This is an optimization exercise on Yosys and OpenROAD, whose aim is small area, not a production implementation. At most, simulation tests tie the RTL to the original design; equivalence was not proved. Some runs may be left out. An edit can pass the tests and still lose a function that they never use. The RTL of runs 2 to 4 was laid out without a check of its function. Power and IR drop assume default switching activity.

## design/flow/design.v

```verilog
`timescale 1ns / 1ps
module DriverRGB(input sysclk,
    input [31:0] red,
	 input [31:0] green,
	 input [31:0] blue,
	 input [31:0] red2,
	 input [31:0] green2,
	 input [31:0] blue2,
	 input [2:0] linesel,
	 input rst,
	 input send,
	 input enable,
	 output reg R1, G1, B1, R2, G2, B2,
	 output reg [2:0] linesel_out,
	 output reg data_clk,
	 output reg regclk_out,
	 output reg output_en,
    output reg ready
    );
	reg [4:0] bitcounter;
	reg [30:0] R_temp;
	reg [30:0] G_temp;
	reg [30:0] B_temp;
	reg [30:0] R2_temp;
	reg [30:0] G2_temp;
	reg [30:0] B2_temp;
	reg [2:0] linesel_in;
	 parameter st_RESET =   5'b00001;
   parameter st_CLKOUT =  5'b00010;
	parameter st_NEXTBIT = 5'b00100;
   parameter st_REGCLK =  5'b01000;
   parameter st_FINISH =  5'b10000;
	(* FSM_ENCODING="ONE-HOT", SAFE_IMPLEMENTATION="NO" *) reg [4:0] state;
always@(posedge sysclk)
      if (rst) begin
         state <= st_RESET;
         R1 <= 0;
			G1 <= 0;
			B1 <= 0;
			R2 <= 0;
			G2 <= 0;
			B2 <= 0;
			data_clk <= 0;
			regclk_out <= 0;
			output_en <= 1;  
			ready <= 1;
			bitcounter <= 0;
			R_temp <= 0;
			G_temp <= 0;
			B_temp <= 0;
			R2_temp <= 0;
			G2_temp <= 0;
			B2_temp <= 0;
			linesel_out <= 0;
      end
      else
         (* FULL_CASE, PARALLEL_CASE *) case (state)
            st_RESET : begin
					if (!send)
                  state <= st_RESET;		 
               else 
                  state <= st_CLKOUT;		 
					linesel_in <= linesel;		 
					R_temp <= red[31:1];			 
					R1 <= red[0];					 
					G_temp <= green[31:1];		 
					G1 <= green[0];				 
					B_temp <= blue[31:1];		 
					B1 <= blue[0];					 
					R2_temp <= red2[31:1];		 
					R2 <= red2[0];					 
					G2_temp <= green2[31:1];	 
					G2 <= green2[0];				 
					B2_temp <= blue2[31:1];		 
					B2 <= blue2[0];				 
					bitcounter <= 0;				    
					ready <= 1'b1;						 
					regclk_out <= 0;
					data_clk <= 0;
					output_en <= 1'b0;						 
            end
st_CLKOUT : begin
               state <= st_NEXTBIT;
					data_clk <= 1'b1;
					ready <= 0;							 
            end
				st_NEXTBIT : begin
               if (&bitcounter)		      
                  state <= st_REGCLK;
               else
                  state <= st_CLKOUT;	   
					data_clk <= 1'b0;							 
					if (!(&bitcounter)) begin				 
					  R1 <= R_temp[0];						 
					  R_temp <= {1'b0,R_temp[30:1]};		 
					  G1 <= G_temp[0];						 
					  G_temp <= {1'b0,G_temp[30:1]};		 
					  B1 <= B_temp[0];						 
					  B_temp <= {1'b0,B_temp[30:1]};		 
					  R2 <= R2_temp[0];						 
					  R2_temp <= {1'b0,R2_temp[30:1]};		 
					  G2 <= G2_temp[0];						 
					  G2_temp <= {1'b0,G2_temp[30:1]};		 
					  B2 <= B2_temp[0];						 
					  B2_temp <= {1'b0,B2_temp[30:1]};		 
					  bitcounter <= bitcounter + 1'b1;		 
					end
					else
						output_en <= 1'b1;	 
            end
				st_REGCLK : begin
               if (!regclk_out)							 
                  state <= st_REGCLK;
               else 
                  state <= st_FINISH;					 
					regclk_out <= ~regclk_out;
					if (!regclk_out)
					  linesel_out <= linesel_in;
            end
				st_FINISH : begin
               state <= st_RESET;						 
					ready <= 1'b1;
					end
         endcase
endmodule
```

## design/flow/run.sh

```bash
#!/bin/bash
# synth_recipe.tcl (not shown) runs the flow's synth.tcl, then flattens the netlist and writes it again
# the make line also repeats each setting of config.mk as NAME=value (left out here)
make -C /OpenROAD-flow-scripts/flow DESIGN_CONFIG=/design/flow/config.mk WORK_HOME=/design/flow/orfs CLKGATE_MAP_FILE= SYNTH_SCRIPT=/design/flow/synth_recipe.tcl finish
```

## design/flow/config.mk

```make
export PLATFORM = sky130hd
export DESIGN_NAME = DriverRGB
export DESIGN_NICKNAME = DriverRGB
export VERILOG_FILES = /design/flow/design.v
export SDC_FILE = /design/flow/constraint.sdc
export NUM_CORES = 4
export LEC_CHECK = 0
export CAP_MARGIN = 20
export CORE_MARGIN = 2
export CORE_UTILIZATION = 40
export SLEW_MARGIN = 20
```

## design/flow/constraint.sdc

```tcl
create_clock -name core_clock -period 10.0 [get_ports {sysclk}]
set_input_delay 2.0000 -clock core_clock [delete_from_list [all_inputs] [get_ports {sysclk}]]
set_output_delay 2.0000 -clock core_clock [all_outputs]
set_load 0.01 [all_outputs]
```

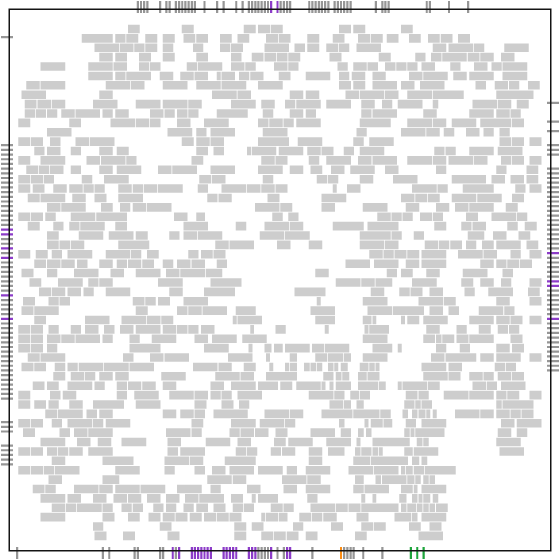
*Pin placement, run 1*
Pins as bars across the die edge, other pins in gray.
Orange shows ready, pins 1, direction output, edge bottom. Green shows linesel_out, pins 3, direction output, edge bottom. Purple shows green2, pins 32, direction input, edge 20 bottom, 6 left, 4 right, 2 top.

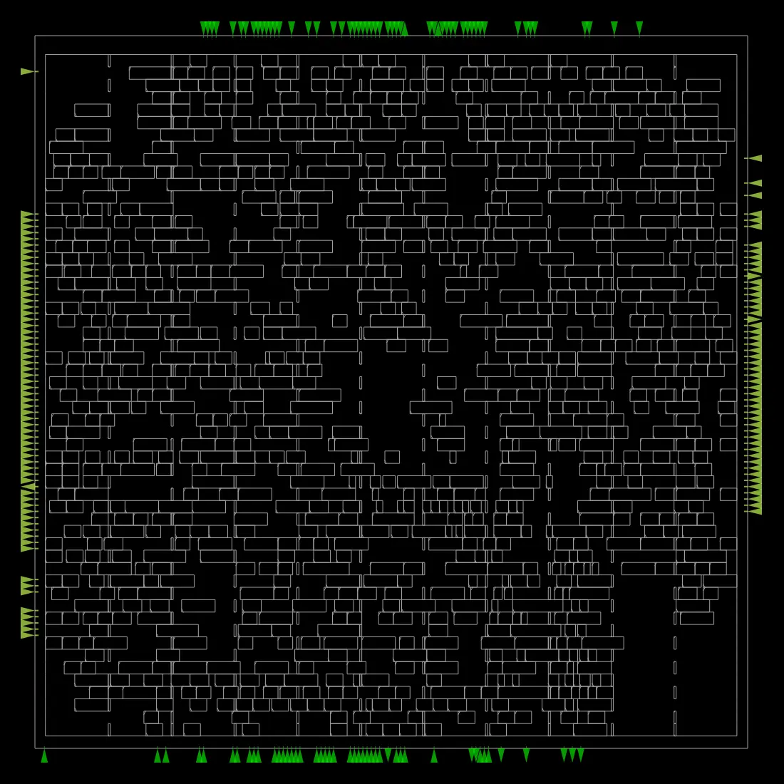
*Cell outlines without signal wires, run 1*
number of filler instances in the final layout: 1931
number of rows created at floorplan: 55
number of standard cells in the final layout excluding fillers: 1239

==> notes.md, run 1 <==
----------------------------------------------------
[Cells and area]
  Final-layout clock-cell area share ... 6.34%
  Layout cells sized above 1 ... 25.8%
  Largest contributor to cell area by class ... multi-input gates
  Post-route design area ... 12100 sq um
  Clkbuf count ... 35
  End-of-flow core utilization ... 53.3%
  Fraction of area in registers ... 35.3%
  Post-synthesis to final-layout area growth ... 30.2%
  Non-clock buffer instance count of the final layout ... 220
  Number of diodes added for antenna fixing ... 1
  NonClk Buf Share ... 18.4%
  Count of nets after finishing ... 1141
  Footprint of the flip-flops and latches ... 4280 sq um
  Number of multi-input combinational cells in the layout ... 472
  Non-clock inverter count in the final layout ... 10
  Fraction of standard cell area in multi-input logic ... 36.6%

[Pwr]
  Clock network fraction of total power ... 34.3%
  Sequential-cell power consumption ... 1.09 mW
  Total power per unit cell area ... 205 nW/um^2
  Part of the power in registers ... 43.9%
  Leading power group ... registers
  Power consumed by combinational cells ... 0.541 mW
  Worst vdd rail ir drop ... 120 uV
  Overall Power ... 2.49 mW
  Static Leak ... 4.28 nW
  Net switching fraction of the power ... 27.3%

[STA]
  Fmax ... 256 MHz
  Final worst-path setup slack ... 6090 ps
  Unrepaired setup endpoints after global routing ... false
  Final count of pins violating max slew ... 0
  Final-report setup violation count ... 0
  Fin crit period ... 3910 ps
  Max transition margin ... 27.8%
  Final critical-path share of the clock period ... 39.1%
  WHS ... 490 ps
  Setup skew after layout ... 7.85 ps
  Hold Vio Cnt, Final ... 0

[Drt]
  Wire length the detailed router placed on met1 ... 11400 um
  Routed wl met2 ... 11100 um
  Drt first-iter violations ... 683
  Via density per instance ... 6.12
  Total iterations of the first detailed-routing run ... 5
  Detailed-routed wire length on met3 ... 1520 um
  Number of remaining DRC errors ... 0
  Detail-routed net length per standard cell ... 19.8 um
  Antenna-violating nets left ... 0

[Floorplanning]
  Die Span X ... 156 um
  I/O pin count ... 212
  Tap cell count ... 285
  Core Area ... 22700 sq um

[Critical path]
  CP arrival ... 4350 ps
  Required @ worst endpoint ... 10440 ps
  Category of the critical setup timing path ... in2reg
  Setup crit end kind ... flop
  Critical path peak fanout ... 114
  Element type at the critical path start ... input port

[Hold path]
  Path type of the worst min-delay path ... reg2reg

[CTS]
  Clock tree from TritonCTS ... built
  Post-CTS Hold Fix Bufs ... 0
  Largest buffer count on any clock path ... 3
  Post_cts resized ... 0
  Clock sink total ... 212
  Number of buffers created by CTS ... 24
  Buffer count from post-CTS setup fixing ... 0
  Clock root cell ... clkbuf_16
  Clk Latency, worst-skew pair ... 510 ps

[Yosys]
  Top cells by area, synth ... dfxtp_1, o221a_2, o31a_1
  Largest area contributor in the netlist ... dfxtp_1
  Area share of the leading cell type in the synthesized netlist ... 45.0%
  Post-synth EDFFs ... 3
  Instance count of the mapped netlist ... 811
  Async S/R FF share, synth ... 0%
  Synth Area per Inst ... 11.5 sq um
  Flip-flop and latch count after synthesis ... 212
  Number of nets produced by synthesis ... 1012
  Top FF cell, synth ... dfxtp_1
  Most numerous cell in the Yosys netlist ... dfxtp_1
  YS warnings ... 1
  Share of synthesized area occupied by flip-flops and latches ... 46.0%
  Number of distinct library cells after synthesis ... 50
  Syn Std Cell Area ... 9300 sq um

[GRT]
  Global-route usage over all layers ... 19.5%
  Met1 track demand over resource in global routing ... 27.0%
  M2 GR Usage ... 30.7%
  Antenna violations before repair ... 2
  Pin count of the biggest net entering global routing ... 115
  Number of global-route vias before repair ... 7589
  Wire length of the first global-routing pass ... 39800 um
  Most heavily used metal layer in global routing ... met2

[Status]
  Outcome ... finished clean

[Place]
  # port buffers ... 210
  Final HPWL DP ... 14400 um
  Routability congestion estimate ... 0.761
  Place WS ... 5300 ps

[Run]
  Total of max-cap violations ... 0

----------------------------------------------------
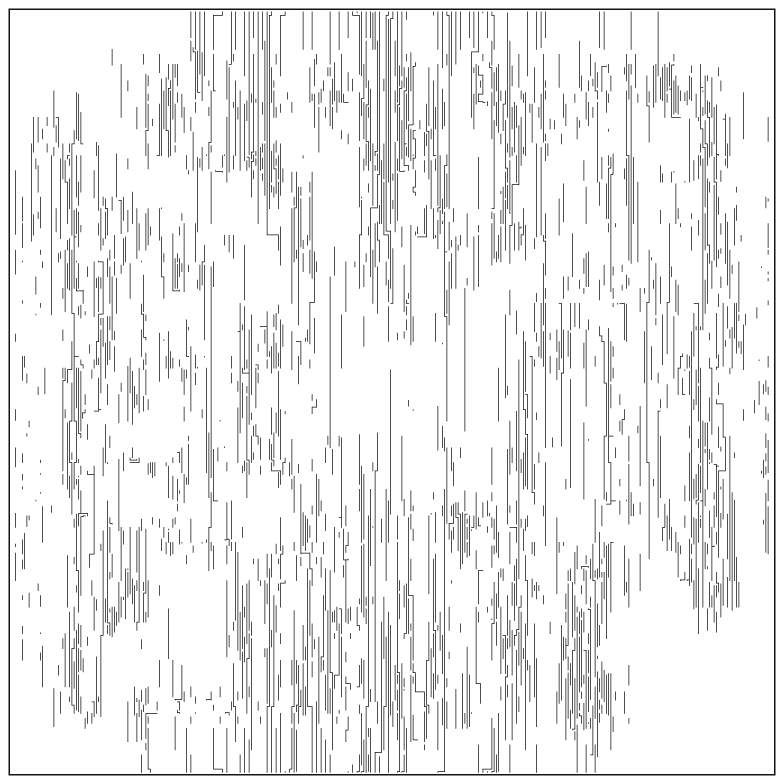
*Met2 routing, run 1*
The longest straight run is 57.8 um. 977 nets have wire on it. The wires run mostly vertical. The layer holds 45% of the routed length. The layer carries 11100 um of wire.

## run 1: cell usage in the layout (no fill, tap or decap), types with 2 or more instances in the layout
| cell type | synthesis | routed |
|---|---|---|
| clkdlybuf4s50_1 | 0 | 210 |
| dfxtp_1 | 209 | 208 |
| o31a_1 | 186 | 186 |
| o221a_2 | 186 | 186 |
| clkbuf_16 | 0 | 25 |
| nand2_1 | 13 | 12 |
| o21ai_0 | 11 | 11 |
| inv_1 | 10 | 9 |
| nor2_1 | 8 | 8 |
| nand3_1 | 7 | 7 |
| a21oi_1 | 7 | 7 |
| o32ai_2 | 6 | 6 |
| clkbuf_8 | 0 | 6 |
| nor2b_1 | 5 | 5 |
| buf_4 | 16 | 5 |
| nor3_1 | 4 | 4 |
| clkbuf_1 | 66 | 4 |
| mux2i_1 | 3 | 3 |
| clkinv_2 | 0 | 3 |
| edfxtp_1 | 3 | 3 |
| buf_6 | 3 | 3 |
| nand2b_1 | 2 | 2 |
| o22ai_1 | 2 | 2 |
| a2bb2oi_1 | 2 | 2 |
| nor4_1 | 2 | 2 |
| ha_1 | 2 | 2 |
| buf_16 | 0 | 2 |
## run 1: final timing paths
| kind | slack [ps] | from | endpoint | cells after the start |
|---|---|---|---|---|
| min | 490 | G2_temp[30] | G2_temp[30] | 2 |
| max | 6090 | rst | B2_temp[18] | 6 |
| max reg2reg | 6490 | bitcounter[0] | B2_temp[10] | 8 |
| min reg2reg | 490 | G2_temp[30] | G2_temp[30] | 2 |
## run 1: critical path, stage by stage
cell,delay (ps)
clkdlybuf4s50_1,390
buf_4,230
inv_6,510
buf_6,730
o31a_1,270
o221a_2,180
## run 1: kinds of logic (layout without fill, tap and decap cells)
| family | count (synthesis) | in the layout | share of synthesized area, % |
|---|---|---|---|
| compound gates | 413 | 413 | 43.7 |
| fa+ha+maj | 2 | 2 | 0.269 |
| buf+inv | 127 | 269 | 6.43 |
| flops | 212 | 212 | 46.0 |
| mux | 3 | 3 | 0.323 |
| other cells | 0 | 1 | 0 |
| simple gates | 54 | 54 | 3.34 |
## run 1: registers in the layout, summed over array words and instances (netlist names)
register / count
B2_temp: 31
B_temp: 31
G2_temp: 31
G_temp: 31
R2_temp: 31
R_temp: 31
bitcounter: 5
state: 5
linesel_in: 3
linesel_out: 3
B1: 1
B2: 1
G1: 1
G2: 1
R1: 1
R2: 1
data_clk: 1
output_en: 1
ready: 1
regclk_out: 1
==> run 2, diff against run 1 <==
==> design/flow/design.v (replaced) <==
`timescale 1ns / 1ps
module DriverRGB(input sysclk,
    input [31:0] red,
    input [31:0] green,
    input [31:0] blue,
    input [31:0] red2,
    input [31:0] green2,
    input [31:0] blue2,
    input [2:0] linesel,
    input rst,
    input send,
    input enable,
    output R1, G1, B1, R2, G2, B2,
    output reg [2:0] linesel_out,
    output reg data_clk,
    output reg regclk_out,
    output reg output_en,
    output reg ready
    );
    reg [31:0] wr, wg, wb, wr2, wg2, wb2;
    reg [2:0]  lin;
    reg        pol;
    reg [4:0]  bitcounter;
    reg        b;    
    wire st_idle    = ready & ~b;
    wire st_clkout  = (ready & b) | (~ready & ~output_en & ~data_clk);
    wire st_nextbit = data_clk;
    wire st_rega    = ~ready & output_en & ~regclk_out & ~b;
    wire st_regb    = regclk_out;
    wire st_fin     = ~ready & output_en & b;
    wire last       = &bitcounter;
    wire ld = st_idle & ~rst;
    wire sh = st_nextbit & ~last & ~rst;
    wire fl = ~st_idle & ~(st_nextbit & ~last) & ~rst;
    always @(posedge sysclk) begin
        wr  <= ~((red    & {32{ld}}) | ({1'b0, wr[31:1]}  & {32{sh}}) | (wr  & {32{fl}}));
        wg  <= ~((green  & {32{ld}}) | ({1'b0, wg[31:1]}  & {32{sh}}) | (wg  & {32{fl}}));
        wb  <= ~((blue   & {32{ld}}) | ({1'b0, wb[31:1]}  & {32{sh}}) | (wb  & {32{fl}}));
        wr2 <= ~((red2   & {32{ld}}) | ({1'b0, wr2[31:1]} & {32{sh}}) | (wr2 & {32{fl}}));
        wg2 <= ~((green2 & {32{ld}}) | ({1'b0, wg2[31:1]} & {32{sh}}) | (wg2 & {32{fl}}));
        wb2 <= ~((blue2  & {32{ld}}) | ({1'b0, wb2[31:1]} & {32{sh}}) | (wb2 & {32{fl}}));
        lin <= ~((linesel & {3{ld}}) | (lin & {3{~ld & ~rst}}));
        pol <= ~(pol & ~ld & ~rst);
    end
    assign R1 = wr[0]  ^ pol;
    assign G1 = wg[0]  ^ pol;
    assign B1 = wb[0]  ^ pol;
    assign R2 = wr2[0] ^ pol;
    assign G2 = wg2[0] ^ pol;
    assign B2 = wb2[0] ^ pol;
    always @(posedge sysclk) begin
        if (rst) begin
            data_clk <= 0; regclk_out <= 0; output_en <= 1; ready <= 1; b <= 0;
            linesel_out <= 0; bitcounter <= 0;
        end else begin
            if (st_idle) begin
                data_clk <= 0; regclk_out <= 0; output_en <= 0; ready <= 1; b <= send;
                bitcounter <= 0;
            end
            if (st_clkout) begin
                data_clk <= 1; ready <= 0; b <= 0;
            end
            if (st_nextbit) begin
                data_clk <= 0;
                if (!last) bitcounter <= bitcounter + 1'b1;
                else output_en <= 1;
            end
            if (st_rega) begin
                regclk_out <= 1;
                linesel_out <= ~lin;    
            end
            if (st_regb) begin
                regclk_out <= 0; b <= 1;
            end
            if (st_fin) begin
                ready <= 1; b <= 0;
            end
        end
    end
endmodule
==> notes.md, run 2 <==
----------------------------------------------------
[Status]
  Outcome ... finished clean

[Critical path]
  Buffer and inverter count on the worst path ... 1 (-3)
  Category of the critical setup timing path ... reg2out
  Largest delay contributor family on the critical path ... flip-flops
  Setup crit end kind ... output port
  Required @ worst endpoint ... 8000 ps (-2440 ps)
  CP arrival ... 1930 ps (-2420 ps)
  Chain of cells forming the critical path ... xor2_1 -> clkdlybuf4s50_1
  Slowest Stage Delay on Critical Path ... 660 ps (-70 ps)
  Critical path peak fanout ... 7 (-94%)
  Element type at the critical path start ... flop
  Critical-path top delay cell ... dfxtp_1

[GRT]
  Global route overflow ... 0
  Wire length of the first global-routing pass ... 28300 um (-29%)
  Antenna violations before repair ... 0 (-2)
  Global-route usage over all layers ... 18.9% (-0.58 points)
  Pin count of the biggest net entering global routing ... 118 (+2.6%)
  Number of global-route vias before repair ... 5578 (-26%)

[CTS]
  Post-CTS Hold Fix Bufs ... 0 (unchanged)
  Buffer count from post-CTS setup fixing ... 0 (unchanged)
  Post_cts resized ... 0 (unchanged)
  CTS H-Tree Depth ... 1
  Clock root cell ... clkbuf_16
  Clock tree from TritonCTS ... built
  Clock sink total ... 209 (-1.4%)
  Clock transition time at the flip-flop clock pins of the worst setup and hold paths ... 60 ps
  Clk Latency, worst-skew pair ... 490 ps (-20 ps)
  Largest buffer count on any clock path ... 3 (unchanged)
  Number of buffers created by CTS ... 23 (-4.2%)

[STA]
  Final critical-path share of the clock period ... 39.3% (+0.27 points)
  WHS ... 430 ps (-60.5 ps)
  Final count of pins violating max slew ... 0 (unchanged)
  Setup skew after layout ... 7.67 ps (-0.178 ps)
  Hold Vio Cnt, Final ... 0 (unchanged)
  Worst Max-Slew Pin Slew ... 1080 ps
  Final-report setup violation count ... 0 (unchanged)
  Max transition margin ... 28.1% (+0.35 points)
  Final setup TNS ... 0 ps
  Fmax ... 254 MHz (-0.68%)
  Fin crit period ... 3930 ps (+26.6 ps)
  Unrepaired setup endpoints after global routing ... false

[Pwr]
  Static Leak ... 3.51 nW (-18%)
  Total power per unit cell area ... 225 nW/um^2 (+9.7%)
  Worst vdd rail ir drop ... 139 uV (+16%)

[Place]
  Final HPWL DP ... 11500 um (-20%)
  # port buffers ... 210 (unchanged)
  Routability congestion estimate ... 0.747 (-1.8%)
  Number of cells after detailed placement ... 898

[Floorplanning]
  Full die area ... 18100 sq um
  Vertical die dimension ... 135 um
  Initial Utilization ... 41.0%
  I/O pin count ... 212 (unchanged)
  Die Span X ... 135 um (-14%)
  Core Area ... 16600 sq um (-27%)
  Number of rows created at floorplan ... 47 (-15%)

[Cells and area]
  Number of diodes added for antenna fixing ... 0 (-1)
  Post-synthesis to final-layout area growth ... 41.9%
  Combined area of the multi-input logic cells ... 2310 sq um
  Highest-count cells in the layout ignoring fill and taps ... clkdlybuf4s50_1, dfxtp_1, a222oi_1, clkbuf_16, nand2_1
  Count of nets after finishing ... 904 (-21%)
  Footprint of the flip-flops and latches ... 4180 sq um (-2.2%)
  Layout cells sized above 1 ... 6.56% (-19 points)
  Most frequent standard cell in the layout excluding fill and tap cells ... clkdlybuf4s50_1
  Number of standard cells in the final layout excluding fillers ... 937 (-24%)

[Yosys]
  Synth cell count leaders ... dfxtp_1, a222oi_1, buf_2
  Instance count of the mapped netlist ... 529 (-35%)
  Share of synthesized area occupied by flip-flops and latches ... 61.3% (+15 points)
  Area share of the leading cell type in the synthesized netlist ... 61.3% (+16 points)
  Async S/R FF share, synth ... 0% (unchanged)
  Synth Area per Inst ... 12.9 sq um (+13%)
  YS warnings ... 1 (unchanged)
  Number of nets produced by synthesis ... 730 (-28%)
  Syn Std Cell Area ... 6830 sq um (-27%)
  Largest area contributor in the netlist ... dfxtp_1
  Flip-flop and latch count after synthesis ... 209 (-1.4%)
  Top cells by area, synth ... dfxtp_1, a222oi_1, buf_2
  Post-synth EDFFs ... 0 (-3)
  Most numerous cell in the Yosys netlist ... dfxtp_1
  Top FF cell, synth ... dfxtp_1
  Number of distinct library cells after synthesis ... 28 (-44%)

[Hold path]
  Path type of the worst min-delay path ... reg2reg

[Drt]
  Via density per instance ... 6.17 (+0.76%)
  Total iterations of the first detailed-routing run ... 14 (+9)
  Antenna-violating nets left ... 0 (unchanged)
  Drt first-iter violations ... 1003 (+47%)
  Detail-routed net length per standard cell ... 19.3 um (-2.8%)
  Wire length reported by the detailed router ... 18100 um
  DR vias ... 5779
  Number of remaining DRC errors ... 0 (unchanged)

[Run]
  Total of max-cap violations ... 0 (unchanged)

----------------------------------------------------
==> run 2: worst register-to-register path: cells and delay by family (launching register included) <==
| kind | cells | cell delay, ps |
|---|---|---|
| flip-flops | 1 | 330 |
| buffers and inverters | 1 | 790 |
| AO/OA/AOI/OAI | 1 | 330 |
| adder cells (fa/ha/maj) | 2 | 430 |
| AND/OR/NAND/NOR | 3 | 620 |
==> run 2: cell families after synthesis <==
logic type / Yosys count / share of synthesized area (%)
XOR/XNOR: 6 / 0.770
AO/OA/AOI/OAI: 207 / 29.5
buffers and inverters: 68 / 5.15
adder cells (fa/ha/maj): 2 / 0.366
flip-flops: 209 / 61.3
AND/OR/NAND/NOR: 36 / 2.80
multiplexers: 1 / 0.165
==> run 2: report_power, final <==
| group | internal (mW) | leakage, nW | switching [mW] |
|---|---|---|---|
| clock network | 0.527 | 0.375 | 0.318 |
| registers | 0.974 | 1.75 | 0.0768 |
| logic | 0.172 | 1.38 | 0.118 |
| total | 1.67 | 3.51 | 0.512 |
==> run 2: area by class of cell <==
class | instances | share of cell area (%)
clock buffers | 31 | 6.66
clock inverters | 8 | 1.21
multi-input cells | 252 | 23.8
flip-flops and latches | 209 | 43.2
well taps | 220 | 2.84
repair buffers | 217 | 22.3
==> run 2: per-layer routing <==
layer / routed length [um] / global-route usage [%] / vias up
li1: - / - / 2715
met5: 0 / 0 / -
met3: 1330 / 4.28 / 38
met4: 528 / 6.32 / 0
met1: 7670 / 24.5 / 2793
met2: 8540 / 31.2 / 233
==> run 2: path summary, 6_finish.rpt <==
path                            slack [ps]          start             end  cells after the start
worst max register to register        7320  bitcounter[0]          wb[12]                      7
worst min register to register         430         lin[2]  linesel_out[2]                      1
worst max-delay path                  6070            pol              B1                      2
worst min-delay path                   430         lin[2]  linesel_out[2]                      1
==> run 2: metrics by stage <==
step / power, mW / cell area [sq um] / utilization, % / setup slack (ps)
after floorplan: 1.22 / 6830 / - / 6980
after global placement: 1.34 / 8920 / 53.6 / 5800
after detailed placement: 1.35 / 8920 / 53.6 / 5750
after CTS: 2.21 / 9690 / 58.2 / 6000
after global routing: 2.28 / 9690 / 58.2 / 5960
final: 2.18 / 9690 / 58.2 / 6070
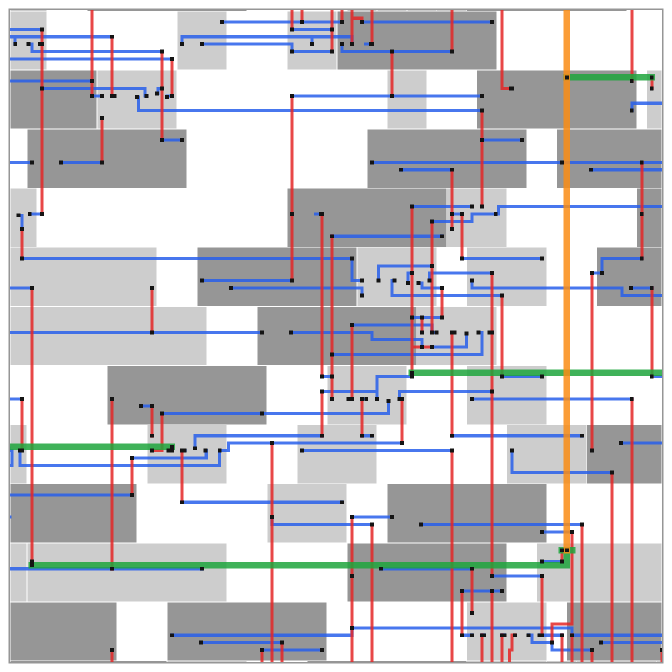
*A small window of the routed layout, run 2*
Region (19, 19) to (49, 49) um. Cells in gray, sequential cells in the stronger gray; small squares are vias.
Blue shows metal 1. Red shows metal 2. Green shows metal 3. Orange shows metal 4.
35 logic cells have their middle in the window. Sequential cells in the window: 16. Most frequent: dfxtp_1 (16), a222oi_1 (6), clkdlybuf4s50_1 (5). Netlist names of flops here include wr (10), wb2 (3).

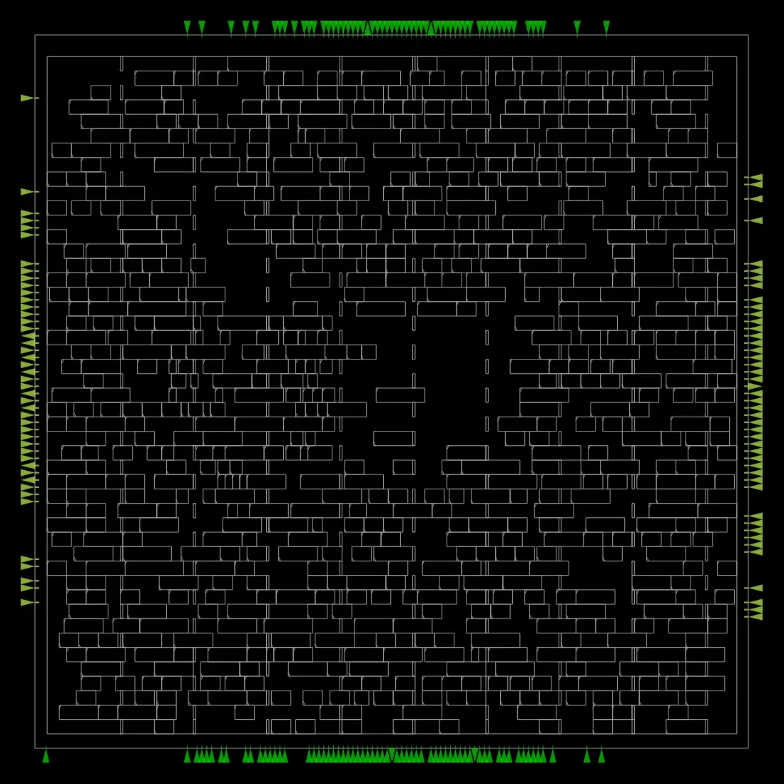
*Cell outlines without signal wires, run 2*
tap cell count: 220
number of filler instances in the final layout: 1341
end-of-flow core utilization: 58.2%

==> run 3, diff against run 2 <==
==> design/flow/flow/run.sh (new file) <==
#!/bin/bash
# Standard ORFS layout, but with the smallest buffer on each port.
set -euo pipefail
bash standard.sh "BUFFER_PORTS_ARGS=-buffer_cell sky130_fd_sc_hd__buf_1" finish > orfs_make.log 2>&1
==> design/flow/standard.sh (new file) <==
#!/bin/bash
# synth_recipe.tcl (not shown) runs the flow's synth.tcl, then flattens the netlist and writes it again
# the make line also repeats each setting of config.mk as NAME=value (left out here)
make -C /OpenROAD-flow-scripts/flow DESIGN_CONFIG=/design/flow/config.mk WORK_HOME=/design/flow/orfs CLKGATE_MAP_FILE= SYNTH_SCRIPT=/design/flow/synth_recipe.tcl "${@:-finish}"
removed: design/flow/run.sh
==> notes.md, run 3 <==
----------------------------------------------------
[Status]
  Outcome ... finished clean

[Yosys]
  Area share of the leading cell type in the synthesized netlist ... 61.3% (unchanged)
  Syn Std Cell Area ... 6830 sq um (unchanged)
  Synth Area per Inst ... 12.9 sq um (unchanged)
  Most numerous cell in the Yosys netlist ... dfxtp_1
  Top FF cell, synth ... dfxtp_1
  Share of synthesized area occupied by flip-flops and latches ... 61.3% (unchanged)
  Synth cell count leaders ... dfxtp_1, a222oi_1, buf_2
  Top cells by area, synth ... dfxtp_1, a222oi_1, buf_2
  Post-synth EDFFs ... 0 (unchanged)
  Async S/R FF share, synth ... 0% (unchanged)
  Number of distinct library cells after synthesis ... 28 (unchanged)
  Flip-flop and latch count after synthesis ... 209 (unchanged)
  Instance count of the mapped netlist ... 529 (unchanged)
  YS warnings ... 1 (unchanged)
  Largest area contributor in the netlist ... dfxtp_1
  Number of nets produced by synthesis ... 730 (unchanged)

[Pwr]
  Total power per unit cell area ... 250 nW/um^2 (+11%)
  Overall Power ... 2.10 mW (-4.1%)
  Clock network fraction of total power ... 38.8% (+0.2 points)
  Net switching fraction of the power ... 24.5% (+1.0 points)
  Switching pwr ... 0.513 mW (about the same)
  Power Internal ... 1.58 mW (-5.4%)
  Worst vdd rail ir drop ... 143 uV (+3.4%)
  Part of the power in registers ... 50.3% (+2.2 points)
  Static Leak ... 2.93 nW (-16%)
  Combinational share of power ... 11.0% (-2.3 points)

[Critical path]
  Worst setup path endpoint ... wr2[18]
  R2R Path Start ... bitcounter[0]
  Element type at the critical path start ... input port
  Category of the critical setup timing path ... in2reg
  Required @ worst endpoint ... 10320 ps (+2320 ps)
  Setup crit end kind ... flop
  R2R depth ... 8 (+1)
  CP Launch Point ... rst
  Endpoint of the worst register-to-register path ... wr2[18]
  CP arrival ... 4780 ps (+2850 ps)
  Setup slack of the worst register-to-register path ... 6060 ps (-1260 ps)
  Critical path peak fanout ... 73 (+66)

[CTS]
  CTS H-Tree Depth ... 1 (unchanged)
  Post-CTS Hold Fix Bufs ... 0 (unchanged)
  Buffer count from post-CTS setup fixing ... 0 (unchanged)
  Clk Latency, worst-skew pair ... 490 ps (about the same)
  Clock root cell ... clkbuf_16
  Clock sink total ... 209 (unchanged)
  Number of buffers created by CTS ... 22 (-4.3%)
  Clock transition time at the flip-flop clock pins of the worst setup and hold paths ... 60 ps (about the same)
  Largest buffer count on any clock path ... 3 (unchanged)
  Post_cts resized ... 0 (unchanged)
  Clock tree from TritonCTS ... built

[STA]
  Final-report setup violation count ... 0 (unchanged)
  Fin crit period ... 4460 ps (+531 ps)
  Max transition margin ... 28.1% (-0.049 points)
  Unrepaired setup endpoints after global routing ... false
  Fmax ... 224 MHz (-12%)
  Worst Max-Slew Pin Slew ... 1080 ps (-1.82 ps)
  Hold Vio Cnt, Final ... 0 (unchanged)
  Final count of pins violating max slew ... 0 (unchanged)
  Final setup TNS ... 0 ps (unchanged)
  Final worst-path setup slack ... 5540 ps (-531 ps)
  Setup skew after layout ... 9.08 ps (+1.41 ps)
  Final critical-path share of the clock period ... 44.6% (+5.3 points)

[Floorplanning]
  Number of rows created at floorplan ... 47 (unchanged)
  I/O pin count ... 212 (unchanged)
  Initial Utilization ... 41.0% (unchanged)
  Full die area ... 18100 sq um (unchanged)

[Drt]
  DR vias ... 5830 (+0.88%)
  Number of remaining DRC errors ... 0 (unchanged)
  Detail-routed net length per standard cell ... 18.6 um (-3.4%)
  Total iterations of the first detailed-routing run ... 13 (-1)
  Wire length reported by the detailed router ... 17500 um (-3.3%)
  Drt first-iter violations ... 1166 (+16%)
  Antenna-violating nets left ... 0 (unchanged)
  Via density per instance ... 6.22 (+0.77%)

[GRT]
  Wire length of the first global-routing pass ... 27100 um (-4.2%)
  Global-route usage over all layers ... 17.8% (-1.1 points)
  Global route overflow ... 0 (unchanged)
  Number of global-route vias before repair ... 5568 (-0.18%)
  Antenna violations before repair ... 0 (unchanged)
  Pin count of the biggest net entering global routing ... 120 (+1.7%)

[Cells and area]
  Number of diodes added for antenna fixing ... 0 (unchanged)
  Count of nets after finishing ... 903 (-0.11%)
  Highest-count cells in the layout ignoring fill and taps ... buf_1, dfxtp_1, a222oi_1, clkbuf_16, nand2_1
  Most frequent standard cell in the layout excluding fill and tap cells ... buf_1
  Layout cells sized above 1 ... 6.96% (+0.41 points)
  Post-synthesis to final-layout area growth ... 22.6%
  Post-route design area ... 8370 sq um (-14%)

[Place]
  Place WS ... 5070 ps (-686 ps)
  Placed standard-cell area ... 7610 sq um (-15%)
  Routability congestion estimate ... 0.779 (+4.2%)
  Final HPWL DP ... 11000 um (-3.8%)

[Run]
  Total of max-cap violations ... 0 (unchanged)

[Hold path]
  Path type of the worst min-delay path ... reg2reg

----------------------------------------------------
## run 3: stage by stage
| stage | hold slack (ps) | std cells | utilization [%] |
|---|---|---|---|
| final | 438 | 938 | 50.3 |
| after global routing | 448 | 938 | 50.3 |
| after CTS | 437 | 938 | 50.3 |
| after detailed placement | 430 | 898 | 45.7 |
| after global placement | 421 | 898 | 45.7 |
| after floorplan | 413 | 529 | - |
## run 3: layer usage
metal  track usage, %  part of all wire [%]  vias to the layer above
met4             6.78                   2.9                        0
met5                0                     0                        -
met1             22.8                    41                     2820
met3             3.90                   7.8                       40
li1                 -                     -                     2702
met2             29.5                    48                      268
## run 3: layout make-up
type                    instances  area, sq um  area share (%)
flip-flops and latches        209         4180            50.0
multi-input cells             252         2310            27.6
repair buffers                217          848            10.1
clock buffers                  32          679            8.12
well taps                     220          275            3.29
clock inverters                 8         72.6           0.867
## run 3: power by group through the flow
stage / sequential, mW / clock [mW] / combinational, mW
finish: 1.05 / 0.812 / 0.230
global route: 1.07 / 0.874 / 0.255
floorplan: 1.04 / 0 / 0.175
detailed placement: 1.06 / 0 / 0.231
global placement: 1.06 / 0 / 0.219
CTS: 1.05 / 0.834 / 0.232
## run 3: critical path, cell delays in order
cell,delay (ps)
buf_1,70
buf_4,200
nor2_4,850
buf_4,720
buf_4,650
a222oi_1,240
## run 3: worst min-delay path by stage
stage	start	end	slack, ps	depth (start not counted)
after floorplan	lin[0]	linesel_out[0]	410	1
after global placement	lin[1]	linesel_out[1]	420	1
after detailed placement	wg[28]	wg[28]	430	1
after CTS	lin[2]	linesel_out[2]	440	1
after global routing	wg[1]	wg[1]	450	1
final	lin[2]	linesel_out[2]	440	1
## run 3: cells by family (layout without fill, tap and decap cells)
logic type	count (synthesis)	count (layout)	share of synthesized area, %
AO/OA/AOI/OAI	207	207	29.5
adder cells (fa/ha/maj)	2	2	0.366
XOR/XNOR	6	6	0.770
AND/OR/NAND/NOR	36	36	2.80
multiplexers	1	1	0.165
flip-flops	209	209	61.3
buffers and inverters	68	257	5.15
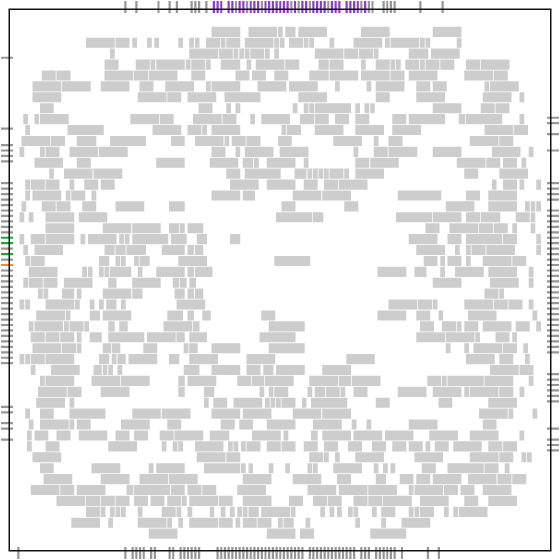
*Pin placement, run 3*
Pins as bars across the die edge, other pins in gray.
Green shows linesel_out, pins 3, direction output, edge left. Orange shows ready, pins 1, direction output, edge left. Purple shows green2, pins 32, direction input, edge top.
All pins by edge: 65 bottom, 57 top, 45 left, 45 right.
Die Span X: 135 um
vertical die dimension: 135 um
# port buffers: 210

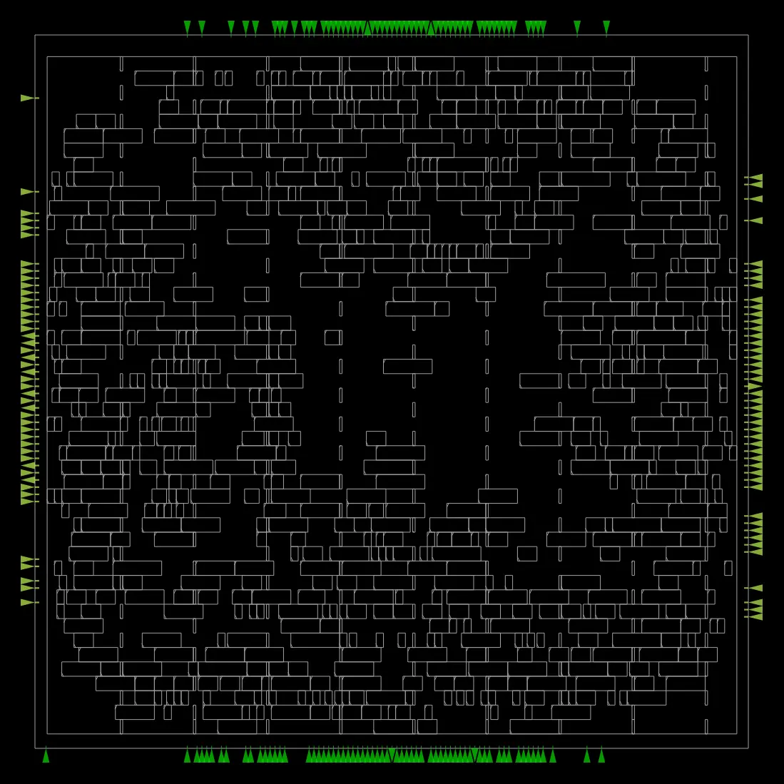
*Cell outlines without signal wires, run 3*
number of filler instances in the final layout: 1510
flip-flop and latch count: 209
Core Area: 16600 sq um
end-of-flow core utilization: 50.3%
fraction of area in registers: 50.0%

==> run 4, diff against run 3 <==
==> design/flow/flow/run.sh (replaced) <==
#!/bin/bash
# Standard ORFS layout with the smallest buffer on each port and a clock tree of small buffers.
set -euo pipefail
bash standard.sh "BUFFER_PORTS_ARGS=-buffer_cell sky130_fd_sc_hd__buf_1" \
  "CTS_ARGS=-sink_clustering_enable -repair_clock_nets -buf_list sky130_fd_sc_hd__clkbuf_4 -dont_use_dummy_load" \
  finish > orfs_make.log 2>&1
==> notes.md, run 4 <==
----------------------------------------------------
[Drt]
  Wire length reported by the detailed router ... 17700 um (+1.2%)
  Drt first-iter violations ... 1238 (+6.2%)
  Number of remaining DRC errors ... 0 (unchanged)
  Detail-routed net length per standard cell ... 18.6 um (-0.21%)
  Antenna-violating nets left ... 0 (unchanged)
  DR vias ... 6009 (+3.1%)

[Floorplanning]
  Core Area ... 16600 sq um (unchanged)
  Die Span X ... 135 um (unchanged)
  Number of rows created at floorplan ... 47 (unchanged)
  I/O pin count ... 212 (unchanged)
  Initial Utilization ... 41.0% (unchanged)
  Full die area ... 18100 sq um (unchanged)

[Critical path]
  CP arrival ... 4780 ps (about the same)
  R2R depth ... 8 (unchanged)
  Element type at the critical path start ... input port
  Setup crit end kind ... flop
  Critical path peak fanout ... 73 (unchanged)
  R2R Path Start ... bitcounter[0]
  Setup slack of the worst register-to-register path ... 6040 ps (-20 ps)
  CP Launch Point ... rst
  Category of the critical setup timing path ... in2reg
  Worst setup path endpoint ... wg2[22]
  Required @ worst endpoint ... 10420 ps (+100 ps)
  Endpoint of the worst register-to-register path ... wg2[22]

[Yosys]
  Share of synthesized area occupied by flip-flops and latches ... 61.3% (unchanged)
  Largest family of logic cells by synthesized area ... compound AO/OA/AOI/OAI gates
  Most numerous cell in the Yosys netlist ... dfxtp_1
  Flip-flop and latch count after synthesis ... 209 (unchanged)
  Number of nets produced by synthesis ... 730 (unchanged)
  Synthesized-area fraction occupied by ao, oa, aoi and oai cells ... 29.5% (unchanged)
  Simple logic cell fraction of the synthesized area ... 2.80% (unchanged)
  Post-synth EDFFs ... 0 (unchanged)
  Synthesized-area fraction occupied by adder cells ... 0.367% (unchanged)
  Multiplexer area fraction after synthesis ... 0.165% (unchanged)
  Async S/R FF share, synth ... 0% (unchanged)
  Area share of the leading cell type in the synthesized netlist ... 61.3% (unchanged)
  YS warnings ... 1 (unchanged)
  Xor and xnor fraction of the mapped netlist area ... 0.770% (unchanged)
  Largest area contributor in the netlist ... dfxtp_1
  Top FF cell, synth ... dfxtp_1
  Instance count of the mapped netlist ... 529 (unchanged)
  Synth Area per Inst ... 12.9 sq um (unchanged)
  Synth cell count leaders ... dfxtp_1, a222oi_1, buf_2
  Syn Std Cell Area ... 6830 sq um (unchanged)
  Number of distinct library cells after synthesis ... 28 (unchanged)
  Top cells by area, synth ... dfxtp_1, a222oi_1, buf_2

[Status]
  Outcome ... finished clean

[CTS]
  Clock transition time at the flip-flop clock pins of the worst setup and hold paths ... 60 ps (about the same)
  Buffer count from post-CTS setup fixing ... 0 (unchanged)
  CTS H-Tree Depth ... 2 (+1)
  Clock tree from TritonCTS ... built
  Largest buffer count on any clock path ... 3 (unchanged)
  Post_cts resized ... 0 (unchanged)
  Clock sink total ... 209 (unchanged)
  Post-CTS Hold Fix Bufs ... 0 (unchanged)
  Clock root cell ... clkbuf_4
  Number of buffers created by CTS ... 52 (+140%)
  Clk Latency, worst-skew pair ... 610 ps (+120 ps)

[Place]
  # port buffers ... 210 (unchanged)
  Place WS ... 5070 ps (unchanged)
  Routability congestion estimate ... 0.779 (unchanged)
  Final HPWL DP ... 11000 um (unchanged)

[GRT]
  Pin count of the biggest net entering global routing ... 120 (unchanged)
  Wire length of the first global-routing pass ... 27400 um (+1.1%)
  Global route overflow ... 0 (unchanged)
  Antenna violations before repair ... 1 (+1)
  Number of global-route vias before repair ... 5733 (+3.0%)

[STA]
  Final-report setup violation count ... 0 (unchanged)
  Fin crit period ... 4360 ps (-108 ps)
  Unrepaired setup endpoints after global routing ... false
  Setup skew after layout ... 39.7 ps (+30.6 ps)
  Hold Vio Cnt, Final ... 0 (unchanged)
  WHS ... 415 ps (-22.6 ps)
  Worst Max-Slew Pin Slew ... 1070 ps (-4.20 ps)
  Fmax ... 230 MHz (+2.5%)

[Run]
  Total of max-cap violations ... 0 (unchanged)

[Cells and area]
  Most frequent standard cell in the layout excluding fill and tap cells ... buf_1
  Count of nets after finishing ... 933 (+3.3%)
  Post-synthesis to final-layout area growth ... 17.3%
  Layout cells sized above 1 ... 8.77% (+1.8 points)

[Pwr]
  Worst vdd rail ir drop ... 115 uV (-20%)
  Total power per unit cell area ... 225 nW/um^2 (-10%)
  Static Leak ... 2.80 nW (-4.3%)

----------------------------------------------------
run 4: cell count changes in the layout (fill, tap and decap cells not counted), moves of 2 or more:
| cell | before | now |
|---|---|---|
| clkinvlp_4 | 3 | 0 |
| clkbuf_4 | 0 | 52 |
| clkbuf_8 | 7 | 0 |
| clkbuf_1 | 2 | 0 |
| clkinv_2 | 4 | 0 |
| clkbuf_16 | 23 | 0 |
run 4: per-stage QoR:
step	cell area [sq um]	cells	total power [mW]	utilization [%]
floorplan	6830	529	1.22	-
global placement	7610	898	1.28	45.7
detailed placement	7610	898	1.30	45.7
CTS	8000	950	1.83	48.1
global route	8010	951	1.91	48.1
finish	8010	951	1.80	48.1
run 4: final cells by class:
cell class	instances	area [sq um]	share of cell area (%)
flip-flops and latches	209	4180	52.2
multi-input cells	252	2310	28.8
repair buffers	217	848	10.6
clock buffers	52	390	4.87
well taps	220	275	3.44
diodes	1	2.50	0.0312
run 4: layer usage:
layer  global-route usage, %  part of all wire, %  vias up
met4                    8.71                  3.1        0
met3                    5.59                  8.5       43
li1                        -                    -     2748
met5                       0                    0        -
met2                    29.0                   48      319
met1                    22.6                   41     2899
run 4: cells by family after synthesis:
logic type | count (synthesis)
adder cells (fa/ha/maj) | 2
AND/OR/NAND/NOR | 36
AO/OA/AOI/OAI | 207
buffers and inverters | 68
flip-flops | 209
multiplexers | 1
XOR/XNOR | 6
run 4: critical path: stages:
cell and delay, ps:
buf_1 70, buf_4 200, nor2_4 840, buf_4 710, buf_4 640, a222oi_1 240
run 4: how the worst min path moves through the flow:
stage | from | endpoint | slack [ps] | cells past startpoint
final | lin[1] | linesel_out[1] | 410 | 1
after global routing | lin[1] | linesel_out[1] | 410 | 1
after CTS | lin[1] | linesel_out[1] | 390 | 1
after detailed placement | wg[28] | wg[28] | 430 | 1
after global placement | lin[1] | linesel_out[1] | 420 | 1
after floorplan | lin[0] | linesel_out[0] | 410 | 1
run 4: power breakdown:
part | leakage (nW) | switching (mW) | internal [mW] | total [mW]
Combinational | 0.815 | 0.118 | 0.112 | 0.230
Clock | 0.239 | 0.285 | 0.236 | 0.521
Sequential | 1.75 | 0.0787 | 0.974 | 1.05
Total | 2.80 | 0.482 | 1.32 | 1.80
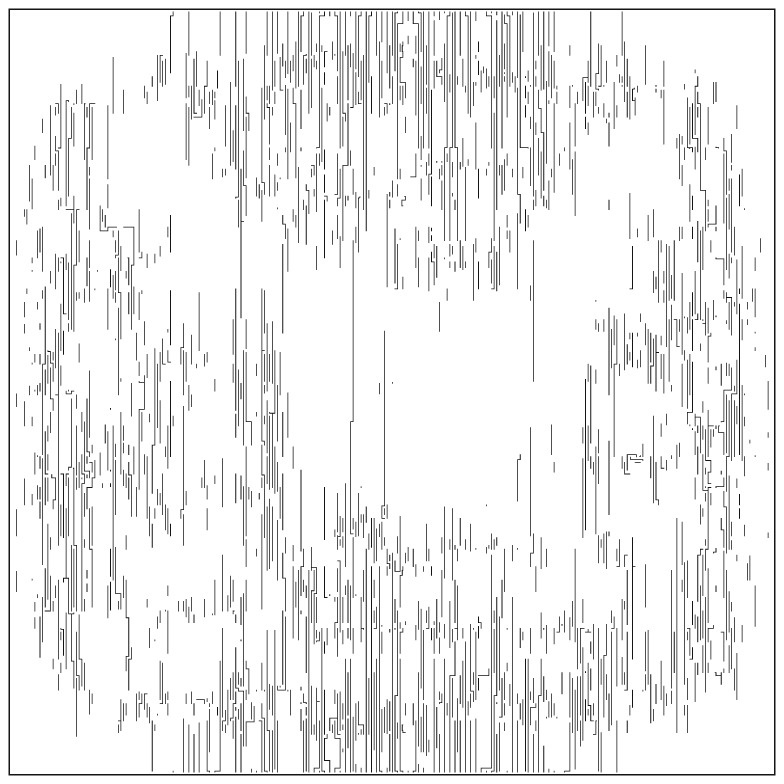
*Met2 routing, run 4*
The wires run mostly vertical. The layer holds 48% of the routed length. The layer carries 8450 um of wire.

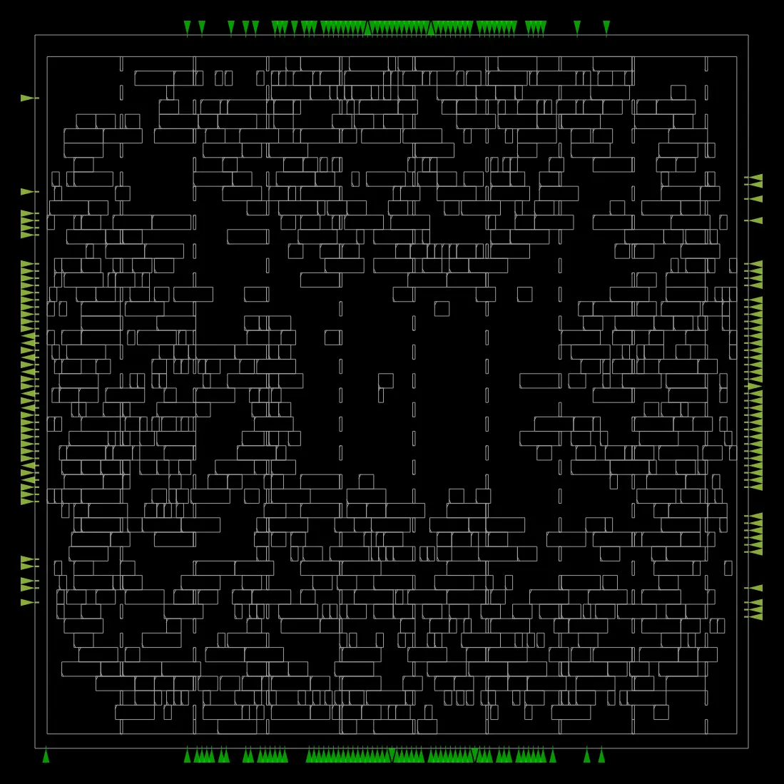
*Cell outlines without signal wires, run 4*
number of filler instances in the final layout: 1557
fraction of area in registers: 52.2%

==> run 5, diff against run 4 <==
==> design/flow/design.v (replaced) <==
`timescale 1ns / 1ps
module DriverRGB(input sysclk,
    input [31:0] red,
    input [31:0] green,
    input [31:0] blue,
    input [31:0] red2,
    input [31:0] green2,
    input [31:0] blue2,
    input [2:0] linesel,
    input rst,
    input send,
    input enable,
    output R1, G1, B1, R2, G2, B2,
    output reg [2:0] linesel_out,
    output reg data_clk,
    output reg regclk_out,
    output reg output_en,
    output ready
    );
    reg [31:0] wr, wg, wb, wr2, wg2, wb2;
    reg [2:0]  lin;
    reg [4:0]  bitcounter;    
    reg        b;
    reg        rdy;
    assign ready = rdy;
    wire st_idle    = rdy & (output_en | ~b);
    wire st_clkout  = ~data_clk & ~output_en & (~rdy | b);
    wire st_rega    = ~rdy & output_en & ~regclk_out & ~b;
    wire st_fin     = ~rdy & output_en & b;
    wire last       = &bitcounter;
    wire inv        = ~data_clk & ~regclk_out & ~(rdy & output_en & b);
    wire ld = st_idle & ~rst;
    wire sh = data_clk & ~last & ~rst;
    wire fl = ~st_idle & ~(data_clk & ~last) & ~rst;
    wire [31:0] nr, ng, nb, nr2, ng2, nb2;
    DriverRGB_sel3 s_r [30:0] (.a(red[30:0]), .sa(ld), .b(wr[31:1]), .sb(sh), .c(wr[30:0]), .sc(fl), .y(nr[30:0]));
    DriverRGB_sel2 s_r_31 (.a(red[31]), .sa(ld), .c(wr[31]), .sc(fl), .y(nr[31]));
    DriverRGB_sel3 s_g [30:0] (.a(green[30:0]), .sa(ld), .b(wg[31:1]), .sb(sh), .c(wg[30:0]), .sc(fl), .y(ng[30:0]));
    DriverRGB_sel2 s_g_31 (.a(green[31]), .sa(ld), .c(wg[31]), .sc(fl), .y(ng[31]));
    DriverRGB_sel3 s_b [30:0] (.a(blue[30:0]), .sa(ld), .b(wb[31:1]), .sb(sh), .c(wb[30:0]), .sc(fl), .y(nb[30:0]));
    DriverRGB_sel2 s_b_31 (.a(blue[31]), .sa(ld), .c(wb[31]), .sc(fl), .y(nb[31]));
    DriverRGB_sel3 s_r2 [30:0] (.a(red2[30:0]), .sa(ld), .b(wr2[31:1]), .sb(sh), .c(wr2[30:0]), .sc(fl), .y(nr2[30:0]));
    DriverRGB_sel2 s_r2_31 (.a(red2[31]), .sa(ld), .c(wr2[31]), .sc(fl), .y(nr2[31]));
    DriverRGB_sel3 s_g2 [30:0] (.a(green2[30:0]), .sa(ld), .b(wg2[31:1]), .sb(sh), .c(wg2[30:0]), .sc(fl), .y(ng2[30:0]));
    DriverRGB_sel2 s_g2_31 (.a(green2[31]), .sa(ld), .c(wg2[31]), .sc(fl), .y(ng2[31]));
    DriverRGB_sel3 s_b2 [30:0] (.a(blue2[30:0]), .sa(ld), .b(wb2[31:1]), .sb(sh), .c(wb2[30:0]), .sc(fl), .y(nb2[30:0]));
    DriverRGB_sel2 s_b2_31 (.a(blue2[31]), .sa(ld), .c(wb2[31]), .sc(fl), .y(nb2[31]));
    always @(posedge sysclk) begin
        wr <= nr; wg <= ng; wb <= nb; wr2 <= nr2; wg2 <= ng2; wb2 <= nb2;
        lin <= ~((linesel & {3{st_idle}}) | (lin & {3{~st_idle}}));
    end
    assign R1 = wr[0]  ^ inv;
    assign G1 = wg[0]  ^ inv;
    assign B1 = wb[0]  ^ inv;
    assign R2 = wr2[0] ^ inv;
    assign G2 = wg2[0] ^ inv;
    assign B2 = wb2[0] ^ inv;
    always @(posedge sysclk) begin
        if (rst) begin
            data_clk <= 0; regclk_out <= 0; output_en <= 1; rdy <= 1; b <= 0;
            linesel_out <= 0; bitcounter <= 0;
        end else begin
            data_clk   <= st_clkout;
            regclk_out <= st_rega;
            output_en  <= (output_en & ~rdy) | (data_clk & last);
            if (st_clkout) rdy <= 0;
            if (st_fin) rdy <= 1;
            b          <= (st_idle & send) | regclk_out | st_fin;
            bitcounter <= bitcounter + data_clk;
            if (st_rega)
                linesel_out <= ~lin;    
        end
    end
endmodule
module DriverRGB_sel3(input a, input sa, input b, input sb, input c, input sc, output y);
    assign y = ~((a & sa) | (b & sb) | (c & sc));
endmodule
module DriverRGB_sel2(input a, input sa, input c, input sc, output y);
    assign y = ~((a & sa) | (c & sc));
endmodule
==> design/flow/flow/run.sh (replaced) <==
#!/bin/bash
set -euo pipefail
bash standard.sh "BUFFER_PORTS_ARGS=-buffer_cell sky130_fd_sc_hd__buf_1" \
  "CTS_ARGS=-sink_clustering_enable -repair_clock_nets -buf_list sky130_fd_sc_hd__clkbuf_8 -sink_clustering_size 16 -sink_clustering_max_diameter 50 -dont_use_dummy_load" \
  finish > orfs_make.log 2>&1
--- a/design/flow/config.mk
+++ b/design/flow/config.mk
@@ -9,3 +9,5 @@
 export CORE_MARGIN = 2
 export CORE_UTILIZATION = 40
 export SLEW_MARGIN = 20
+export SYNTH_HIERARCHICAL = 1
+export SYNTH_MINIMUM_KEEP_SIZE = 0
==> notes.md, run 5 <==
----------------------------------------------------
[Yosys]
  Largest family of logic cells by synthesized area ... compound AO/OA/AOI/OAI gates
  Flip-flop and latch count after synthesis ... 208 (-0.48%)
  Most numerous cell in the Yosys netlist ... dfxtp_1
  YS warnings ... 7 (+6)
  Syn Std Cell Area ... 6470 sq um (-5.3%)
  Top FF cell, synth ... dfxtp_1
  Share of synthesized area occupied by flip-flops and latches ... 64.4% (+3.1 points)
  Synthesized-area fraction occupied by ao, oa, aoi and oai cells ... 31.3% (+1.8 points)
  Top cells by area, synth ... dfxtp_1, a222oi_1, a22oi_2
  Synth Area per Inst ... 14.4 sq um (+11%)
  Multiplexer area fraction after synthesis ... 0.638% (+0.47 points)
  Simple logic cell fraction of the synthesized area ... 1.99% (-0.81 points)
  Number of nets produced by synthesis ... 651 (-11%)
  Instance count of the mapped netlist ... 450 (-15%)
  Post-synth EDFFs ... 0 (unchanged)
  Synthesized-area fraction occupied by adder cells ... 0.387% (+0.020 points)
  Area share of the leading cell type in the synthesized netlist ... 64.4% (+3.1 points)
  Xor and xnor fraction of the mapped netlist area ... 1.22% (+0.45 points)

[CTS]
  Clk Latency, worst-skew pair ... 510 ps (-100 ps)
  Post_cts resized ... 0 (unchanged)
  Largest buffer count on any clock path ... 3 (unchanged)
  CTS H-Tree Depth ... 1 (-1)
  Number of buffers created by CTS ... 20 (-62%)
  Buffer count from post-CTS setup fixing ... 0 (unchanged)

[Critical path]
  Required @ worst endpoint ... 10300 ps (-120 ps)
  Critical-path top delay cell ... buf_4
  Slowest Stage Delay on Critical Path ... 770 ps (-70 ps)
  R2R depth ... 5 (-3)
  Worst setup path endpoint ... wr2[11]
  CP arrival ... 4420 ps (-360 ps)
  Setup crit end kind ... flop
  Largest delay contributor family on the critical path ... buffers and inverters
  R2R Path Start ... output_en
  Category of the critical setup timing path ... in2reg
  Element type at the critical path start ... input port
  Critical path peak fanout ... 97 (+33%)
  Setup slack of the worst register-to-register path ... 6940 ps (+900 ps)
  Buffer and inverter count on the worst path ... 3 (-1)

[Drt]
  Detail-routed net length per standard cell ... 18.0 um (-3.3%)
  Antenna-violating nets left ... 0 (unchanged)
  Wire length reported by the detailed router ... 16200 um (-8.4%)
  Number of remaining DRC errors ... 0 (unchanged)
  Drt first-iter violations ... 983 (-21%)

[Run]
  Total of max-cap violations ... 0 (unchanged)

[GRT]
  Global route overflow ... 0 (unchanged)
  Number of global-route vias before repair ... 5299 (-7.6%)
  Wire length of the first global-routing pass ... 25700 um (-6.3%)
  Antenna violations before repair ... 1 (unchanged)

[Floorplanning]
  Die Span X ... 131 um (-2.6%)
  Initial Utilization ... 40.9% (-0.16 points)
  I/O pin count ... 212 (unchanged)
  Core Area ... 15800 sq um (-4.9%)
  Number of rows created at floorplan ... 46 (-2.1%)
  Full die area ... 17200 sq um (-5.1%)

[STA]
  Worst Max-Slew Pin Slew ... 1000 ps (-72.0 ps)
  Setup skew after layout ... 43.3 ps (+3.61 ps)
  Final-report setup violation count ... 0 (unchanged)
  Fin crit period ... 4120 ps (-236 ps)
  Fmax ... 243 MHz (+5.7%)
  Unrepaired setup endpoints after global routing ... false

[Cells and area]
  Number of filler instances in the final layout ... 1493 (-4.1%)
  Count of nets after finishing ... 888 (-4.8%)
  Number of diodes added for antenna fixing ... 0 (-1)
  Layout cells sized above 1 ... 5.40% (-3.4 points)
  Post-synthesis to final-layout area growth ... 21.9%

[Hold path]
  Number of instances on the worst hold path ... 1 (unchanged)

[Place]
  Routability congestion estimate ... 0.728 (-6.5%)
  # port buffers ... 210 (unchanged)

[Pwr]
  Worst vdd rail ir drop ... 124 uV (+8.1%)
  Total power per unit cell area ... 209 nW/um^2 (-7.4%)

[Status]
  Outcome ... finished clean

----------------------------------------------------
run 5: kinds of logic (layout without fill, tap and decap cells):
| kind of cell | count (synthesis) | count (layout) |
|---|---|---|
| flip-flops | 208 | 208 |
| adder cells (fa/ha/maj) | 2 | 2 |
| AND/OR/NAND/NOR | 23 | 23 |
| multiplexers | 4 | 4 |
| AO/OA/AOI/OAI | 202 | 202 |
| buffers and inverters | 2 | 237 |
| XOR/XNOR | 9 | 9 |
run 5: cell type report:
class / count / area, sq um / area share, %
clock buffers: 20 / 275 / 3.49
well taps: 216 / 270 / 3.43
inverters: 1 / 3.75 / 0.0476
multi-input cells: 240 / 2320 / 29.4
flip-flops and latches: 208 / 4160 / 52.8
repair buffers: 216 / 853 / 10.8
run 5: worst min path at each step:
| stage | slack, ps | from | end |
|---|---|---|---|
| 5_1_grt | 420 | wb2[7] | wb2[6] |
| 3_5_place_dp | 430 | wb2[4] | wb2[3] |
| 2_1_floorplan | 410 | lin[0] | linesel_out[0] |
| 3_3_place_gp | 430 | lin[2] | linesel_out[2] |
| 4_1_cts | 410 | wb2[7] | wb2[6] |
| 6_report | 410 | wb2[7] | wb2[6] |
run 5: stage by stage:
stage               std cells  power, mW  setup WS (ps)  utilization, %  area [sq um]
global route              901       1.73           5670            49.8          7880
detailed placement        880       1.23           5140            47.9          7580
floorplan                 450       1.16           1150               -          6470
CTS                       900       1.66           5690            49.6          7860
global placement          880       1.21           5230            47.9          7580
finish                    901       1.64           5880            49.8          7880
run 5: modules after synthesis (local to each module, per instance):
module	copies in the design	flops+latches
DriverRGB_sel2	6	0
DriverRGB_sel3	186	0
DriverRGB	1	208
run 5: power breakdown:
part           internal (mW)  switching, mW
combinational          0.103         0.0958
sequential             0.946         0.0654
clock                  0.179          0.255
total                   1.23          0.416
run 5: metal layers:
layer | share of wire [%] | global-route usage (%) | vias to the layer above
li1 | - | - | 2628
met1 | 41 | 23.1 | 2770
met2 | 46 | 26.8 | 291
met3 | 11 | 6.44 | 28
met4 | 1.8 | 4.89 | 2
met5 | 0.080 | 0 | -
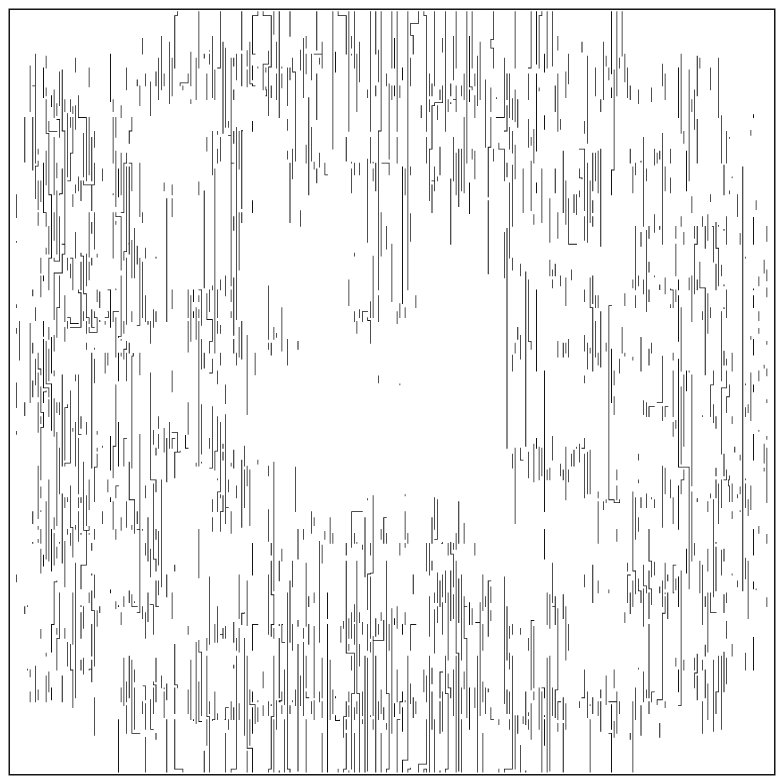
*Met2 routing, run 5*
The layer carries 7400 um of wire. 826 nets have wire on it. The wires run mostly vertical. The layer holds 46% of the routed length.

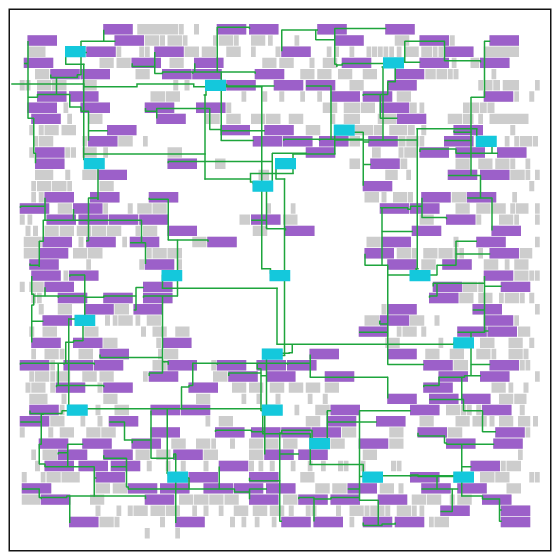
*Clock distribution, run 5*
Green shows clock wires, length 2340 um. Purple shows flip-flops, count 208. Cyan shows clock drivers, count 20.
There are 21 routed clock nets.

--- run 6 (changed files replaced; the others as in run 5) ---
==> design/flow/design.v <==
`timescale 1ns / 1ps
module DriverRGB(input sysclk,
    input [31:0] red,
    input [31:0] green,
    input [31:0] blue,
    input [31:0] red2,
    input [31:0] green2,
    input [31:0] blue2,
    input [2:0] linesel,
    input rst,
    input send,
    input enable,
    output R1, G1, B1, R2, G2, B2,
    output reg [2:0] linesel_out,
    output reg data_clk,
    output reg regclk_out,
    output reg output_en,
    output ready
    );
    reg [31:0] wr, wg, wb, wr2, wg2, wb2;
    reg [2:0]  lin;
    reg [4:0]  bitcounter;    
    reg        b;
    reg        rdy;
    assign ready = rdy;
    wire st_idle    = rdy & (output_en | ~b);
    wire st_clkout  = ~data_clk & ~output_en & (~rdy | b);
    wire st_rega    = ~rdy & output_en & ~regclk_out & ~b;
    wire st_fin     = ~rdy & output_en & b;
    wire last       = &bitcounter;
    wire ld = st_idle & ~rst;
    wire sh = data_clk & ~last & ~rst;
    wire fl = ~st_idle & ~(data_clk & ~last) & ~rst;
    wire [31:0] nr, ng, nb, nr2, ng2, nb2;
    DriverRGB_sel3 s_r [30:1] (.a(red[30:1]), .sa(ld), .b(wr[31:2]), .sb(sh), .c(wr[30:1]), .sc(fl), .y(nr[30:1]));
    DriverRGB_sel3p s_r_0 (.a(red[0]), .sa(ld), .b(wr[1]), .sb(sh), .c(wr[0]), .sc(fl), .y(nr[0]));
    DriverRGB_sel2 s_r_31 (.a(red[31]), .sa(ld), .c(wr[31]), .sc(fl), .y(nr[31]));
    DriverRGB_sel3 s_g [30:1] (.a(green[30:1]), .sa(ld), .b(wg[31:2]), .sb(sh), .c(wg[30:1]), .sc(fl), .y(ng[30:1]));
    DriverRGB_sel3p s_g_0 (.a(green[0]), .sa(ld), .b(wg[1]), .sb(sh), .c(wg[0]), .sc(fl), .y(ng[0]));
    DriverRGB_sel2 s_g_31 (.a(green[31]), .sa(ld), .c(wg[31]), .sc(fl), .y(ng[31]));
    DriverRGB_sel3 s_b [30:1] (.a(blue[30:1]), .sa(ld), .b(wb[31:2]), .sb(sh), .c(wb[30:1]), .sc(fl), .y(nb[30:1]));
    DriverRGB_sel3p s_b_0 (.a(blue[0]), .sa(ld), .b(wb[1]), .sb(sh), .c(wb[0]), .sc(fl), .y(nb[0]));
    DriverRGB_sel2 s_b_31 (.a(blue[31]), .sa(ld), .c(wb[31]), .sc(fl), .y(nb[31]));
    DriverRGB_sel3 s_r2 [30:1] (.a(red2[30:1]), .sa(ld), .b(wr2[31:2]), .sb(sh), .c(wr2[30:1]), .sc(fl), .y(nr2[30:1]));
    DriverRGB_sel3p s_r2_0 (.a(red2[0]), .sa(ld), .b(wr2[1]), .sb(sh), .c(wr2[0]), .sc(fl), .y(nr2[0]));
    DriverRGB_sel2 s_r2_31 (.a(red2[31]), .sa(ld), .c(wr2[31]), .sc(fl), .y(nr2[31]));
    DriverRGB_sel3 s_g2 [30:1] (.a(green2[30:1]), .sa(ld), .b(wg2[31:2]), .sb(sh), .c(wg2[30:1]), .sc(fl), .y(ng2[30:1]));
    DriverRGB_sel3p s_g2_0 (.a(green2[0]), .sa(ld), .b(wg2[1]), .sb(sh), .c(wg2[0]), .sc(fl), .y(ng2[0]));
    DriverRGB_sel2 s_g2_31 (.a(green2[31]), .sa(ld), .c(wg2[31]), .sc(fl), .y(ng2[31]));
    DriverRGB_sel3 s_b2 [30:1] (.a(blue2[30:1]), .sa(ld), .b(wb2[31:2]), .sb(sh), .c(wb2[30:1]), .sc(fl), .y(nb2[30:1]));
    DriverRGB_sel3p s_b2_0 (.a(blue2[0]), .sa(ld), .b(wb2[1]), .sb(sh), .c(wb2[0]), .sc(fl), .y(nb2[0]));
    DriverRGB_sel2 s_b2_31 (.a(blue2[31]), .sa(ld), .c(wb2[31]), .sc(fl), .y(nb2[31]));
    always @(posedge sysclk) begin
        wr <= nr; wg <= ng; wb <= nb; wr2 <= nr2; wg2 <= ng2; wb2 <= nb2;
        lin <= ~((linesel & {3{st_idle}}) | (lin & {3{~st_idle}}));
    end
    assign R1 = wr[0];
    assign G1 = wg[0];
    assign B1 = wb[0];
    assign R2 = wr2[0];
    assign G2 = wg2[0];
    assign B2 = wb2[0];
    always @(posedge sysclk) begin
        if (rst) begin
            data_clk <= 0; regclk_out <= 0; output_en <= 1; rdy <= 1; b <= 0;
            linesel_out <= 0; bitcounter <= 0;
        end else begin
            data_clk   <= st_clkout;
            regclk_out <= st_rega;
            output_en  <= (output_en & ~rdy) | (data_clk & last);
            if (st_clkout) rdy <= 0;
            if (st_fin) rdy <= 1;
            b          <= (st_idle & send) | regclk_out | st_fin;
            bitcounter <= bitcounter + data_clk;
            if (st_rega)
                linesel_out <= ~lin;    
        end
    end
endmodule
module DriverRGB_sel3(input a, input sa, input b, input sb, input c, input sc, output y);
    assign y = ~((a & sa) | (b & sb) | (c & sc));
endmodule
module DriverRGB_sel2(input a, input sa, input c, input sc, output y);
    assign y = ~((a & sa) | (c & sc));
endmodule
module DriverRGB_sel3p(input a, input sa, input b, input sb, input c, input sc, output y);
    assign y = (a & sa) | (b & sb) | (c & sc);
endmodule
==> design/flow/flow/run.sh <==
#!/bin/bash
set -euo pipefail
bash standard.sh "BUFFER_PORTS_ARGS=-buffer_cell sky130_fd_sc_hd__buf_1" \
  "CTS_ARGS=-sink_clustering_enable -repair_clock_nets -buf_list sky130_fd_sc_hd__clkbuf_8 -sink_clustering_size 19 -sink_clustering_max_diameter 55 -dont_use_dummy_load" \
  finish > orfs_make.log 2>&1
==> notes.md, run 6 <==
----------------------------------------------------
[Floorplanning]
  Number of rows created at floorplan ... 46 (unchanged)
  Initial Utilization ... 40.7% (-0.21 points)
  Full die area ... 17100 sq um (-0.84%)
  Die Span X ... 131 um (-0.42%)
  Core Area ... 15800 sq um (-0.36%)
  Vertical die dimension ... 131 um
  I/O pin count ... 212 (unchanged)

[Cells and area]
  Number of standard cells in the final layout excluding fillers ... 896 (-0.55%)
  Count of nets after finishing ... 883 (-0.56%)
  Most frequent standard cell in the layout excluding fill and tap cells ... buf_1
  Highest-count cells in the layout ignoring fill and taps ... buf_1, dfxtp_1, a222oi_1, clkbuf_8, nor2_1
  Post-synthesis to final-layout area growth ... 21.0%
  Layout cells sized above 1 ... 4.85% (-0.55 points)
  End-of-flow core utilization ... 49.2% (-0.59 points)
  Number of diodes added for antenna fixing ... 0 (unchanged)

[Hold path]
  Path type of the worst min-delay path ... reg2reg

[Critical path]
  Slowest Stage Delay on Critical Path ... 1050 ps (+280 ps)
  R2R depth ... 5 (unchanged)
  Critical path peak fanout ... 116 (+20%)
  WP depth ... 4
  Chain of cells forming the critical path ... buf_1 -> and3b_4 -> buf_6 -> a222oi_1
  Critical-path top delay cell ... and3b_4
  R2R Path Start ... b
  Worst setup path endpoint ... wg2[1]
  Category of the critical setup timing path ... in2reg
  Largest delay contributor family on the critical path ... buffers and inverters
  Setup slack of the worst register-to-register path ... 6970 ps (+30 ps)
  Endpoint of the worst register-to-register path ... wg2[1]
  CP arrival ... 4450 ps (+30 ps)
  Buffer and inverter count on the worst path ... 2 (-1)
  CP Launch Point ... rst
  Required @ worst endpoint ... 10280 ps (-20 ps)
  Element type at the critical path start ... input port
  Setup crit end kind ... flop

[Yosys]
  Syn Std Cell Area ... 6410 sq um (-0.87%)
  Async S/R FF share, synth ... 0%
  Top cells by area, synth ... dfxtp_1, a222oi_1, a22oi_2
  Number of nets produced by synthesis ... 650 (-0.15%)
  Post-synth EDFFs ... 0 (unchanged)
  Number of distinct library cells after synthesis ... 23
  Most numerous cell in the Yosys netlist ... dfxtp_1
  Largest area contributor in the netlist ... dfxtp_1
  Top FF cell, synth ... dfxtp_1
  Instance count of the mapped netlist ... 449 (-0.22%)
  Flip-flop and latch count after synthesis ... 208 (unchanged)
  Area share of the leading cell type in the synthesized netlist ... 64.9% (+0.57 points)
  Share of synthesized area occupied by flip-flops and latches ... 64.9% (+0.57 points)
  YS warnings ... 7 (unchanged)
  Synth Area per Inst ... 14.3 sq um (-0.65%)
  Synth cell count leaders ... dfxtp_1, a222oi_1, nor2_1

[STA]
  Final count of pins violating max slew ... 0
  Fmax ... 240 MHz (-1.2%)
  Max transition margin ... 28.0%
  Hold Vio Cnt, Final ... 0
  Final-report setup violation count ... 0 (unchanged)
  Fin crit period ... 4170 ps (+51.1 ps)
  Final setup TNS ... 0 ps
  Worst Max-Slew Pin Slew ... 1080 ps (+80.5 ps)
  Final critical-path share of the clock period ... 41.7%
  Unrepaired setup endpoints after global routing ... false

[CTS]
  Largest buffer count on any clock path ... 3 (unchanged)
  Buffer count from post-CTS setup fixing ... 0 (unchanged)
  CTS H-Tree Depth ... 1 (unchanged)
  Clock root cell ... clkbuf_8
  Post_cts resized ... 0 (unchanged)
  Post-CTS Hold Fix Bufs ... 0
  Clock transition time at the flip-flop clock pins of the worst setup and hold paths ... 100 ps
  Clock sink total ... 208
  Number of buffers created by CTS ... 17 (-15%)
  Clock tree from TritonCTS ... built

[Drt]
  Wire length the detailed router placed on met1 ... 6490 um (-2.4%)
  Topmost layer with routed signal wires ... met4
  Drt first-iter violations ... 1070 (+8.9%)
  Wire length reported by the detailed router ... 15900 um (-2.0%)
  Detailed-routed wire length on met3 ... 1830 um (-0.70%)
  DR vias ... 5709
  Via density per instance ... 6.37
  Total iterations of the first detailed-routing run ... 19
  Antenna-violating nets left ... 0 (unchanged)
  Routed wl met2 ... 7290 um (-1.4%)
  Number of remaining DRC errors ... 0 (unchanged)
  Detail-routed net length per standard cell ... 17.7 um (-1.5%)

[GRT]
  M2 GR Usage ... 27.3% (+0.54 points)
  Number of global-route vias before repair ... 5049 (-4.7%)
  Wire length of the first global-routing pass ... 24100 um (-6.3%)
  Pin count of the biggest net entering global routing ... 117
  Most heavily used metal layer in global routing ... met2
  Antenna violations before repair ... 0 (-1)
  Global route overflow ... 0 (unchanged)
  Global-route usage over all layers ... 16.9%
  GR Layer Usage met3 ... 5.62% (-0.82 points)
  Met1 track demand over resource in global routing ... 22.2% (-0.93 points)

[Status]
  Outcome ... finished clean

[Pwr]
  Worst vdd rail ir drop ... 101 uV (-19%)
  Total power per unit cell area ... 205 nW/um^2 (-1.7%)
  Static Leak ... 2.65 nW

[Run]
  Total of max-cap violations ... 0 (unchanged)

[Place]
  Routability congestion estimate ... 0.716 (-1.6%)
  Final HPWL DP ... 9980 um
  # port buffers ... 210 (unchanged)
  Number of cells after detailed placement ... 879 (-0.11%)

----------------------------------------------------
[run 6: cell types whose count changed in the layout (fill, tap and decap cells not counted)]
| cell | before | now |
|---|---|---|
| inv_1 | 1 | 7 |
| xor2_1 | 8 | 2 |
| clkbuf_8 | 20 | 17 |
| a311oi_4 | 1 | 0 |
| buf_16 | 1 | 0 |
| buf_4 | 5 | 4 |
| buf_6 | 0 | 1 |
| mux2_1 | 1 | 0 |
| mux2_2 | 0 | 1 |
[run 6: final cells by class]
cell class,instances,area [sq um]
inverter,7,26.3
clock buffer,17,234
multi-input combinational,233,2240
sequential,208,4160
fill,1482,8010
timing repair buffer,215,830
tap,216,270
[run 6: cells by family (layout without fill, tap and decap cells)]
| family | count (synthesis) | count (layout) | share of synthesized area, % |
|---|---|---|---|
| DFF | 208 | 208 | 64.9 |
| AOI/OAI and AO/OA | 201 | 201 | 31.1 |
| and+or+nand+nor | 23 | 23 | 2.01 |
| buffers and inverters | 8 | 239 | 0.468 |
| muxes | 4 | 4 | 0.644 |
| xor gates and xnor gates | 3 | 3 | 0.410 |
| adders and majority gates | 2 | 2 | 0.390 |
[run 6: where the power goes]
group / total (mW) / internal, mW / switching, mW
sequential: 1.01 / 0.945 / 0.0636
clock: 0.395 / 0.153 / 0.242
combinational: 0.186 / 0.0963 / 0.0900
[run 6: worst min-delay path by stage]
stage / from / endpoint / cells after the start
2_1_floorplan: lin[0] / linesel_out[0] / 1
3_3_place_gp: lin[0] / linesel_out[0] / 1
3_5_place_dp: wb2[13] / wb2[12] / 1
4_1_cts: wb2[29] / wb2[28] / 1
5_1_grt: wb2[29] / wb2[28] / 1
6_report: lin[0] / linesel_out[0] / 1
[run 6: worst reg2reg max path, stage by stage (launching register included)]
cell,delay [ps]
dfxtp_1,480
nand2b_1,110
nand2_1,280
and3b_4,880
buf_6,800
a222oi_1,280
[run 6: through the flow]
stage | total power [mW] | hold slack (ps) | cell area (sq um) | setup slack, ps
floorplan | 1.15 | 413 | 6410 | 1150
global placement | 1.20 | 424 | 7520 | 5290
detailed placement | 1.21 | 434 | 7520 | 5140
CTS | 1.61 | 402 | 7760 | 5670
global route | 1.67 | 430 | 7760 | 5700
finish | 1.59 | 407 | 7760 | 5830
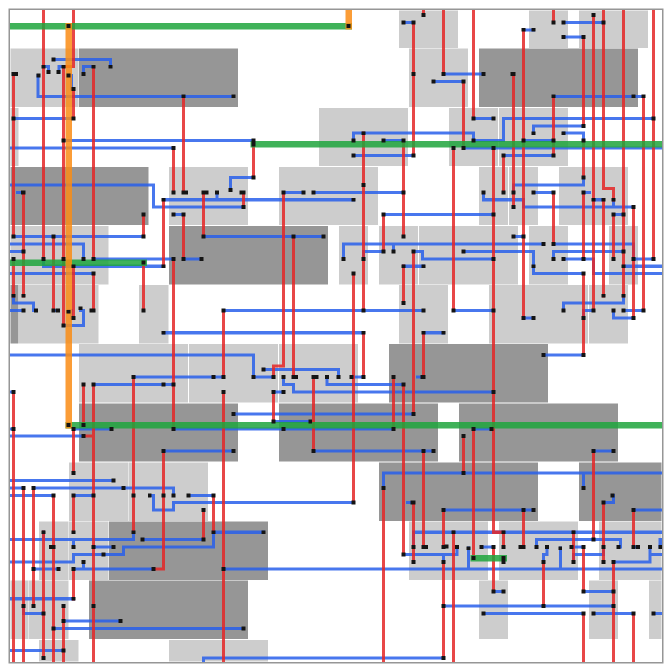
*A small window of the routed layout, run 6*
Region (18, 18) to (48, 48) um. Cells in gray, sequential cells in the stronger gray; small squares are vias.
Orange shows metal 4. Green shows metal 3. Blue shows metal 1. Red shows metal 2.
Netlist names of flops here include wg2 (7), bitcounter (2). 49 logic cells have their middle in the window. Sequential cells in the window: 12. Most frequent: dfxtp_1 (12), a222oi_1 (7).

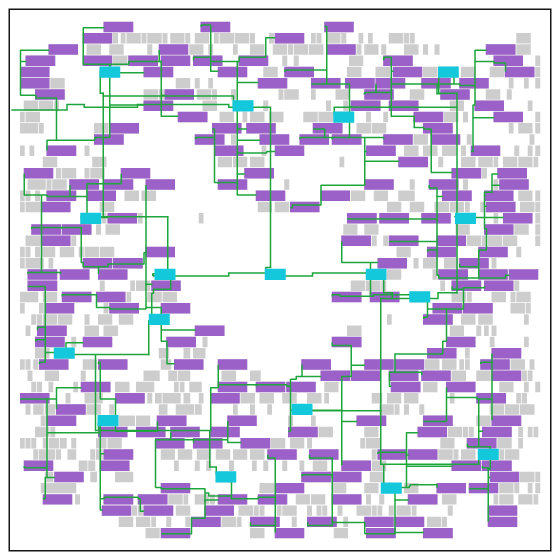
*Clock distribution, run 6*
Purple shows flip-flops, count 208. Cyan shows clock drivers, count 17. Green shows clock wires, length 2190 um.
Position of the flops: all over the die. There are 18 routed clock nets.
setup skew after layout: 47.1 ps
clock network fraction of total power: 24.8%
Clk Latency, worst-skew pair: 490 ps

==> run 7, diff against run 6 <==
==> design/flow/flow/run.sh (replaced) <==
#!/bin/bash
set -euo pipefail
bash standard.sh "BUFFER_PORTS_ARGS=-buffer_cell sky130_fd_sc_hd__buf_1" \
  "CTS_ARGS=-sink_clustering_enable -repair_clock_nets -buf_list sky130_fd_sc_hd__clkbuf_4 -sink_clustering_size 10 -sink_clustering_max_diameter 40 -dont_use_dummy_load" \
  finish > orfs_make.log 2>&1
==> notes.md, run 7 <==
----------------------------------------------------
[Status]
  Outcome ... finished clean

[Yosys]
  YS warnings ... 7 (unchanged)
  Top FF cell, synth ... dfxtp_1
  Most numerous cell in the Yosys netlist ... dfxtp_1
  Top cells by area, synth ... dfxtp_1, a222oi_1, a22oi_2
  Synth Area per Inst ... 14.3 sq um (unchanged)
  Largest area contributor in the netlist ... dfxtp_1
  Number of distinct library cells after synthesis ... 23 (unchanged)

[Cells and area]
  Number of diodes added for antenna fixing ... 0 (unchanged)
  Most frequent standard cell in the layout excluding fill and tap cells ... buf_1
  Highest-count cells in the layout ignoring fill and taps ... buf_1, dfxtp_1, a222oi_1, clkbuf_4, nor2_1
  Combined area of the multi-input logic cells ... 2240 sq um (unchanged)
  Footprint of the flip-flops and latches ... 4160 sq um (unchanged)
  Number of filler instances in the final layout ... 1491 (+0.61%)
  Post-synthesis to final-layout area growth ... 20.8%
  Count of nets after finishing ... 895 (+1.4%)
  Post-route design area ... 7740 sq um (-0.21%)

[Place]
  Placed standard-cell area ... 7520 sq um (unchanged)
  Number of cells after detailed placement ... 879 (unchanged)
  # port buffers ... 210 (unchanged)
  Final HPWL DP ... 9980 um (unchanged)
  Routability congestion estimate ... 0.716 (unchanged)

[GRT]
  M2 GR Usage ... 27.2% (-0.092 points)
  GR Layer Usage met3 ... 5.86% (+0.24 points)
  Number of global-route vias before repair ... 5161 (+2.2%)
  Antenna violations before repair ... 0 (unchanged)
  Wire length of the first global-routing pass ... 24400 um (+1.1%)

[STA]
  Final critical-path share of the clock period ... 40.3% (-1.5 points)
  WHS ... 395 ps (-11.3 ps)
  Setup skew after layout ... 51.9 ps (+4.80 ps)
  Fmax ... 248 MHz (+3.6%)
  Final count of pins violating max slew ... 0 (unchanged)
  Unrepaired setup endpoints after global routing ... false
  Fin crit period ... 4030 ps (-145 ps)
  Final setup TNS ... 0 ps (unchanged)

[CTS]
  Clk Latency, worst-skew pair ... 620 ps (+130 ps)
  Post-CTS Hold Fix Bufs ... 0 (unchanged)
  Largest buffer count on any clock path ... 3 (unchanged)
  CTS H-Tree Depth ... 1 (unchanged)

[Floorplanning]
  Number of rows created at floorplan ... 46 (unchanged)
  Vertical die dimension ... 131 um (unchanged)
  Die Span X ... 131 um (unchanged)
  I/O pin count ... 212 (unchanged)

[Critical path]
  CP Launch Point ... rst
  Setup crit end kind ... flop
  CP arrival ... 4450 ps (about the same)
  Worst setup path endpoint ... wg2[15]
  Endpoint of the worst register-to-register path ... wg2[15]
  R2R depth ... 5 (unchanged)
  Critical path peak fanout ... 116 (unchanged)
  R2R Path Start ... b
  Required @ worst endpoint ... 10420 ps (+140 ps)
  Element type at the critical path start ... input port

[Pwr]
  Static Leak ... 2.66 nW (+0.42%)
  Total power per unit cell area ... 204 nW/um^2 (-0.64%)
  Worst vdd rail ir drop ... 96.2 uV (-4.7%)

[Drt]
  Total iterations of the first detailed-routing run ... 19 (unchanged)
  DR vias ... 5743 (+0.60%)
  Detail-routed net length per standard cell ... 17.6 um (-0.78%)
  Wire length reported by the detailed router ... 16000 um (+0.55%)

[Hold path]
  Path type of the worst min-delay path ... reg2reg

----------------------------------------------------
-- run 7: cell counts after synthesis --
No cell type changed its count.
-- run 7: power by group --
part	total (mW)	switching (mW)	internal, mW
Clock	0.381	0.249	0.133
Sequential	1.01	0.0634	0.945
Combinational	0.187	0.0903	0.0963
Total	1.58	0.402	1.17
-- run 7: layout make-up --
cell class	count	share of cell area (%)
inverter	7	0.339
sequential	208	53.8
clock buffer	29	2.81
tap	216	3.49
timing repair buffer	215	10.7
multi-input combinational	233	28.9
-- run 7: worst max-delay path, cell delays in order --
cell and delay, ps:
buf_1 330, and3b_4 1050, buf_6 730, a222oi_1 210
-- run 7: per-module statistics from Yosys (local to each module, per instance) --
module,flops+latches,area [sq um]
DriverRGB_sel3p,0,13.8
DriverRGB_sel3,0,10.0
DriverRGB,208,4450
DriverRGB_sel2,0,12.5
-- run 7: routing by layer --
layer / wire length (um) / up-vias
li1: - / 2638
met2: 7260 / 266
met5: 0 / -
met4: 191 / 0
met3: 1800 / 19
met1: 6720 / 2820
-- run 7: worst min path at each step --
stage / start / depth (start not counted) / endpoint
floorplan: lin[0] / 1 / linesel_out[0]
global route: wb[8] / 1 / wb[7]
detailed placement: wb2[13] / 1 / wb2[12]
global placement: lin[0] / 1 / linesel_out[0]
finish: wb[8] / 1 / wb[7]
CTS: wb[8] / 1 / wb[7]
-- run 7: through the flow --
stage | setup slack [ps] | util [%]
3_5_place_dp | 5140 | 47.7
4_1_cts | 5840 | 49.1
2_1_floorplan | 1150 | -
6_report | 5970 | 49.1
5_1_grt | 5880 | 49.1
3_3_place_gp | 5290 | 47.7
-- run 7: logic make-up after synthesis --
family | share of synthesized area (%)
DFF | 64.9
muxes | 0.644
buffers and inverters | 0.468
AOI/OAI and AO/OA | 31.1
xor gates and xnor gates | 0.410
and+or+nand+nor | 2.01
adders and majority gates | 0.390
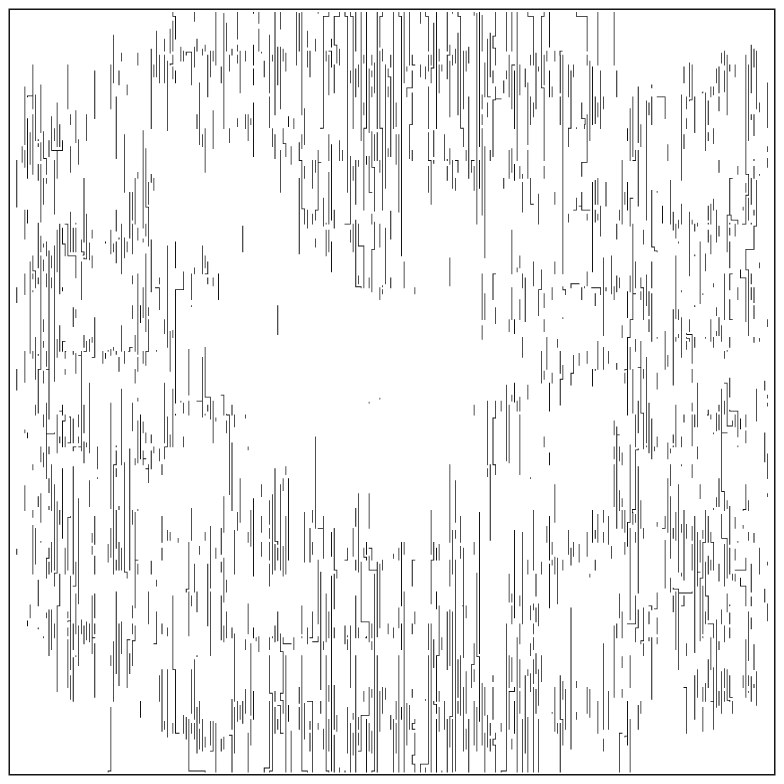
*Met2 routing, run 7*
The layer carries 7260 um of wire. The layer holds 45% of the routed length.

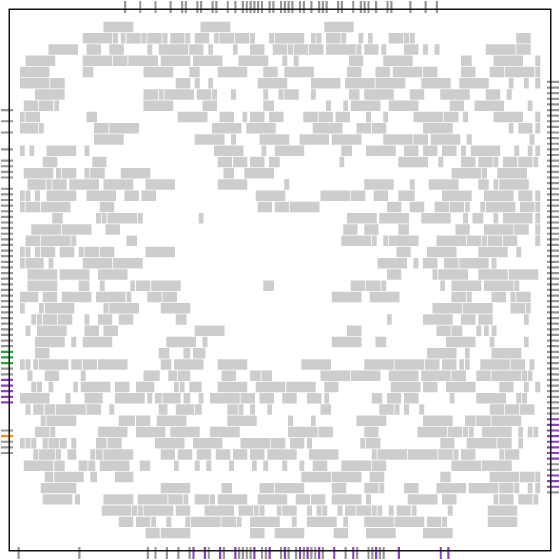
*Pin placement, run 7*
Pins as bars across the die edge, other pins in gray.
Purple shows green2, pins 32, direction input, edge 16 bottom, 11 right, 5 left. Green shows linesel_out, pins 3, direction output, edge left. Orange shows ready, pins 1, direction output, edge left.
All pins by edge: 74 right, 52 left, 44 bottom, 42 top.

==> run 8, diff against run 7 <==
--- a/design/flow/design.v
+++ b/design/flow/design.v
@@ -34,22 +34,22 @@
     wire [31:0] nr, ng, nb, nr2, ng2, nb2;
     DriverRGB_sel3 s_r [30:1] (.a(red[30:1]), .sa(ld), .b(wr[31:2]), .sb(sh), .c(wr[30:1]), .sc(fl), .y(nr[30:1]));
     DriverRGB_sel3p s_r_0 (.a(red[0]), .sa(ld), .b(wr[1]), .sb(sh), .c(wr[0]), .sc(fl), .y(nr[0]));
-    DriverRGB_sel2 s_r_31 (.a(red[31]), .sa(ld), .c(wr[31]), .sc(fl), .y(nr[31]));
+    DriverRGB_sel2 s_r_31 (.a(red[31]), .s(ld), .c(wr[31]), .y(nr[31]));
     DriverRGB_sel3 s_g [30:1] (.a(green[30:1]), .sa(ld), .b(wg[31:2]), .sb(sh), .c(wg[30:1]), .sc(fl), .y(ng[30:1]));
     DriverRGB_sel3p s_g_0 (.a(green[0]), .sa(ld), .b(wg[1]), .sb(sh), .c(wg[0]), .sc(fl), .y(ng[0]));
-    DriverRGB_sel2 s_g_31 (.a(green[31]), .sa(ld), .c(wg[31]), .sc(fl), .y(ng[31]));
+    DriverRGB_sel2 s_g_31 (.a(green[31]), .s(ld), .c(wg[31]), .y(ng[31]));
     DriverRGB_sel3 s_b [30:1] (.a(blue[30:1]), .sa(ld), .b(wb[31:2]), .sb(sh), .c(wb[30:1]), .sc(fl), .y(nb[30:1]));
     DriverRGB_sel3p s_b_0 (.a(blue[0]), .sa(ld), .b(wb[1]), .sb(sh), .c(wb[0]), .sc(fl), .y(nb[0]));
-    DriverRGB_sel2 s_b_31 (.a(blue[31]), .sa(ld), .c(wb[31]), .sc(fl), .y(nb[31]));
+    DriverRGB_sel2 s_b_31 (.a(blue[31]), .s(ld), .c(wb[31]), .y(nb[31]));
     DriverRGB_sel3 s_r2 [30:1] (.a(red2[30:1]), .sa(ld), .b(wr2[31:2]), .sb(sh), .c(wr2[30:1]), .sc(fl), .y(nr2[30:1]));
     DriverRGB_sel3p s_r2_0 (.a(red2[0]), .sa(ld), .b(wr2[1]), .sb(sh), .c(wr2[0]), .sc(fl), .y(nr2[0]));
-    DriverRGB_sel2 s_r2_31 (.a(red2[31]), .sa(ld), .c(wr2[31]), .sc(fl), .y(nr2[31]));
+    DriverRGB_sel2 s_r2_31 (.a(red2[31]), .s(ld), .c(wr2[31]), .y(nr2[31]));
     DriverRGB_sel3 s_g2 [30:1] (.a(green2[30:1]), .sa(ld), .b(wg2[31:2]), .sb(sh), .c(wg2[30:1]), .sc(fl), .y(ng2[30:1]));
     DriverRGB_sel3p s_g2_0 (.a(green2[0]), .sa(ld), .b(wg2[1]), .sb(sh), .c(wg2[0]), .sc(fl), .y(ng2[0]));
-    DriverRGB_sel2 s_g2_31 (.a(green2[31]), .sa(ld), .c(wg2[31]), .sc(fl), .y(ng2[31]));
+    DriverRGB_sel2 s_g2_31 (.a(green2[31]), .s(ld), .c(wg2[31]), .y(ng2[31]));
     DriverRGB_sel3 s_b2 [30:1] (.a(blue2[30:1]), .sa(ld), .b(wb2[31:2]), .sb(sh), .c(wb2[30:1]), .sc(fl), .y(nb2[30:1]));
     DriverRGB_sel3p s_b2_0 (.a(blue2[0]), .sa(ld), .b(wb2[1]), .sb(sh), .c(wb2[0]), .sc(fl), .y(nb2[0]));
-    DriverRGB_sel2 s_b2_31 (.a(blue2[31]), .sa(ld), .c(wb2[31]), .sc(fl), .y(nb2[31]));
+    DriverRGB_sel2 s_b2_31 (.a(blue2[31]), .s(ld), .c(wb2[31]), .y(nb2[31]));
     always @(posedge sysclk) begin
         wr <= nr; wg <= ng; wb <= nb; wr2 <= nr2; wg2 <= ng2; wb2 <= nb2;
         lin <= ~((linesel & {3{st_idle}}) | (lin & {3{~st_idle}}));
@@ -80,8 +80,8 @@
 module DriverRGB_sel3(input a, input sa, input b, input sb, input c, input sc, output y);
     assign y = ~((a & sa) | (b & sb) | (c & sc));
 endmodule
-module DriverRGB_sel2(input a, input sa, input c, input sc, output y);
-    assign y = ~((a & sa) | (c & sc));
+module DriverRGB_sel2(input a, input s, input c, output y);
+    assign y = s ? ~a : ~c;
 endmodule
 module DriverRGB_sel3p(input a, input sa, input b, input sb, input c, input sc, output y);
     assign y = (a & sa) | (b & sb) | (c & sc);
--- a/design/flow/config.mk
+++ b/design/flow/config.mk
@@ -8,6 +8,7 @@
 export CAP_MARGIN = 20
 export CORE_MARGIN = 2
 export CORE_UTILIZATION = 40
+export PLACE_DENSITY = 0.7
 export SLEW_MARGIN = 20
 export SYNTH_HIERARCHICAL = 1
 export SYNTH_MINIMUM_KEEP_SIZE = 0
==> notes.md, run 8 <==
----------------------------------------------------
[Status]
  Outcome ... finished clean

[GRT]
  Wire length of the first global-routing pass ... 23600 um (-3.2%)
  GR Layer Usage met3 ... 5.66% (-0.20 points)
  Pin count of the biggest net entering global routing ... 112
  Number of global-route vias before repair ... 5109 (-1.0%)
  Met1 track demand over resource in global routing ... 20.4%
  Global-route usage over all layers ... 16.7%
  Global route overflow ... 0
  Antenna violations before repair ... 2 (+2)
  Most heavily used metal layer in global routing ... met2

[CTS]
  Clk Latency, worst-skew pair ... 640 ps (+20 ps)
  Number of buffers created by CTS ... 30
  Clock transition time at the flip-flop clock pins of the worst setup and hold paths ... 100 ps
  Post_cts resized ... 0
  Buffer count from post-CTS setup fixing ... 0
  Clock tree from TritonCTS ... built
  Clock root cell ... clkbuf_4
  CTS H-Tree Depth ... 1 (unchanged)
  Clock sink total ... 208
  Largest buffer count on any clock path ... 3 (unchanged)
  Post-CTS Hold Fix Bufs ... 0 (unchanged)

[Critical path]
  Setup crit end kind ... flop
  Required @ worst endpoint ... 10400 ps (-20 ps)
  Category of the critical setup timing path ... in2reg
  Element type at the critical path start ... input port
  Critical path peak fanout ... 106 (-8.6%)
  CP arrival ... 4640 ps (+190 ps)

[Floorplanning]
  Die Span X ... 130 um (-0.11%)
  Number of rows created at floorplan ... 46 (unchanged)
  Core Area ... 15800 sq um
  Initial Utilization ... 40.6%
  Full die area ... 17000 sq um
  I/O pin count ... 212 (unchanged)
  Vertical die dimension ... 130 um (-0.11%)

[Cells and area]
  Layout cells sized above 1 ... 5.77%
  Post-synthesis to final-layout area growth ... 20.9%
  Post-route design area ... 7740 sq um (-0.11%)
  Highest-count cells in the layout ignoring fill and taps ... buf_1, dfxtp_1, a222oi_1, clkbuf_4, mux2i_1
  Number of filler instances in the final layout ... 1492 (+0.067%)
  Most frequent standard cell in the layout excluding fill and tap cells ... buf_1
  Count of nets after finishing ... 896 (+0.11%)

[Run]
  Total of max-cap violations ... 0

[Drt]
  Drt first-iter violations ... 841
  Number of remaining DRC errors ... 0
  Total iterations of the first detailed-routing run ... 17 (-2)
  Antenna-violating nets left ... 0
  Detail-routed net length per standard cell ... 17.3 um (-1.8%)
  Via density per instance ... 6.31

[Yosys]
  Number of nets produced by synthesis ... 650
  Share of synthesized area occupied by flip-flops and latches ... 65.1%
  Syn Std Cell Area ... 6400 sq um
  YS warnings ... 7 (unchanged)
  Number of distinct library cells after synthesis ... 22 (-4.3%)
  Most numerous cell in the Yosys netlist ... dfxtp_1
  Synth cell count leaders ... dfxtp_1, a222oi_1, nor2_1
  Instance count of the mapped netlist ... 449
  Top FF cell, synth ... dfxtp_1
  Synth Area per Inst ... 14.2 sq um (-0.23%)
  Top cells by area, synth ... dfxtp_1, a222oi_1, mux2i_1
  Largest area contributor in the netlist ... dfxtp_1
  Flip-flop and latch count after synthesis ... 208
  Area share of the leading cell type in the synthesized netlist ... 65.1%
  Async S/R FF share, synth ... 0%
  Post-synth EDFFs ... 0

[Pwr]
  Total power per unit cell area ... 205 nW/um^2 (+0.50%)
  Static Leak ... 2.68 nW (+0.77%)
  Worst vdd rail ir drop ... 114 uV (+18%)
  Overall Power ... 1.58 mW

[STA]
  Max transition margin ... 26.3%
  Final worst-path setup slack ... 5760 ps (-215 ps)
  Setup skew after layout ... 86.4 ps (+34.5 ps)
  Hold Vio Cnt, Final ... 0
  WHS ... 372 ps (-23.7 ps)
  Final count of pins violating max slew ... 0 (unchanged)
  Unrepaired setup endpoints after global routing ... false
  Final critical-path share of the clock period ... 42.4% (+2.2 points)
  Final setup TNS ... 0 ps (unchanged)
  Final-report setup violation count ... 0
  Fmax ... 236 MHz (-5.1%)
  Worst Max-Slew Pin Slew ... 1110 ps
  Fin crit period ... 4240 ps (+215 ps)

[Place]
  Placed standard-cell area ... 7510 sq um (-0.20%)
  Final HPWL DP ... 9870 um (-1.1%)
  # port buffers ... 210 (unchanged)
  Routability congestion estimate ... 0.750 (+4.7%)
  Place WS ... 5240 ps (+100 ps)

[Hold path]
  Path type of the worst min-delay path ... reg2reg

----------------------------------------------------
[run 8: path summary, 6_finish.rpt]
check,from,to,slack (ps),cells past startpoint
min,lin[1],linesel_out[1],370,1
max,rst,wg[16],5760,4
max reg2reg,bitcounter[2],wg[16],6680,5
min reg2reg,lin[1],linesel_out[1],370,1
[run 8: kinds of logic after synthesis]
| group | share of synthesized area, % |
|---|---|
| flip-flops | 65.1 |
| multiplexers | 1.58 |
| AO/OA/AOI/OAI | 30.0 |
| adder cells (fa/ha/maj) | 0.391 |
| buffers and inverters | 0.469 |
| AND/OR/NAND/NOR | 2.01 |
| XOR/XNOR | 0.411 |
[run 8: metal layers]
layer / vias up / routed length, um
met5: - / 10
met4: 2 / 359
met3: 35 / 1800
met2: 293 / 7280
met1: 2773 / 6260
li1: 2635 / -
[run 8: per-module statistics from Yosys, one instance, submodules excluded]
module,copies in the design,cells inside,area [sq um],flops+latches
DriverRGB_sel2,6,1,10.0,0
DriverRGB,1,251,4450,208
DriverRGB_sel3,180,1,10.0,0
DriverRGB_sel3p,6,2,13.8,0
[run 8: report_power, final]
part           leakage (nW)  total [mW]  switching, mW  internal (mW)
clock network         0.138       0.385          0.249          0.136
registers              1.74        1.01         0.0647          0.947
logic                 0.807       0.186         0.0896         0.0963
[run 8: cell type report]
class,count,area (sq um),share of cell area [%]
sequential,208,4160,53.8
antenna,1,2.50,0.0323
timing repair buffer,215,826,10.7
clock buffer,30,225,2.91
multi-input combinational,233,2220,28.7
tap,216,270,3.49
inverter,7,26.3,0.340
[run 8: stage by stage]
stage | utilization [%] | cells
after CTS | 49.0 | 909
after global placement | 47.6 | 879
final | 49.1 | 910
after floorplan | - | 449
after detailed placement | 47.6 | 879
after global routing | 49.1 | 910
[run 8: worst max-delay path, cell delays in order]
cell      delay, ps
buf_1           320
and3b_4        1040
buf_4           910
a222oi_1        210
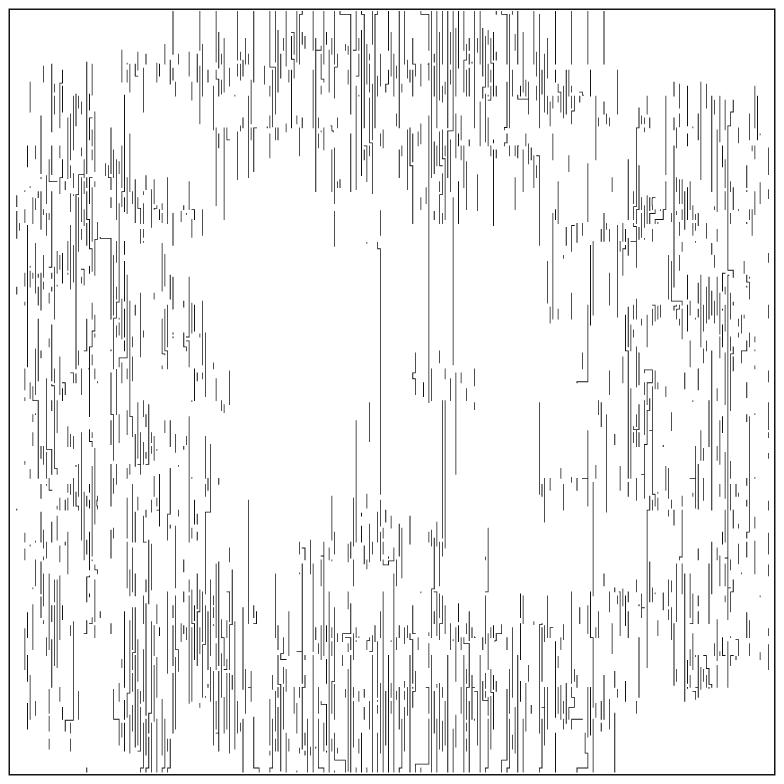
*Met2 routing, run 8*
The longest straight run is 58.8 um. The layer holds 46% of the routed length. The layer carries 7280 um of wire.
DR vias: 5738
wire length reported by the detailed router: 15700 um
M2 GR Usage: 27.2%

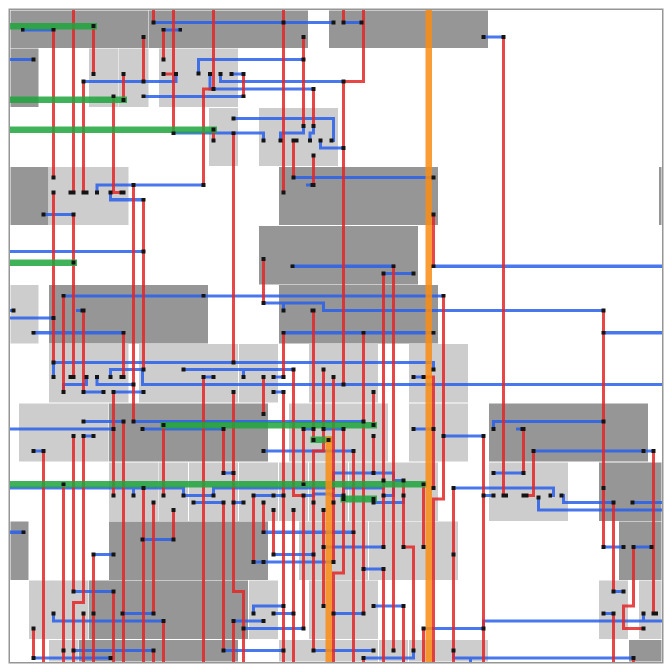
*A small window of the routed layout, run 8*
Region (18, 18) to (48, 48) um. Cells in gray, sequential cells in the stronger gray; small squares are vias.
Green shows metal 3. Orange shows metal 4. Blue shows metal 1. Red shows metal 2.
Netlist names of flops here include bitcounter (5), wb (3), wg2 (2). 40 logic cells have their middle in the window. Sequential cells in the window: 11. Most frequent: dfxtp_1 (11), a222oi_1 (5), buf_1 (5).

==> run 9, diff against run 8 <==
==> design/flow/flow/run.sh (replaced) <==
#!/bin/bash
set -euo pipefail
bash standard.sh "BUFFER_PORTS_ARGS=-buffer_cell sky130_fd_sc_hd__buf_1" \
  "CTS_ARGS=-sink_clustering_enable -repair_clock_nets -buf_list sky130_fd_sc_hd__clkbuf_4 -sink_clustering_size 12 -sink_clustering_max_diameter 45 -dont_use_dummy_load" \
  finish > orfs_make.log 2>&1
==> design/flow/config.mk (replaced) <==
export PLATFORM = sky130hd
export DESIGN_NAME = DriverRGB
export DESIGN_NICKNAME = DriverRGB
export VERILOG_FILES = /design/flow/design.v
export SDC_FILE = /design/flow/constraint.sdc
export NUM_CORES = 4
export LEC_CHECK = 0
export CAP_MARGIN = 10
export CORE_MARGIN = 2
export CORE_UTILIZATION = 40
export SLEW_MARGIN = 10
export SYNTH_HIERARCHICAL = 1
export SYNTH_MINIMUM_KEEP_SIZE = 0
==> notes.md, run 9 <==
----------------------------------------------------
[Status]
  Outcome ... finished clean

[Hold path]
  Worst Hold Path EP ... wg[2]
  Number of instances on the worst hold path ... 1 (unchanged)
  Path type of the worst min-delay path ... reg2reg
  Startpoint of the lowest-slack hold path ... wg[3]

[Floorplanning]
  Die Span X ... 130 um (unchanged)
  Initial Utilization ... 40.6% (unchanged)
  Number of rows created at floorplan ... 46 (unchanged)
  Core Area ... 15800 sq um (unchanged)
  I/O pin count ... 212 (unchanged)
  Full die area ... 17000 sq um (unchanged)
  Vertical die dimension ... 130 um (unchanged)

[Yosys]
  YS warnings ... 7 (unchanged)
  Multiplexer area fraction after synthesis ... 1.58% (unchanged)
  Post-synth EDFFs ... 0 (unchanged)
  Most numerous cell in the Yosys netlist ... dfxtp_1
  Simple logic cell fraction of the synthesized area ... 2.01% (unchanged)
  Share of synthesized area occupied by flip-flops and latches ... 65.1% (unchanged)
  Number of distinct library cells after synthesis ... 22 (unchanged)
  Largest family of logic cells by synthesized area ... compound AO/OA/AOI/OAI gates
  Area share of the leading cell type in the synthesized netlist ... 65.1% (unchanged)
  Top FF cell, synth ... dfxtp_1
  Xor and xnor fraction of the mapped netlist area ... 0.411% (unchanged)
  Top cells by area, synth ... dfxtp_1, a222oi_1, mux2i_1
  Flip-flop and latch count after synthesis ... 208 (unchanged)
  Synth Area per Inst ... 14.2 sq um (unchanged)
  Instance count of the mapped netlist ... 449 (unchanged)
  Async S/R FF share, synth ... 0% (unchanged)
  Synthesized-area fraction occupied by ao, oa, aoi and oai cells ... 30.0% (unchanged)
  Syn Std Cell Area ... 6400 sq um (unchanged)
  Synthesized-area fraction occupied by adder cells ... 0.391% (unchanged)
  Largest area contributor in the netlist ... dfxtp_1
  Number of nets produced by synthesis ... 650 (unchanged)
  Synth cell count leaders ... dfxtp_1, a222oi_1, nor2_1

[Critical path]
  R2R depth ... 5 (unchanged)
  Chain of cells forming the critical path ... buf_1 -> and3b_4 -> buf_4 -> a222oi_1
  Category of the critical setup timing path ... in2reg
  Required @ worst endpoint ... 10400 ps (about the same)
  Slowest Stage Delay on Critical Path ... 1130 ps (+90 ps)
  CP arrival ... 4600 ps (-40 ps)
  CP Launch Point ... rst
  Element type at the critical path start ... input port
  R2R Path Start ... bitcounter[2]
  Critical-path top delay cell ... and3b_4
  Endpoint of the worst register-to-register path ... wg[5]
  Critical path peak fanout ... 97 (-8.5%)
  Largest delay contributor family on the critical path ... buffers and inverters
  Setup crit end kind ... flop
  Buffer and inverter count on the worst path ... 2 (unchanged)
  Setup slack of the worst register-to-register path ... 6800 ps (+120 ps)

[Cells and area]
  Post-synthesis to final-layout area growth ... 20.5%
  Number of filler instances in the final layout ... 1535 (+2.9%)
  Combined area of the multi-input logic cells ... 2220 sq um (unchanged)
  End-of-flow core utilization ... 48.9% (-0.16 points)
  Number of diodes added for antenna fixing ... 0 (-1)
  Highest-count cells in the layout ignoring fill and taps ... buf_1, dfxtp_1, a222oi_1, clkbuf_4, mux2i_1
  Most frequent standard cell in the layout excluding fill and tap cells ... buf_1
  Layout cells sized above 1 ... 5.36% (-0.41 points)
  Count of nets after finishing ... 893 (-0.33%)
  Footprint of the flip-flops and latches ... 4160 sq um (unchanged)

[Place]
  # port buffers ... 210 (unchanged)
  Routability congestion estimate ... 0.676 (-9.8%)
  Final HPWL DP ... 9730 um (-1.4%)

[GRT]
  Pin count of the biggest net entering global routing ... 98 (-13%)
  Global-route usage over all layers ... 16.2% (-0.44 points)
  Global route overflow ... 0 (unchanged)
  Number of global-route vias before repair ... 4994 (-2.3%)
  Antenna violations before repair ... 0 (-2)
  Wire length of the first global-routing pass ... 23000 um (-2.7%)

[CTS]
  Post-CTS Hold Fix Bufs ... 0 (unchanged)
  Buffer count from post-CTS setup fixing ... 0 (unchanged)
  Clock root cell ... clkbuf_4
  Clock sink total ... 208 (unchanged)
  Clk Latency, worst-skew pair ... 620 ps (-20 ps)
  Largest buffer count on any clock path ... 3 (unchanged)
  CTS H-Tree Depth ... 1 (unchanged)
  Clock transition time at the flip-flop clock pins of the worst setup and hold paths ... 100 ps (about the same)
  Clock tree from TritonCTS ... built
  Number of buffers created by CTS ... 27 (-10%)
  Post_cts resized ... 0 (unchanged)

[STA]
  Final-report setup violation count ... 0 (unchanged)
  Max transition margin ... 26.9% (+0.64 points)
  Fin crit period ... 4200 ps (-40.6 ps)
  Final setup TNS ... 0 ps (unchanged)
  Hold Vio Cnt, Final ... 0 (unchanged)
  Final critical-path share of the clock period ... 42.0% (-0.41 points)
  Fmax ... 238 MHz (+0.97%)
  Worst Max-Slew Pin Slew ... 1100 ps (-9.65 ps)
  Unrepaired setup endpoints after global routing ... false
  Final count of pins violating max slew ... 0 (unchanged)
  Setup skew after layout ... 40.9 ps (-45.4 ps)

[Pwr]
  Worst vdd rail ir drop ... 90.2 uV (-21%)
  Total power per unit cell area ... 203 nW/um^2 (-0.63%)
  Static Leak ... 2.67 nW (-0.51%)

[Drt]
  Wire length reported by the detailed router ... 15600 um (-0.67%)
  DR vias ... 5686 (-0.91%)
  Antenna-violating nets left ... 0 (unchanged)
  Detail-routed net length per standard cell ... 17.2 um (-0.24%)
  Drt first-iter violations ... 1021 (+21%)
  Number of remaining DRC errors ... 0 (unchanged)
  Total iterations of the first detailed-routing run ... 22 (+5)
  Via density per instance ... 6.28 (-0.47%)

[Run]
  Total of max-cap violations ... 0 (unchanged)

----------------------------------------------------
==> run 9: cell counts after synthesis <==
No cell type changed its count.
==> run 9: cell type report <==
type / instances / share of cell area, %
multi-input combinational: 233 / 28.8
timing repair buffer: 215 / 10.7
clock buffer: 27 / 2.63
inverter: 7 / 0.341
sequential: 208 / 54.0
tap: 216 / 3.50
==> run 9: stage by stage <==
stage,power [mW],cell area (sq um),hold WS [ps],cells,setup slack (ps)
global placement,1.20,7510,422,879,5360
finish,1.57,7710,403,906,5800
global route,1.66,7710,419,906,5650
detailed placement,1.21,7510,428,879,5220
floorplan,1.15,6400,412,449,1120
CTS,1.59,7710,401,906,5910
==> run 9: routing by layer <==
metal / GRT usage (%) / vias up / part of all wire [%]
li1: - / 2630 / -
met1: 20.4 / 2769 / 41
met2: 25.7 / 262 / 45
met3: 6.35 / 25 / 12
met4: 5.32 / 0 / 2.1
met5: 0 / - / 0
==> run 9: worst max-delay path by stage <==
stage	slack [ps]	endpoint	cells past startpoint
after floorplan	1120	wb2[10]	3
after global placement	5360	wr2[6]	4
after detailed placement	5220	wg2[10]	4
after CTS	5910	wb2[14]	4
after global routing	5650	wg[3]	4
final	5800	wg[5]	4
==> run 9: report_power, final <==
group | total, mW | switching (mW) | internal, mW
combinational | 0.185 | 0.0887 | 0.0966
clock | 0.373 | 0.249 | 0.124
sequential | 1.01 | 0.0633 | 0.947
total | 1.57 | 0.401 | 1.17
==> run 9: cells by family (layout without fill, tap and decap cells) <==
family | count (synthesis) | in the layout
adders and majority gates | 2 | 2
buffers and inverters | 8 | 249
and+or+nand+nor | 23 | 23
muxes | 10 | 10
DFF | 208 | 208
AOI/OAI and AO/OA | 195 | 195
xor gates and xnor gates | 3 | 3
==> run 9: modules after synthesis (local to each module, per instance) <==
module	copies in the design	area, sq um	cells inside
DriverRGB	1	4450	251
DriverRGB_sel2	6	10.0	1
DriverRGB_sel3	180	10.0	1
DriverRGB_sel3p	6	13.8	2
==> run 9: worst register-to-register path, stage by stage, from the launching register on <==
cell and delay [ps]:
dfxtp_1 410, nand2_1 90, o21ai_0 370, and3b_4 970
buf_4 880, a222oi_1 270
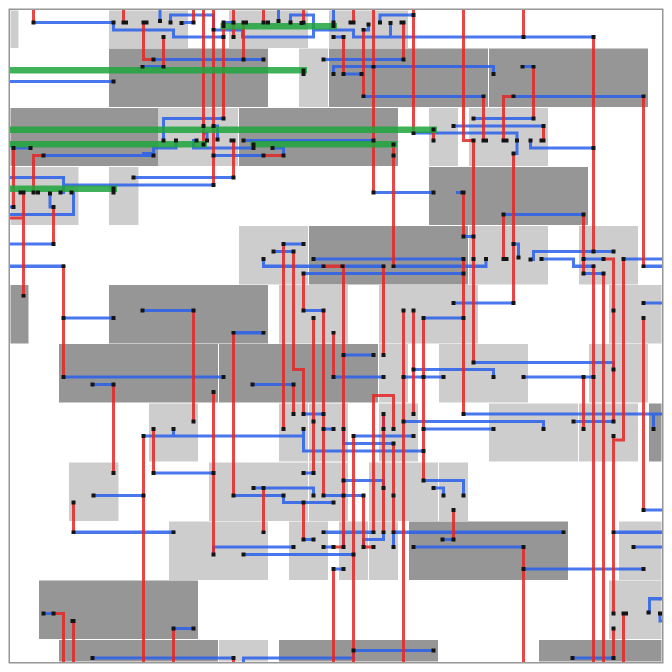
*A small window of the routed layout, run 9*
Region (18, 18) to (48, 48) um. Cells in gray, sequential cells in the stronger gray; small squares are vias.
Blue shows metal 1. Green shows metal 3. Red shows metal 2.
Netlist names of flops here include bitcounter (5), wb (3), wg2 (3). Sequential cells in the window: 12. Most frequent: dfxtp_1 (12), a222oi_1 (8). 47 logic cells have their middle in the window.

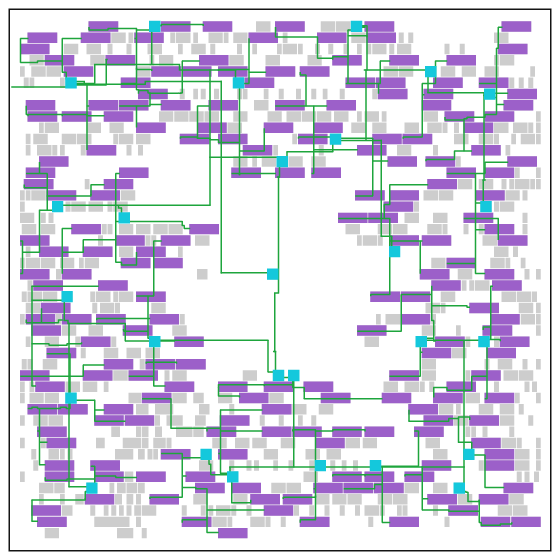
*Clock distribution, run 9*
Cyan shows clock drivers, count 27. Green shows clock wires, length 2370 um. Purple shows flip-flops, count 208.
There are 28 routed clock nets.

==> run 10, diff against run 9 <==
==> design/flow/flow/run.sh (replaced) <==
#!/bin/bash
set -euo pipefail
bash standard.sh "BUFFER_PORTS_ARGS=-buffer_cell sky130_fd_sc_hd__buf_1" \
  "CTS_ARGS=-sink_clustering_enable -repair_clock_nets -buf_list sky130_fd_sc_hd__clkbuf_4 -sink_clustering_size 12 -sink_clustering_max_diameter 90 -dont_use_dummy_load" \
  finish > orfs_make.log 2>&1
--- a/design/flow/config.mk
+++ b/design/flow/config.mk
@@ -8,6 +8,7 @@
 export CAP_MARGIN = 10
 export CORE_MARGIN = 2
 export CORE_UTILIZATION = 40
+export PLACE_DENSITY = 0.7
 export SLEW_MARGIN = 10
 export SYNTH_HIERARCHICAL = 1
 export SYNTH_MINIMUM_KEEP_SIZE = 0
==> notes.md, run 10 <==
----------------------------------------------------
[CTS]
  Clock root cell ... clkbuf_4
  Clock transition time at the flip-flop clock pins of the worst setup and hold paths ... 120 ps (+20 ps)
  Clock tree from TritonCTS ... built
  Largest buffer count on any clock path ... 3 (unchanged)
  Number of buffers created by CTS ... 21 (-22%)
  Clock sink total ... 208 (unchanged)
  Post-CTS Hold Fix Bufs ... 0 (unchanged)
  Post_cts resized ... 0 (unchanged)
  CTS H-Tree Depth ... 1 (unchanged)
  Clk Latency, worst-skew pair ... 600 ps (-20 ps)
  Buffer count from post-CTS setup fixing ... 0 (unchanged)

[GRT]
  Pin count of the biggest net entering global routing ... 112 (+14%)
  Antenna violations before repair ... 2 (+2)
  Number of global-route vias before repair ... 5099 (+2.1%)
  Global route overflow ... 0 (unchanged)
  Wire length of the first global-routing pass ... 23300 um (+1.3%)
  Global-route usage over all layers ... 16.5% (+0.29 points)

[Yosys]
  Largest area contributor in the netlist ... dfxtp_1
  Simple logic cell fraction of the synthesized area ... 2.01% (unchanged)
  Async S/R FF share, synth ... 0% (unchanged)
  Top FF cell, synth ... dfxtp_1
  Synthesized-area fraction occupied by ao, oa, aoi and oai cells ... 30.0% (unchanged)
  Synthesized-area fraction occupied by adder cells ... 0.391% (unchanged)
  Share of synthesized area occupied by flip-flops and latches ... 65.1% (unchanged)
  Top cells by area, synth ... dfxtp_1, a222oi_1, mux2i_1
  Flip-flop and latch count after synthesis ... 208 (unchanged)
  Number of nets produced by synthesis ... 650 (unchanged)
  Xor and xnor fraction of the mapped netlist area ... 0.411% (unchanged)
  Most numerous cell in the Yosys netlist ... dfxtp_1
  Number of distinct library cells after synthesis ... 22 (unchanged)
  Syn Std Cell Area ... 6400 sq um (unchanged)
  Synth cell count leaders ... dfxtp_1, a222oi_1, nor2_1
  YS warnings ... 7 (unchanged)
  Instance count of the mapped netlist ... 449 (unchanged)
  Area share of the leading cell type in the synthesized netlist ... 65.1% (unchanged)
  Synth Area per Inst ... 14.2 sq um (unchanged)
  Multiplexer area fraction after synthesis ... 1.58% (unchanged)
  Largest family of logic cells by synthesized area ... compound AO/OA/AOI/OAI gates
  Post-synth EDFFs ... 0 (unchanged)

[STA]
  Unrepaired setup endpoints after global routing ... false
  Max transition margin ... 27.4% (+0.45 points)
  Final-report setup violation count ... 0 (unchanged)
  Fmax ... 235 MHz (-1.3%)
  WHS ... 436 ps (+32.6 ps)
  Fin crit period ... 4260 ps (+56.3 ps)
  Worst Max-Slew Pin Slew ... 1090 ps (-6.78 ps)
  Final count of pins violating max slew ... 0 (unchanged)
  Setup skew after layout ... 59.8 ps (+18.9 ps)
  Final critical-path share of the clock period ... 42.6% (+0.56 points)
  Hold Vio Cnt, Final ... 0 (unchanged)
  Final setup TNS ... 0 ps (unchanged)

[Place]
  # port buffers ... 210 (unchanged)
  Placed standard-cell area ... 7510 sq um (unchanged)
  Final HPWL DP ... 9870 um (+1.5%)
  Routability congestion estimate ... 0.750 (+11%)

[Drt]
  DR vias ... 5667 (-0.33%)
  Antenna-violating nets left ... 0 (unchanged)
  Drt first-iter violations ... 908 (-11%)
  Number of remaining DRC errors ... 0 (unchanged)
  Total iterations of the first detailed-routing run ... 15 (-32%)
  Wire length reported by the detailed router ... 15700 um (+0.38%)
  Via density per instance ... 6.29 (+0.22%)
  Detail-routed net length per standard cell ... 17.4 um (+0.94%)

[Floorplanning]
  Full die area ... 17000 sq um (unchanged)
  Vertical die dimension ... 130 um (unchanged)
  Initial Utilization ... 40.6% (unchanged)
  Die Span X ... 130 um (unchanged)
  I/O pin count ... 212 (unchanged)

[Pwr]
  Overall Power ... 1.53 mW (-2.1%)
  Static Leak ... 2.64 nW (-1.0%)
  Total power per unit cell area ... 200 nW/um^2 (-1.6%)
  Worst vdd rail ir drop ... 115 uV (+28%)

[Cells and area]
  Layout cells sized above 1 ... 4.53% (-0.83 points)
  Highest-count cells in the layout ignoring fill and taps ... buf_1, dfxtp_1, a222oi_1, clkbuf_4, mux2i_1
  Number of filler instances in the final layout ... 1495 (-2.6%)
  Combined area of the multi-input logic cells ... 2220 sq um (unchanged)
  Post-synthesis to final-layout area growth ... 19.9%
  Footprint of the flip-flops and latches ... 4160 sq um (unchanged)
  Count of nets after finishing ... 887 (-0.67%)
  Post-route design area ... 7670 sq um (-0.55%)
  Most frequent standard cell in the layout excluding fill and tap cells ... buf_1

[Critical path]
  Required @ worst endpoint ... 10420 ps (+20 ps)
  CP arrival ... 4680 ps (+80 ps)
  Setup crit end kind ... flop
  Category of the critical setup timing path ... in2reg
  Element type at the critical path start ... input port
  Critical path peak fanout ... 106 (+9.3%)

[Hold path]
  Path type of the worst min-delay path ... reg2reg

[Status]
  Outcome ... finished clean

[Run]
  Total of max-cap violations ... 0 (unchanged)

----------------------------------------------------
==> run 10: modules after synthesis (local to each module, per instance) <==
module	flip-flops and latches	cells	cell area, sq um
DriverRGB	208	251	4450
DriverRGB_sel3p	0	2	13.8
DriverRGB_sel2	0	1	10.0
DriverRGB_sel3	0	1	10.0
==> run 10: per-layer routing <==
metal / global-route usage, % / wire length, um
met1: 20.2 / 6420
met2: 27.3 / 7290
met3: 5.17 / 1560
met4: 6.63 / 378
met5: 0 / 10
==> run 10: area by class of cell <==
type                       instances  share of cell area (%)
sequential                       208                    54.3
multi-input combinational        233                    29.0
timing repair buffer             215                    10.8
tap                              216                    3.52
clock buffer                      21                    2.06
inverter                           7                   0.343
antenna                            1                  0.0326
==> run 10: power by group <==
part	leakage [nW]	total, mW	internal, mW	switching (mW)
logic	0.807	0.186	0.0963	0.0899
registers	1.74	1.01	0.947	0.0651
clock network	0.0966	0.337	0.0974	0.239
total	2.64	1.53	1.14	0.394
==> run 10: critical path, stage by stage <==
cell      delay, ps
buf_1           330
and3b_4        1050
buf_4           900
a222oi_1        220
==> run 10: final timing paths <==
check | start | to | slack (ps) | cells after the start
min reg2reg | lin[1] | lin[1] | 440 | 1
min | lin[1] | lin[1] | 440 | 1
max reg2reg | bitcounter[1] | wr[18] | 6710 | 5
max | rst | wr[18] | 5740 | 4
==> run 10: kinds of logic (layout without fill, tap and decap cells) <==
logic type,Yosys count,count (layout)
flip-flops,208,208
AO/OA/AOI/OAI,195,195
AND/OR/NAND/NOR,23,23
multiplexers,10,10
buffers and inverters,8,243
XOR/XNOR,3,3
adder cells (fa/ha/maj),2,2
other,0,1
==> run 10: per-stage QoR <==
stage | std cells | util (%) | setup slack [ps]
3_3_place_gp | 879 | 47.6 | 5390
4_1_cts | 900 | 48.6 | 5940
6_report | 901 | 48.6 | 5740
2_1_floorplan | 449 | - | 1120
3_5_place_dp | 879 | 47.6 | 5240
5_1_grt | 901 | 48.6 | 5640
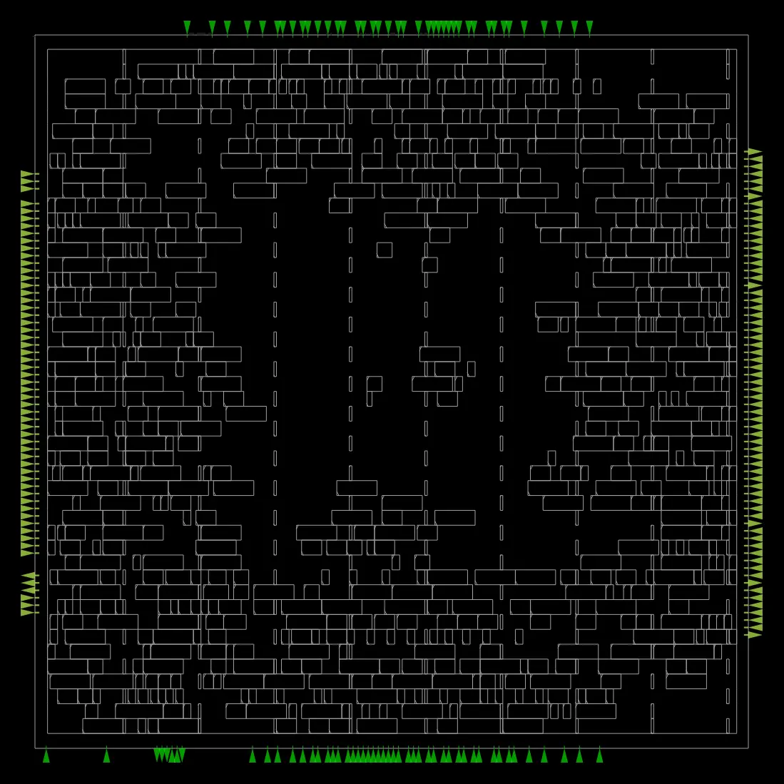
*Cell outlines without signal wires, run 10*
fraction of area in registers: 54.3%
flip-flop and latch count: 208
number of rows created at floorplan: 46
number of standard cells in the final layout excluding fillers: 901
Core Area: 15800 sq um

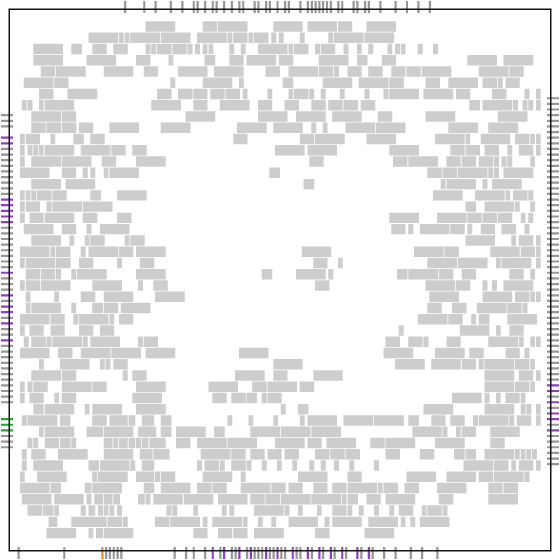
*Pin placement, run 10*
Pins as bars across the die edge, other pins in gray.
Green shows linesel_out, pins 3, direction output, edge left. Purple shows green2, pins 32, direction input, edge 13 bottom, 13 left, 6 right. Orange shows ready, pins 1, direction output, edge bottom.
All pins by edge: 66 right, 57 left, 49 bottom, 40 top.


## Gallery

Pin placement.
Pins as bars across the die edge, other pins in gray.
picture 1
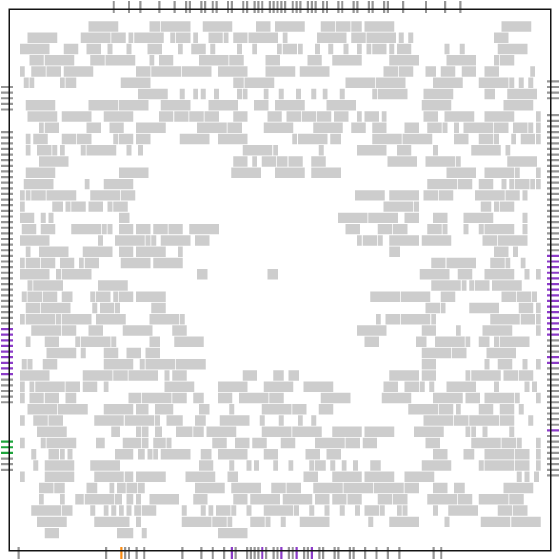
picture 2
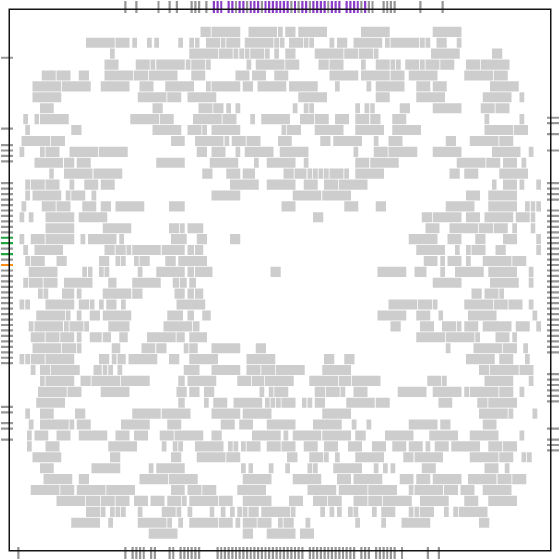
picture 3
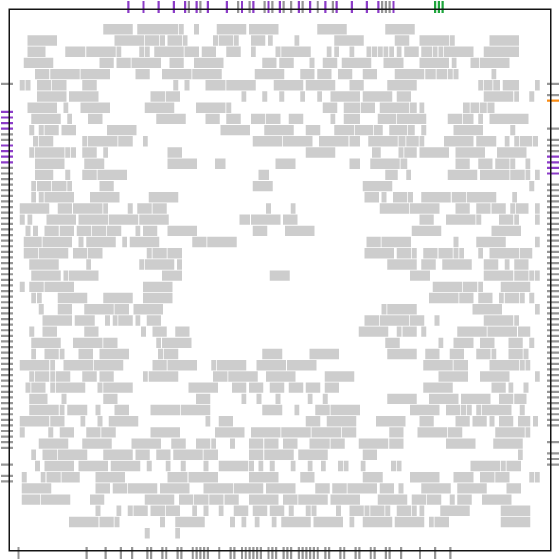
picture 4
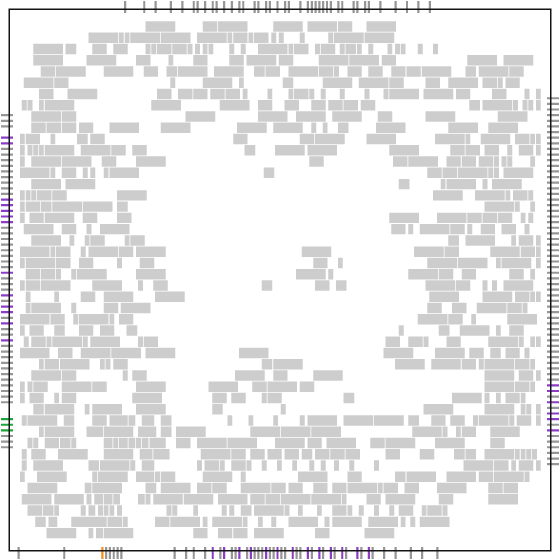
picture 5
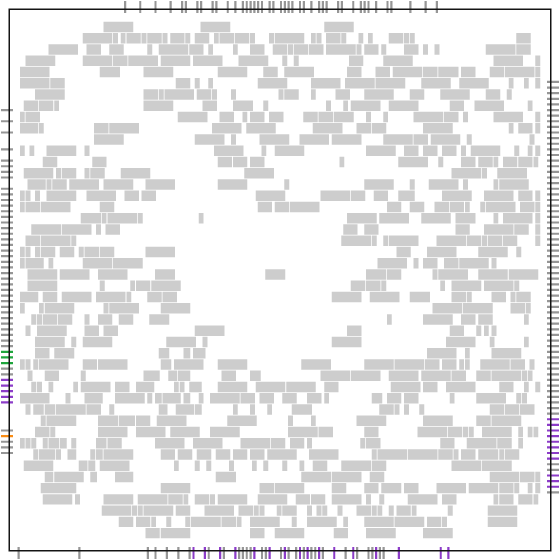
| from | picture |
|---|---|
| run 9 | picture 1 |
| run 5 | picture 3 |
| run 6 | picture 5 |
| run 4 | picture 2 |
| run 8 | picture 4 |

Key to picture 2:
Purple shows green2, pins 32, direction input, edge top. Green shows linesel_out, pins 3, direction output, edge left. Orange shows ready, pins 1, direction output, edge left.
All pins by edge: 65 bottom, 57 top, 45 left, 45 right.

separate check: timing with driven ports:
How much do the figures lean on ideal ports? The routed layouts below were timed once more, with nothing changed but the port constraints.
Step 1, drivers: a clkbuf_16 drives sysclk and a buf_2 each remaining input, both assumed.
Step 2 times the ports against the registers' clock, not the clock port: input delays grow and output delays shrink by t, the midpoint of the rising clock arrivals with the driver on.
a / b / c = ideal / step 1 / step 2; a / b = the first two.
| run | t, ns | setup WS [ns] | hold WS [ns] | clock arrival spread, ns |
|---|---|---|---|---|
| run 1 | 0.550 | 6.093 / 6.116 / 5.566 | 0.490 / 0.490 / 0.490 | 0.009 / 0.008 |
| run 2 | 0.527 | 6.066 / 6.024 / 5.903 | 0.430 / 0.430 / 0.430 | 0.009 / 0.008 |
| run 3 | 0.524 | 5.535 / 5.543 / 5.019 | 0.438 / 0.438 / 0.438 | 0.012 / 0.012 |
| run 4 | 0.632 | 5.643 / 5.646 / 5.014 | 0.415 / 0.415 / 0.415 | 0.046 / 0.046 |
| run 5 | 0.519 | 5.879 / 5.889 / 5.370 | 0.407 / 0.407 / 0.407 | 0.052 / 0.052 |
| run 6 | 0.506 | 5.828 / 5.842 / 5.337 | 0.407 / 0.407 / 0.407 | 0.047 / 0.047 |
| run 7 | 0.631 | 5.973 / 5.986 / 5.354 | 0.395 / 0.395 / 0.395 | 0.053 / 0.053 |
| run 8 | 0.634 | 5.757 / 5.767 / 5.133 | 0.372 / 0.372 / 0.372 | 0.087 / 0.086 |
| run 9 | 0.635 | 5.798 / 5.808 / 5.173 | 0.403 / 0.403 / 0.403 | 0.049 / 0.049 |
| run 10 | 0.603 | 5.742 / 5.752 / 5.149 | 0.436 / 0.436 / 0.436 | 0.060 / 0.059 |
After both steps setup and hold are still met in every run listed. For run 4, which loses most, drivers alone change the setup slack by +0.003 ns; drivers and shift together by -0.629 ns.
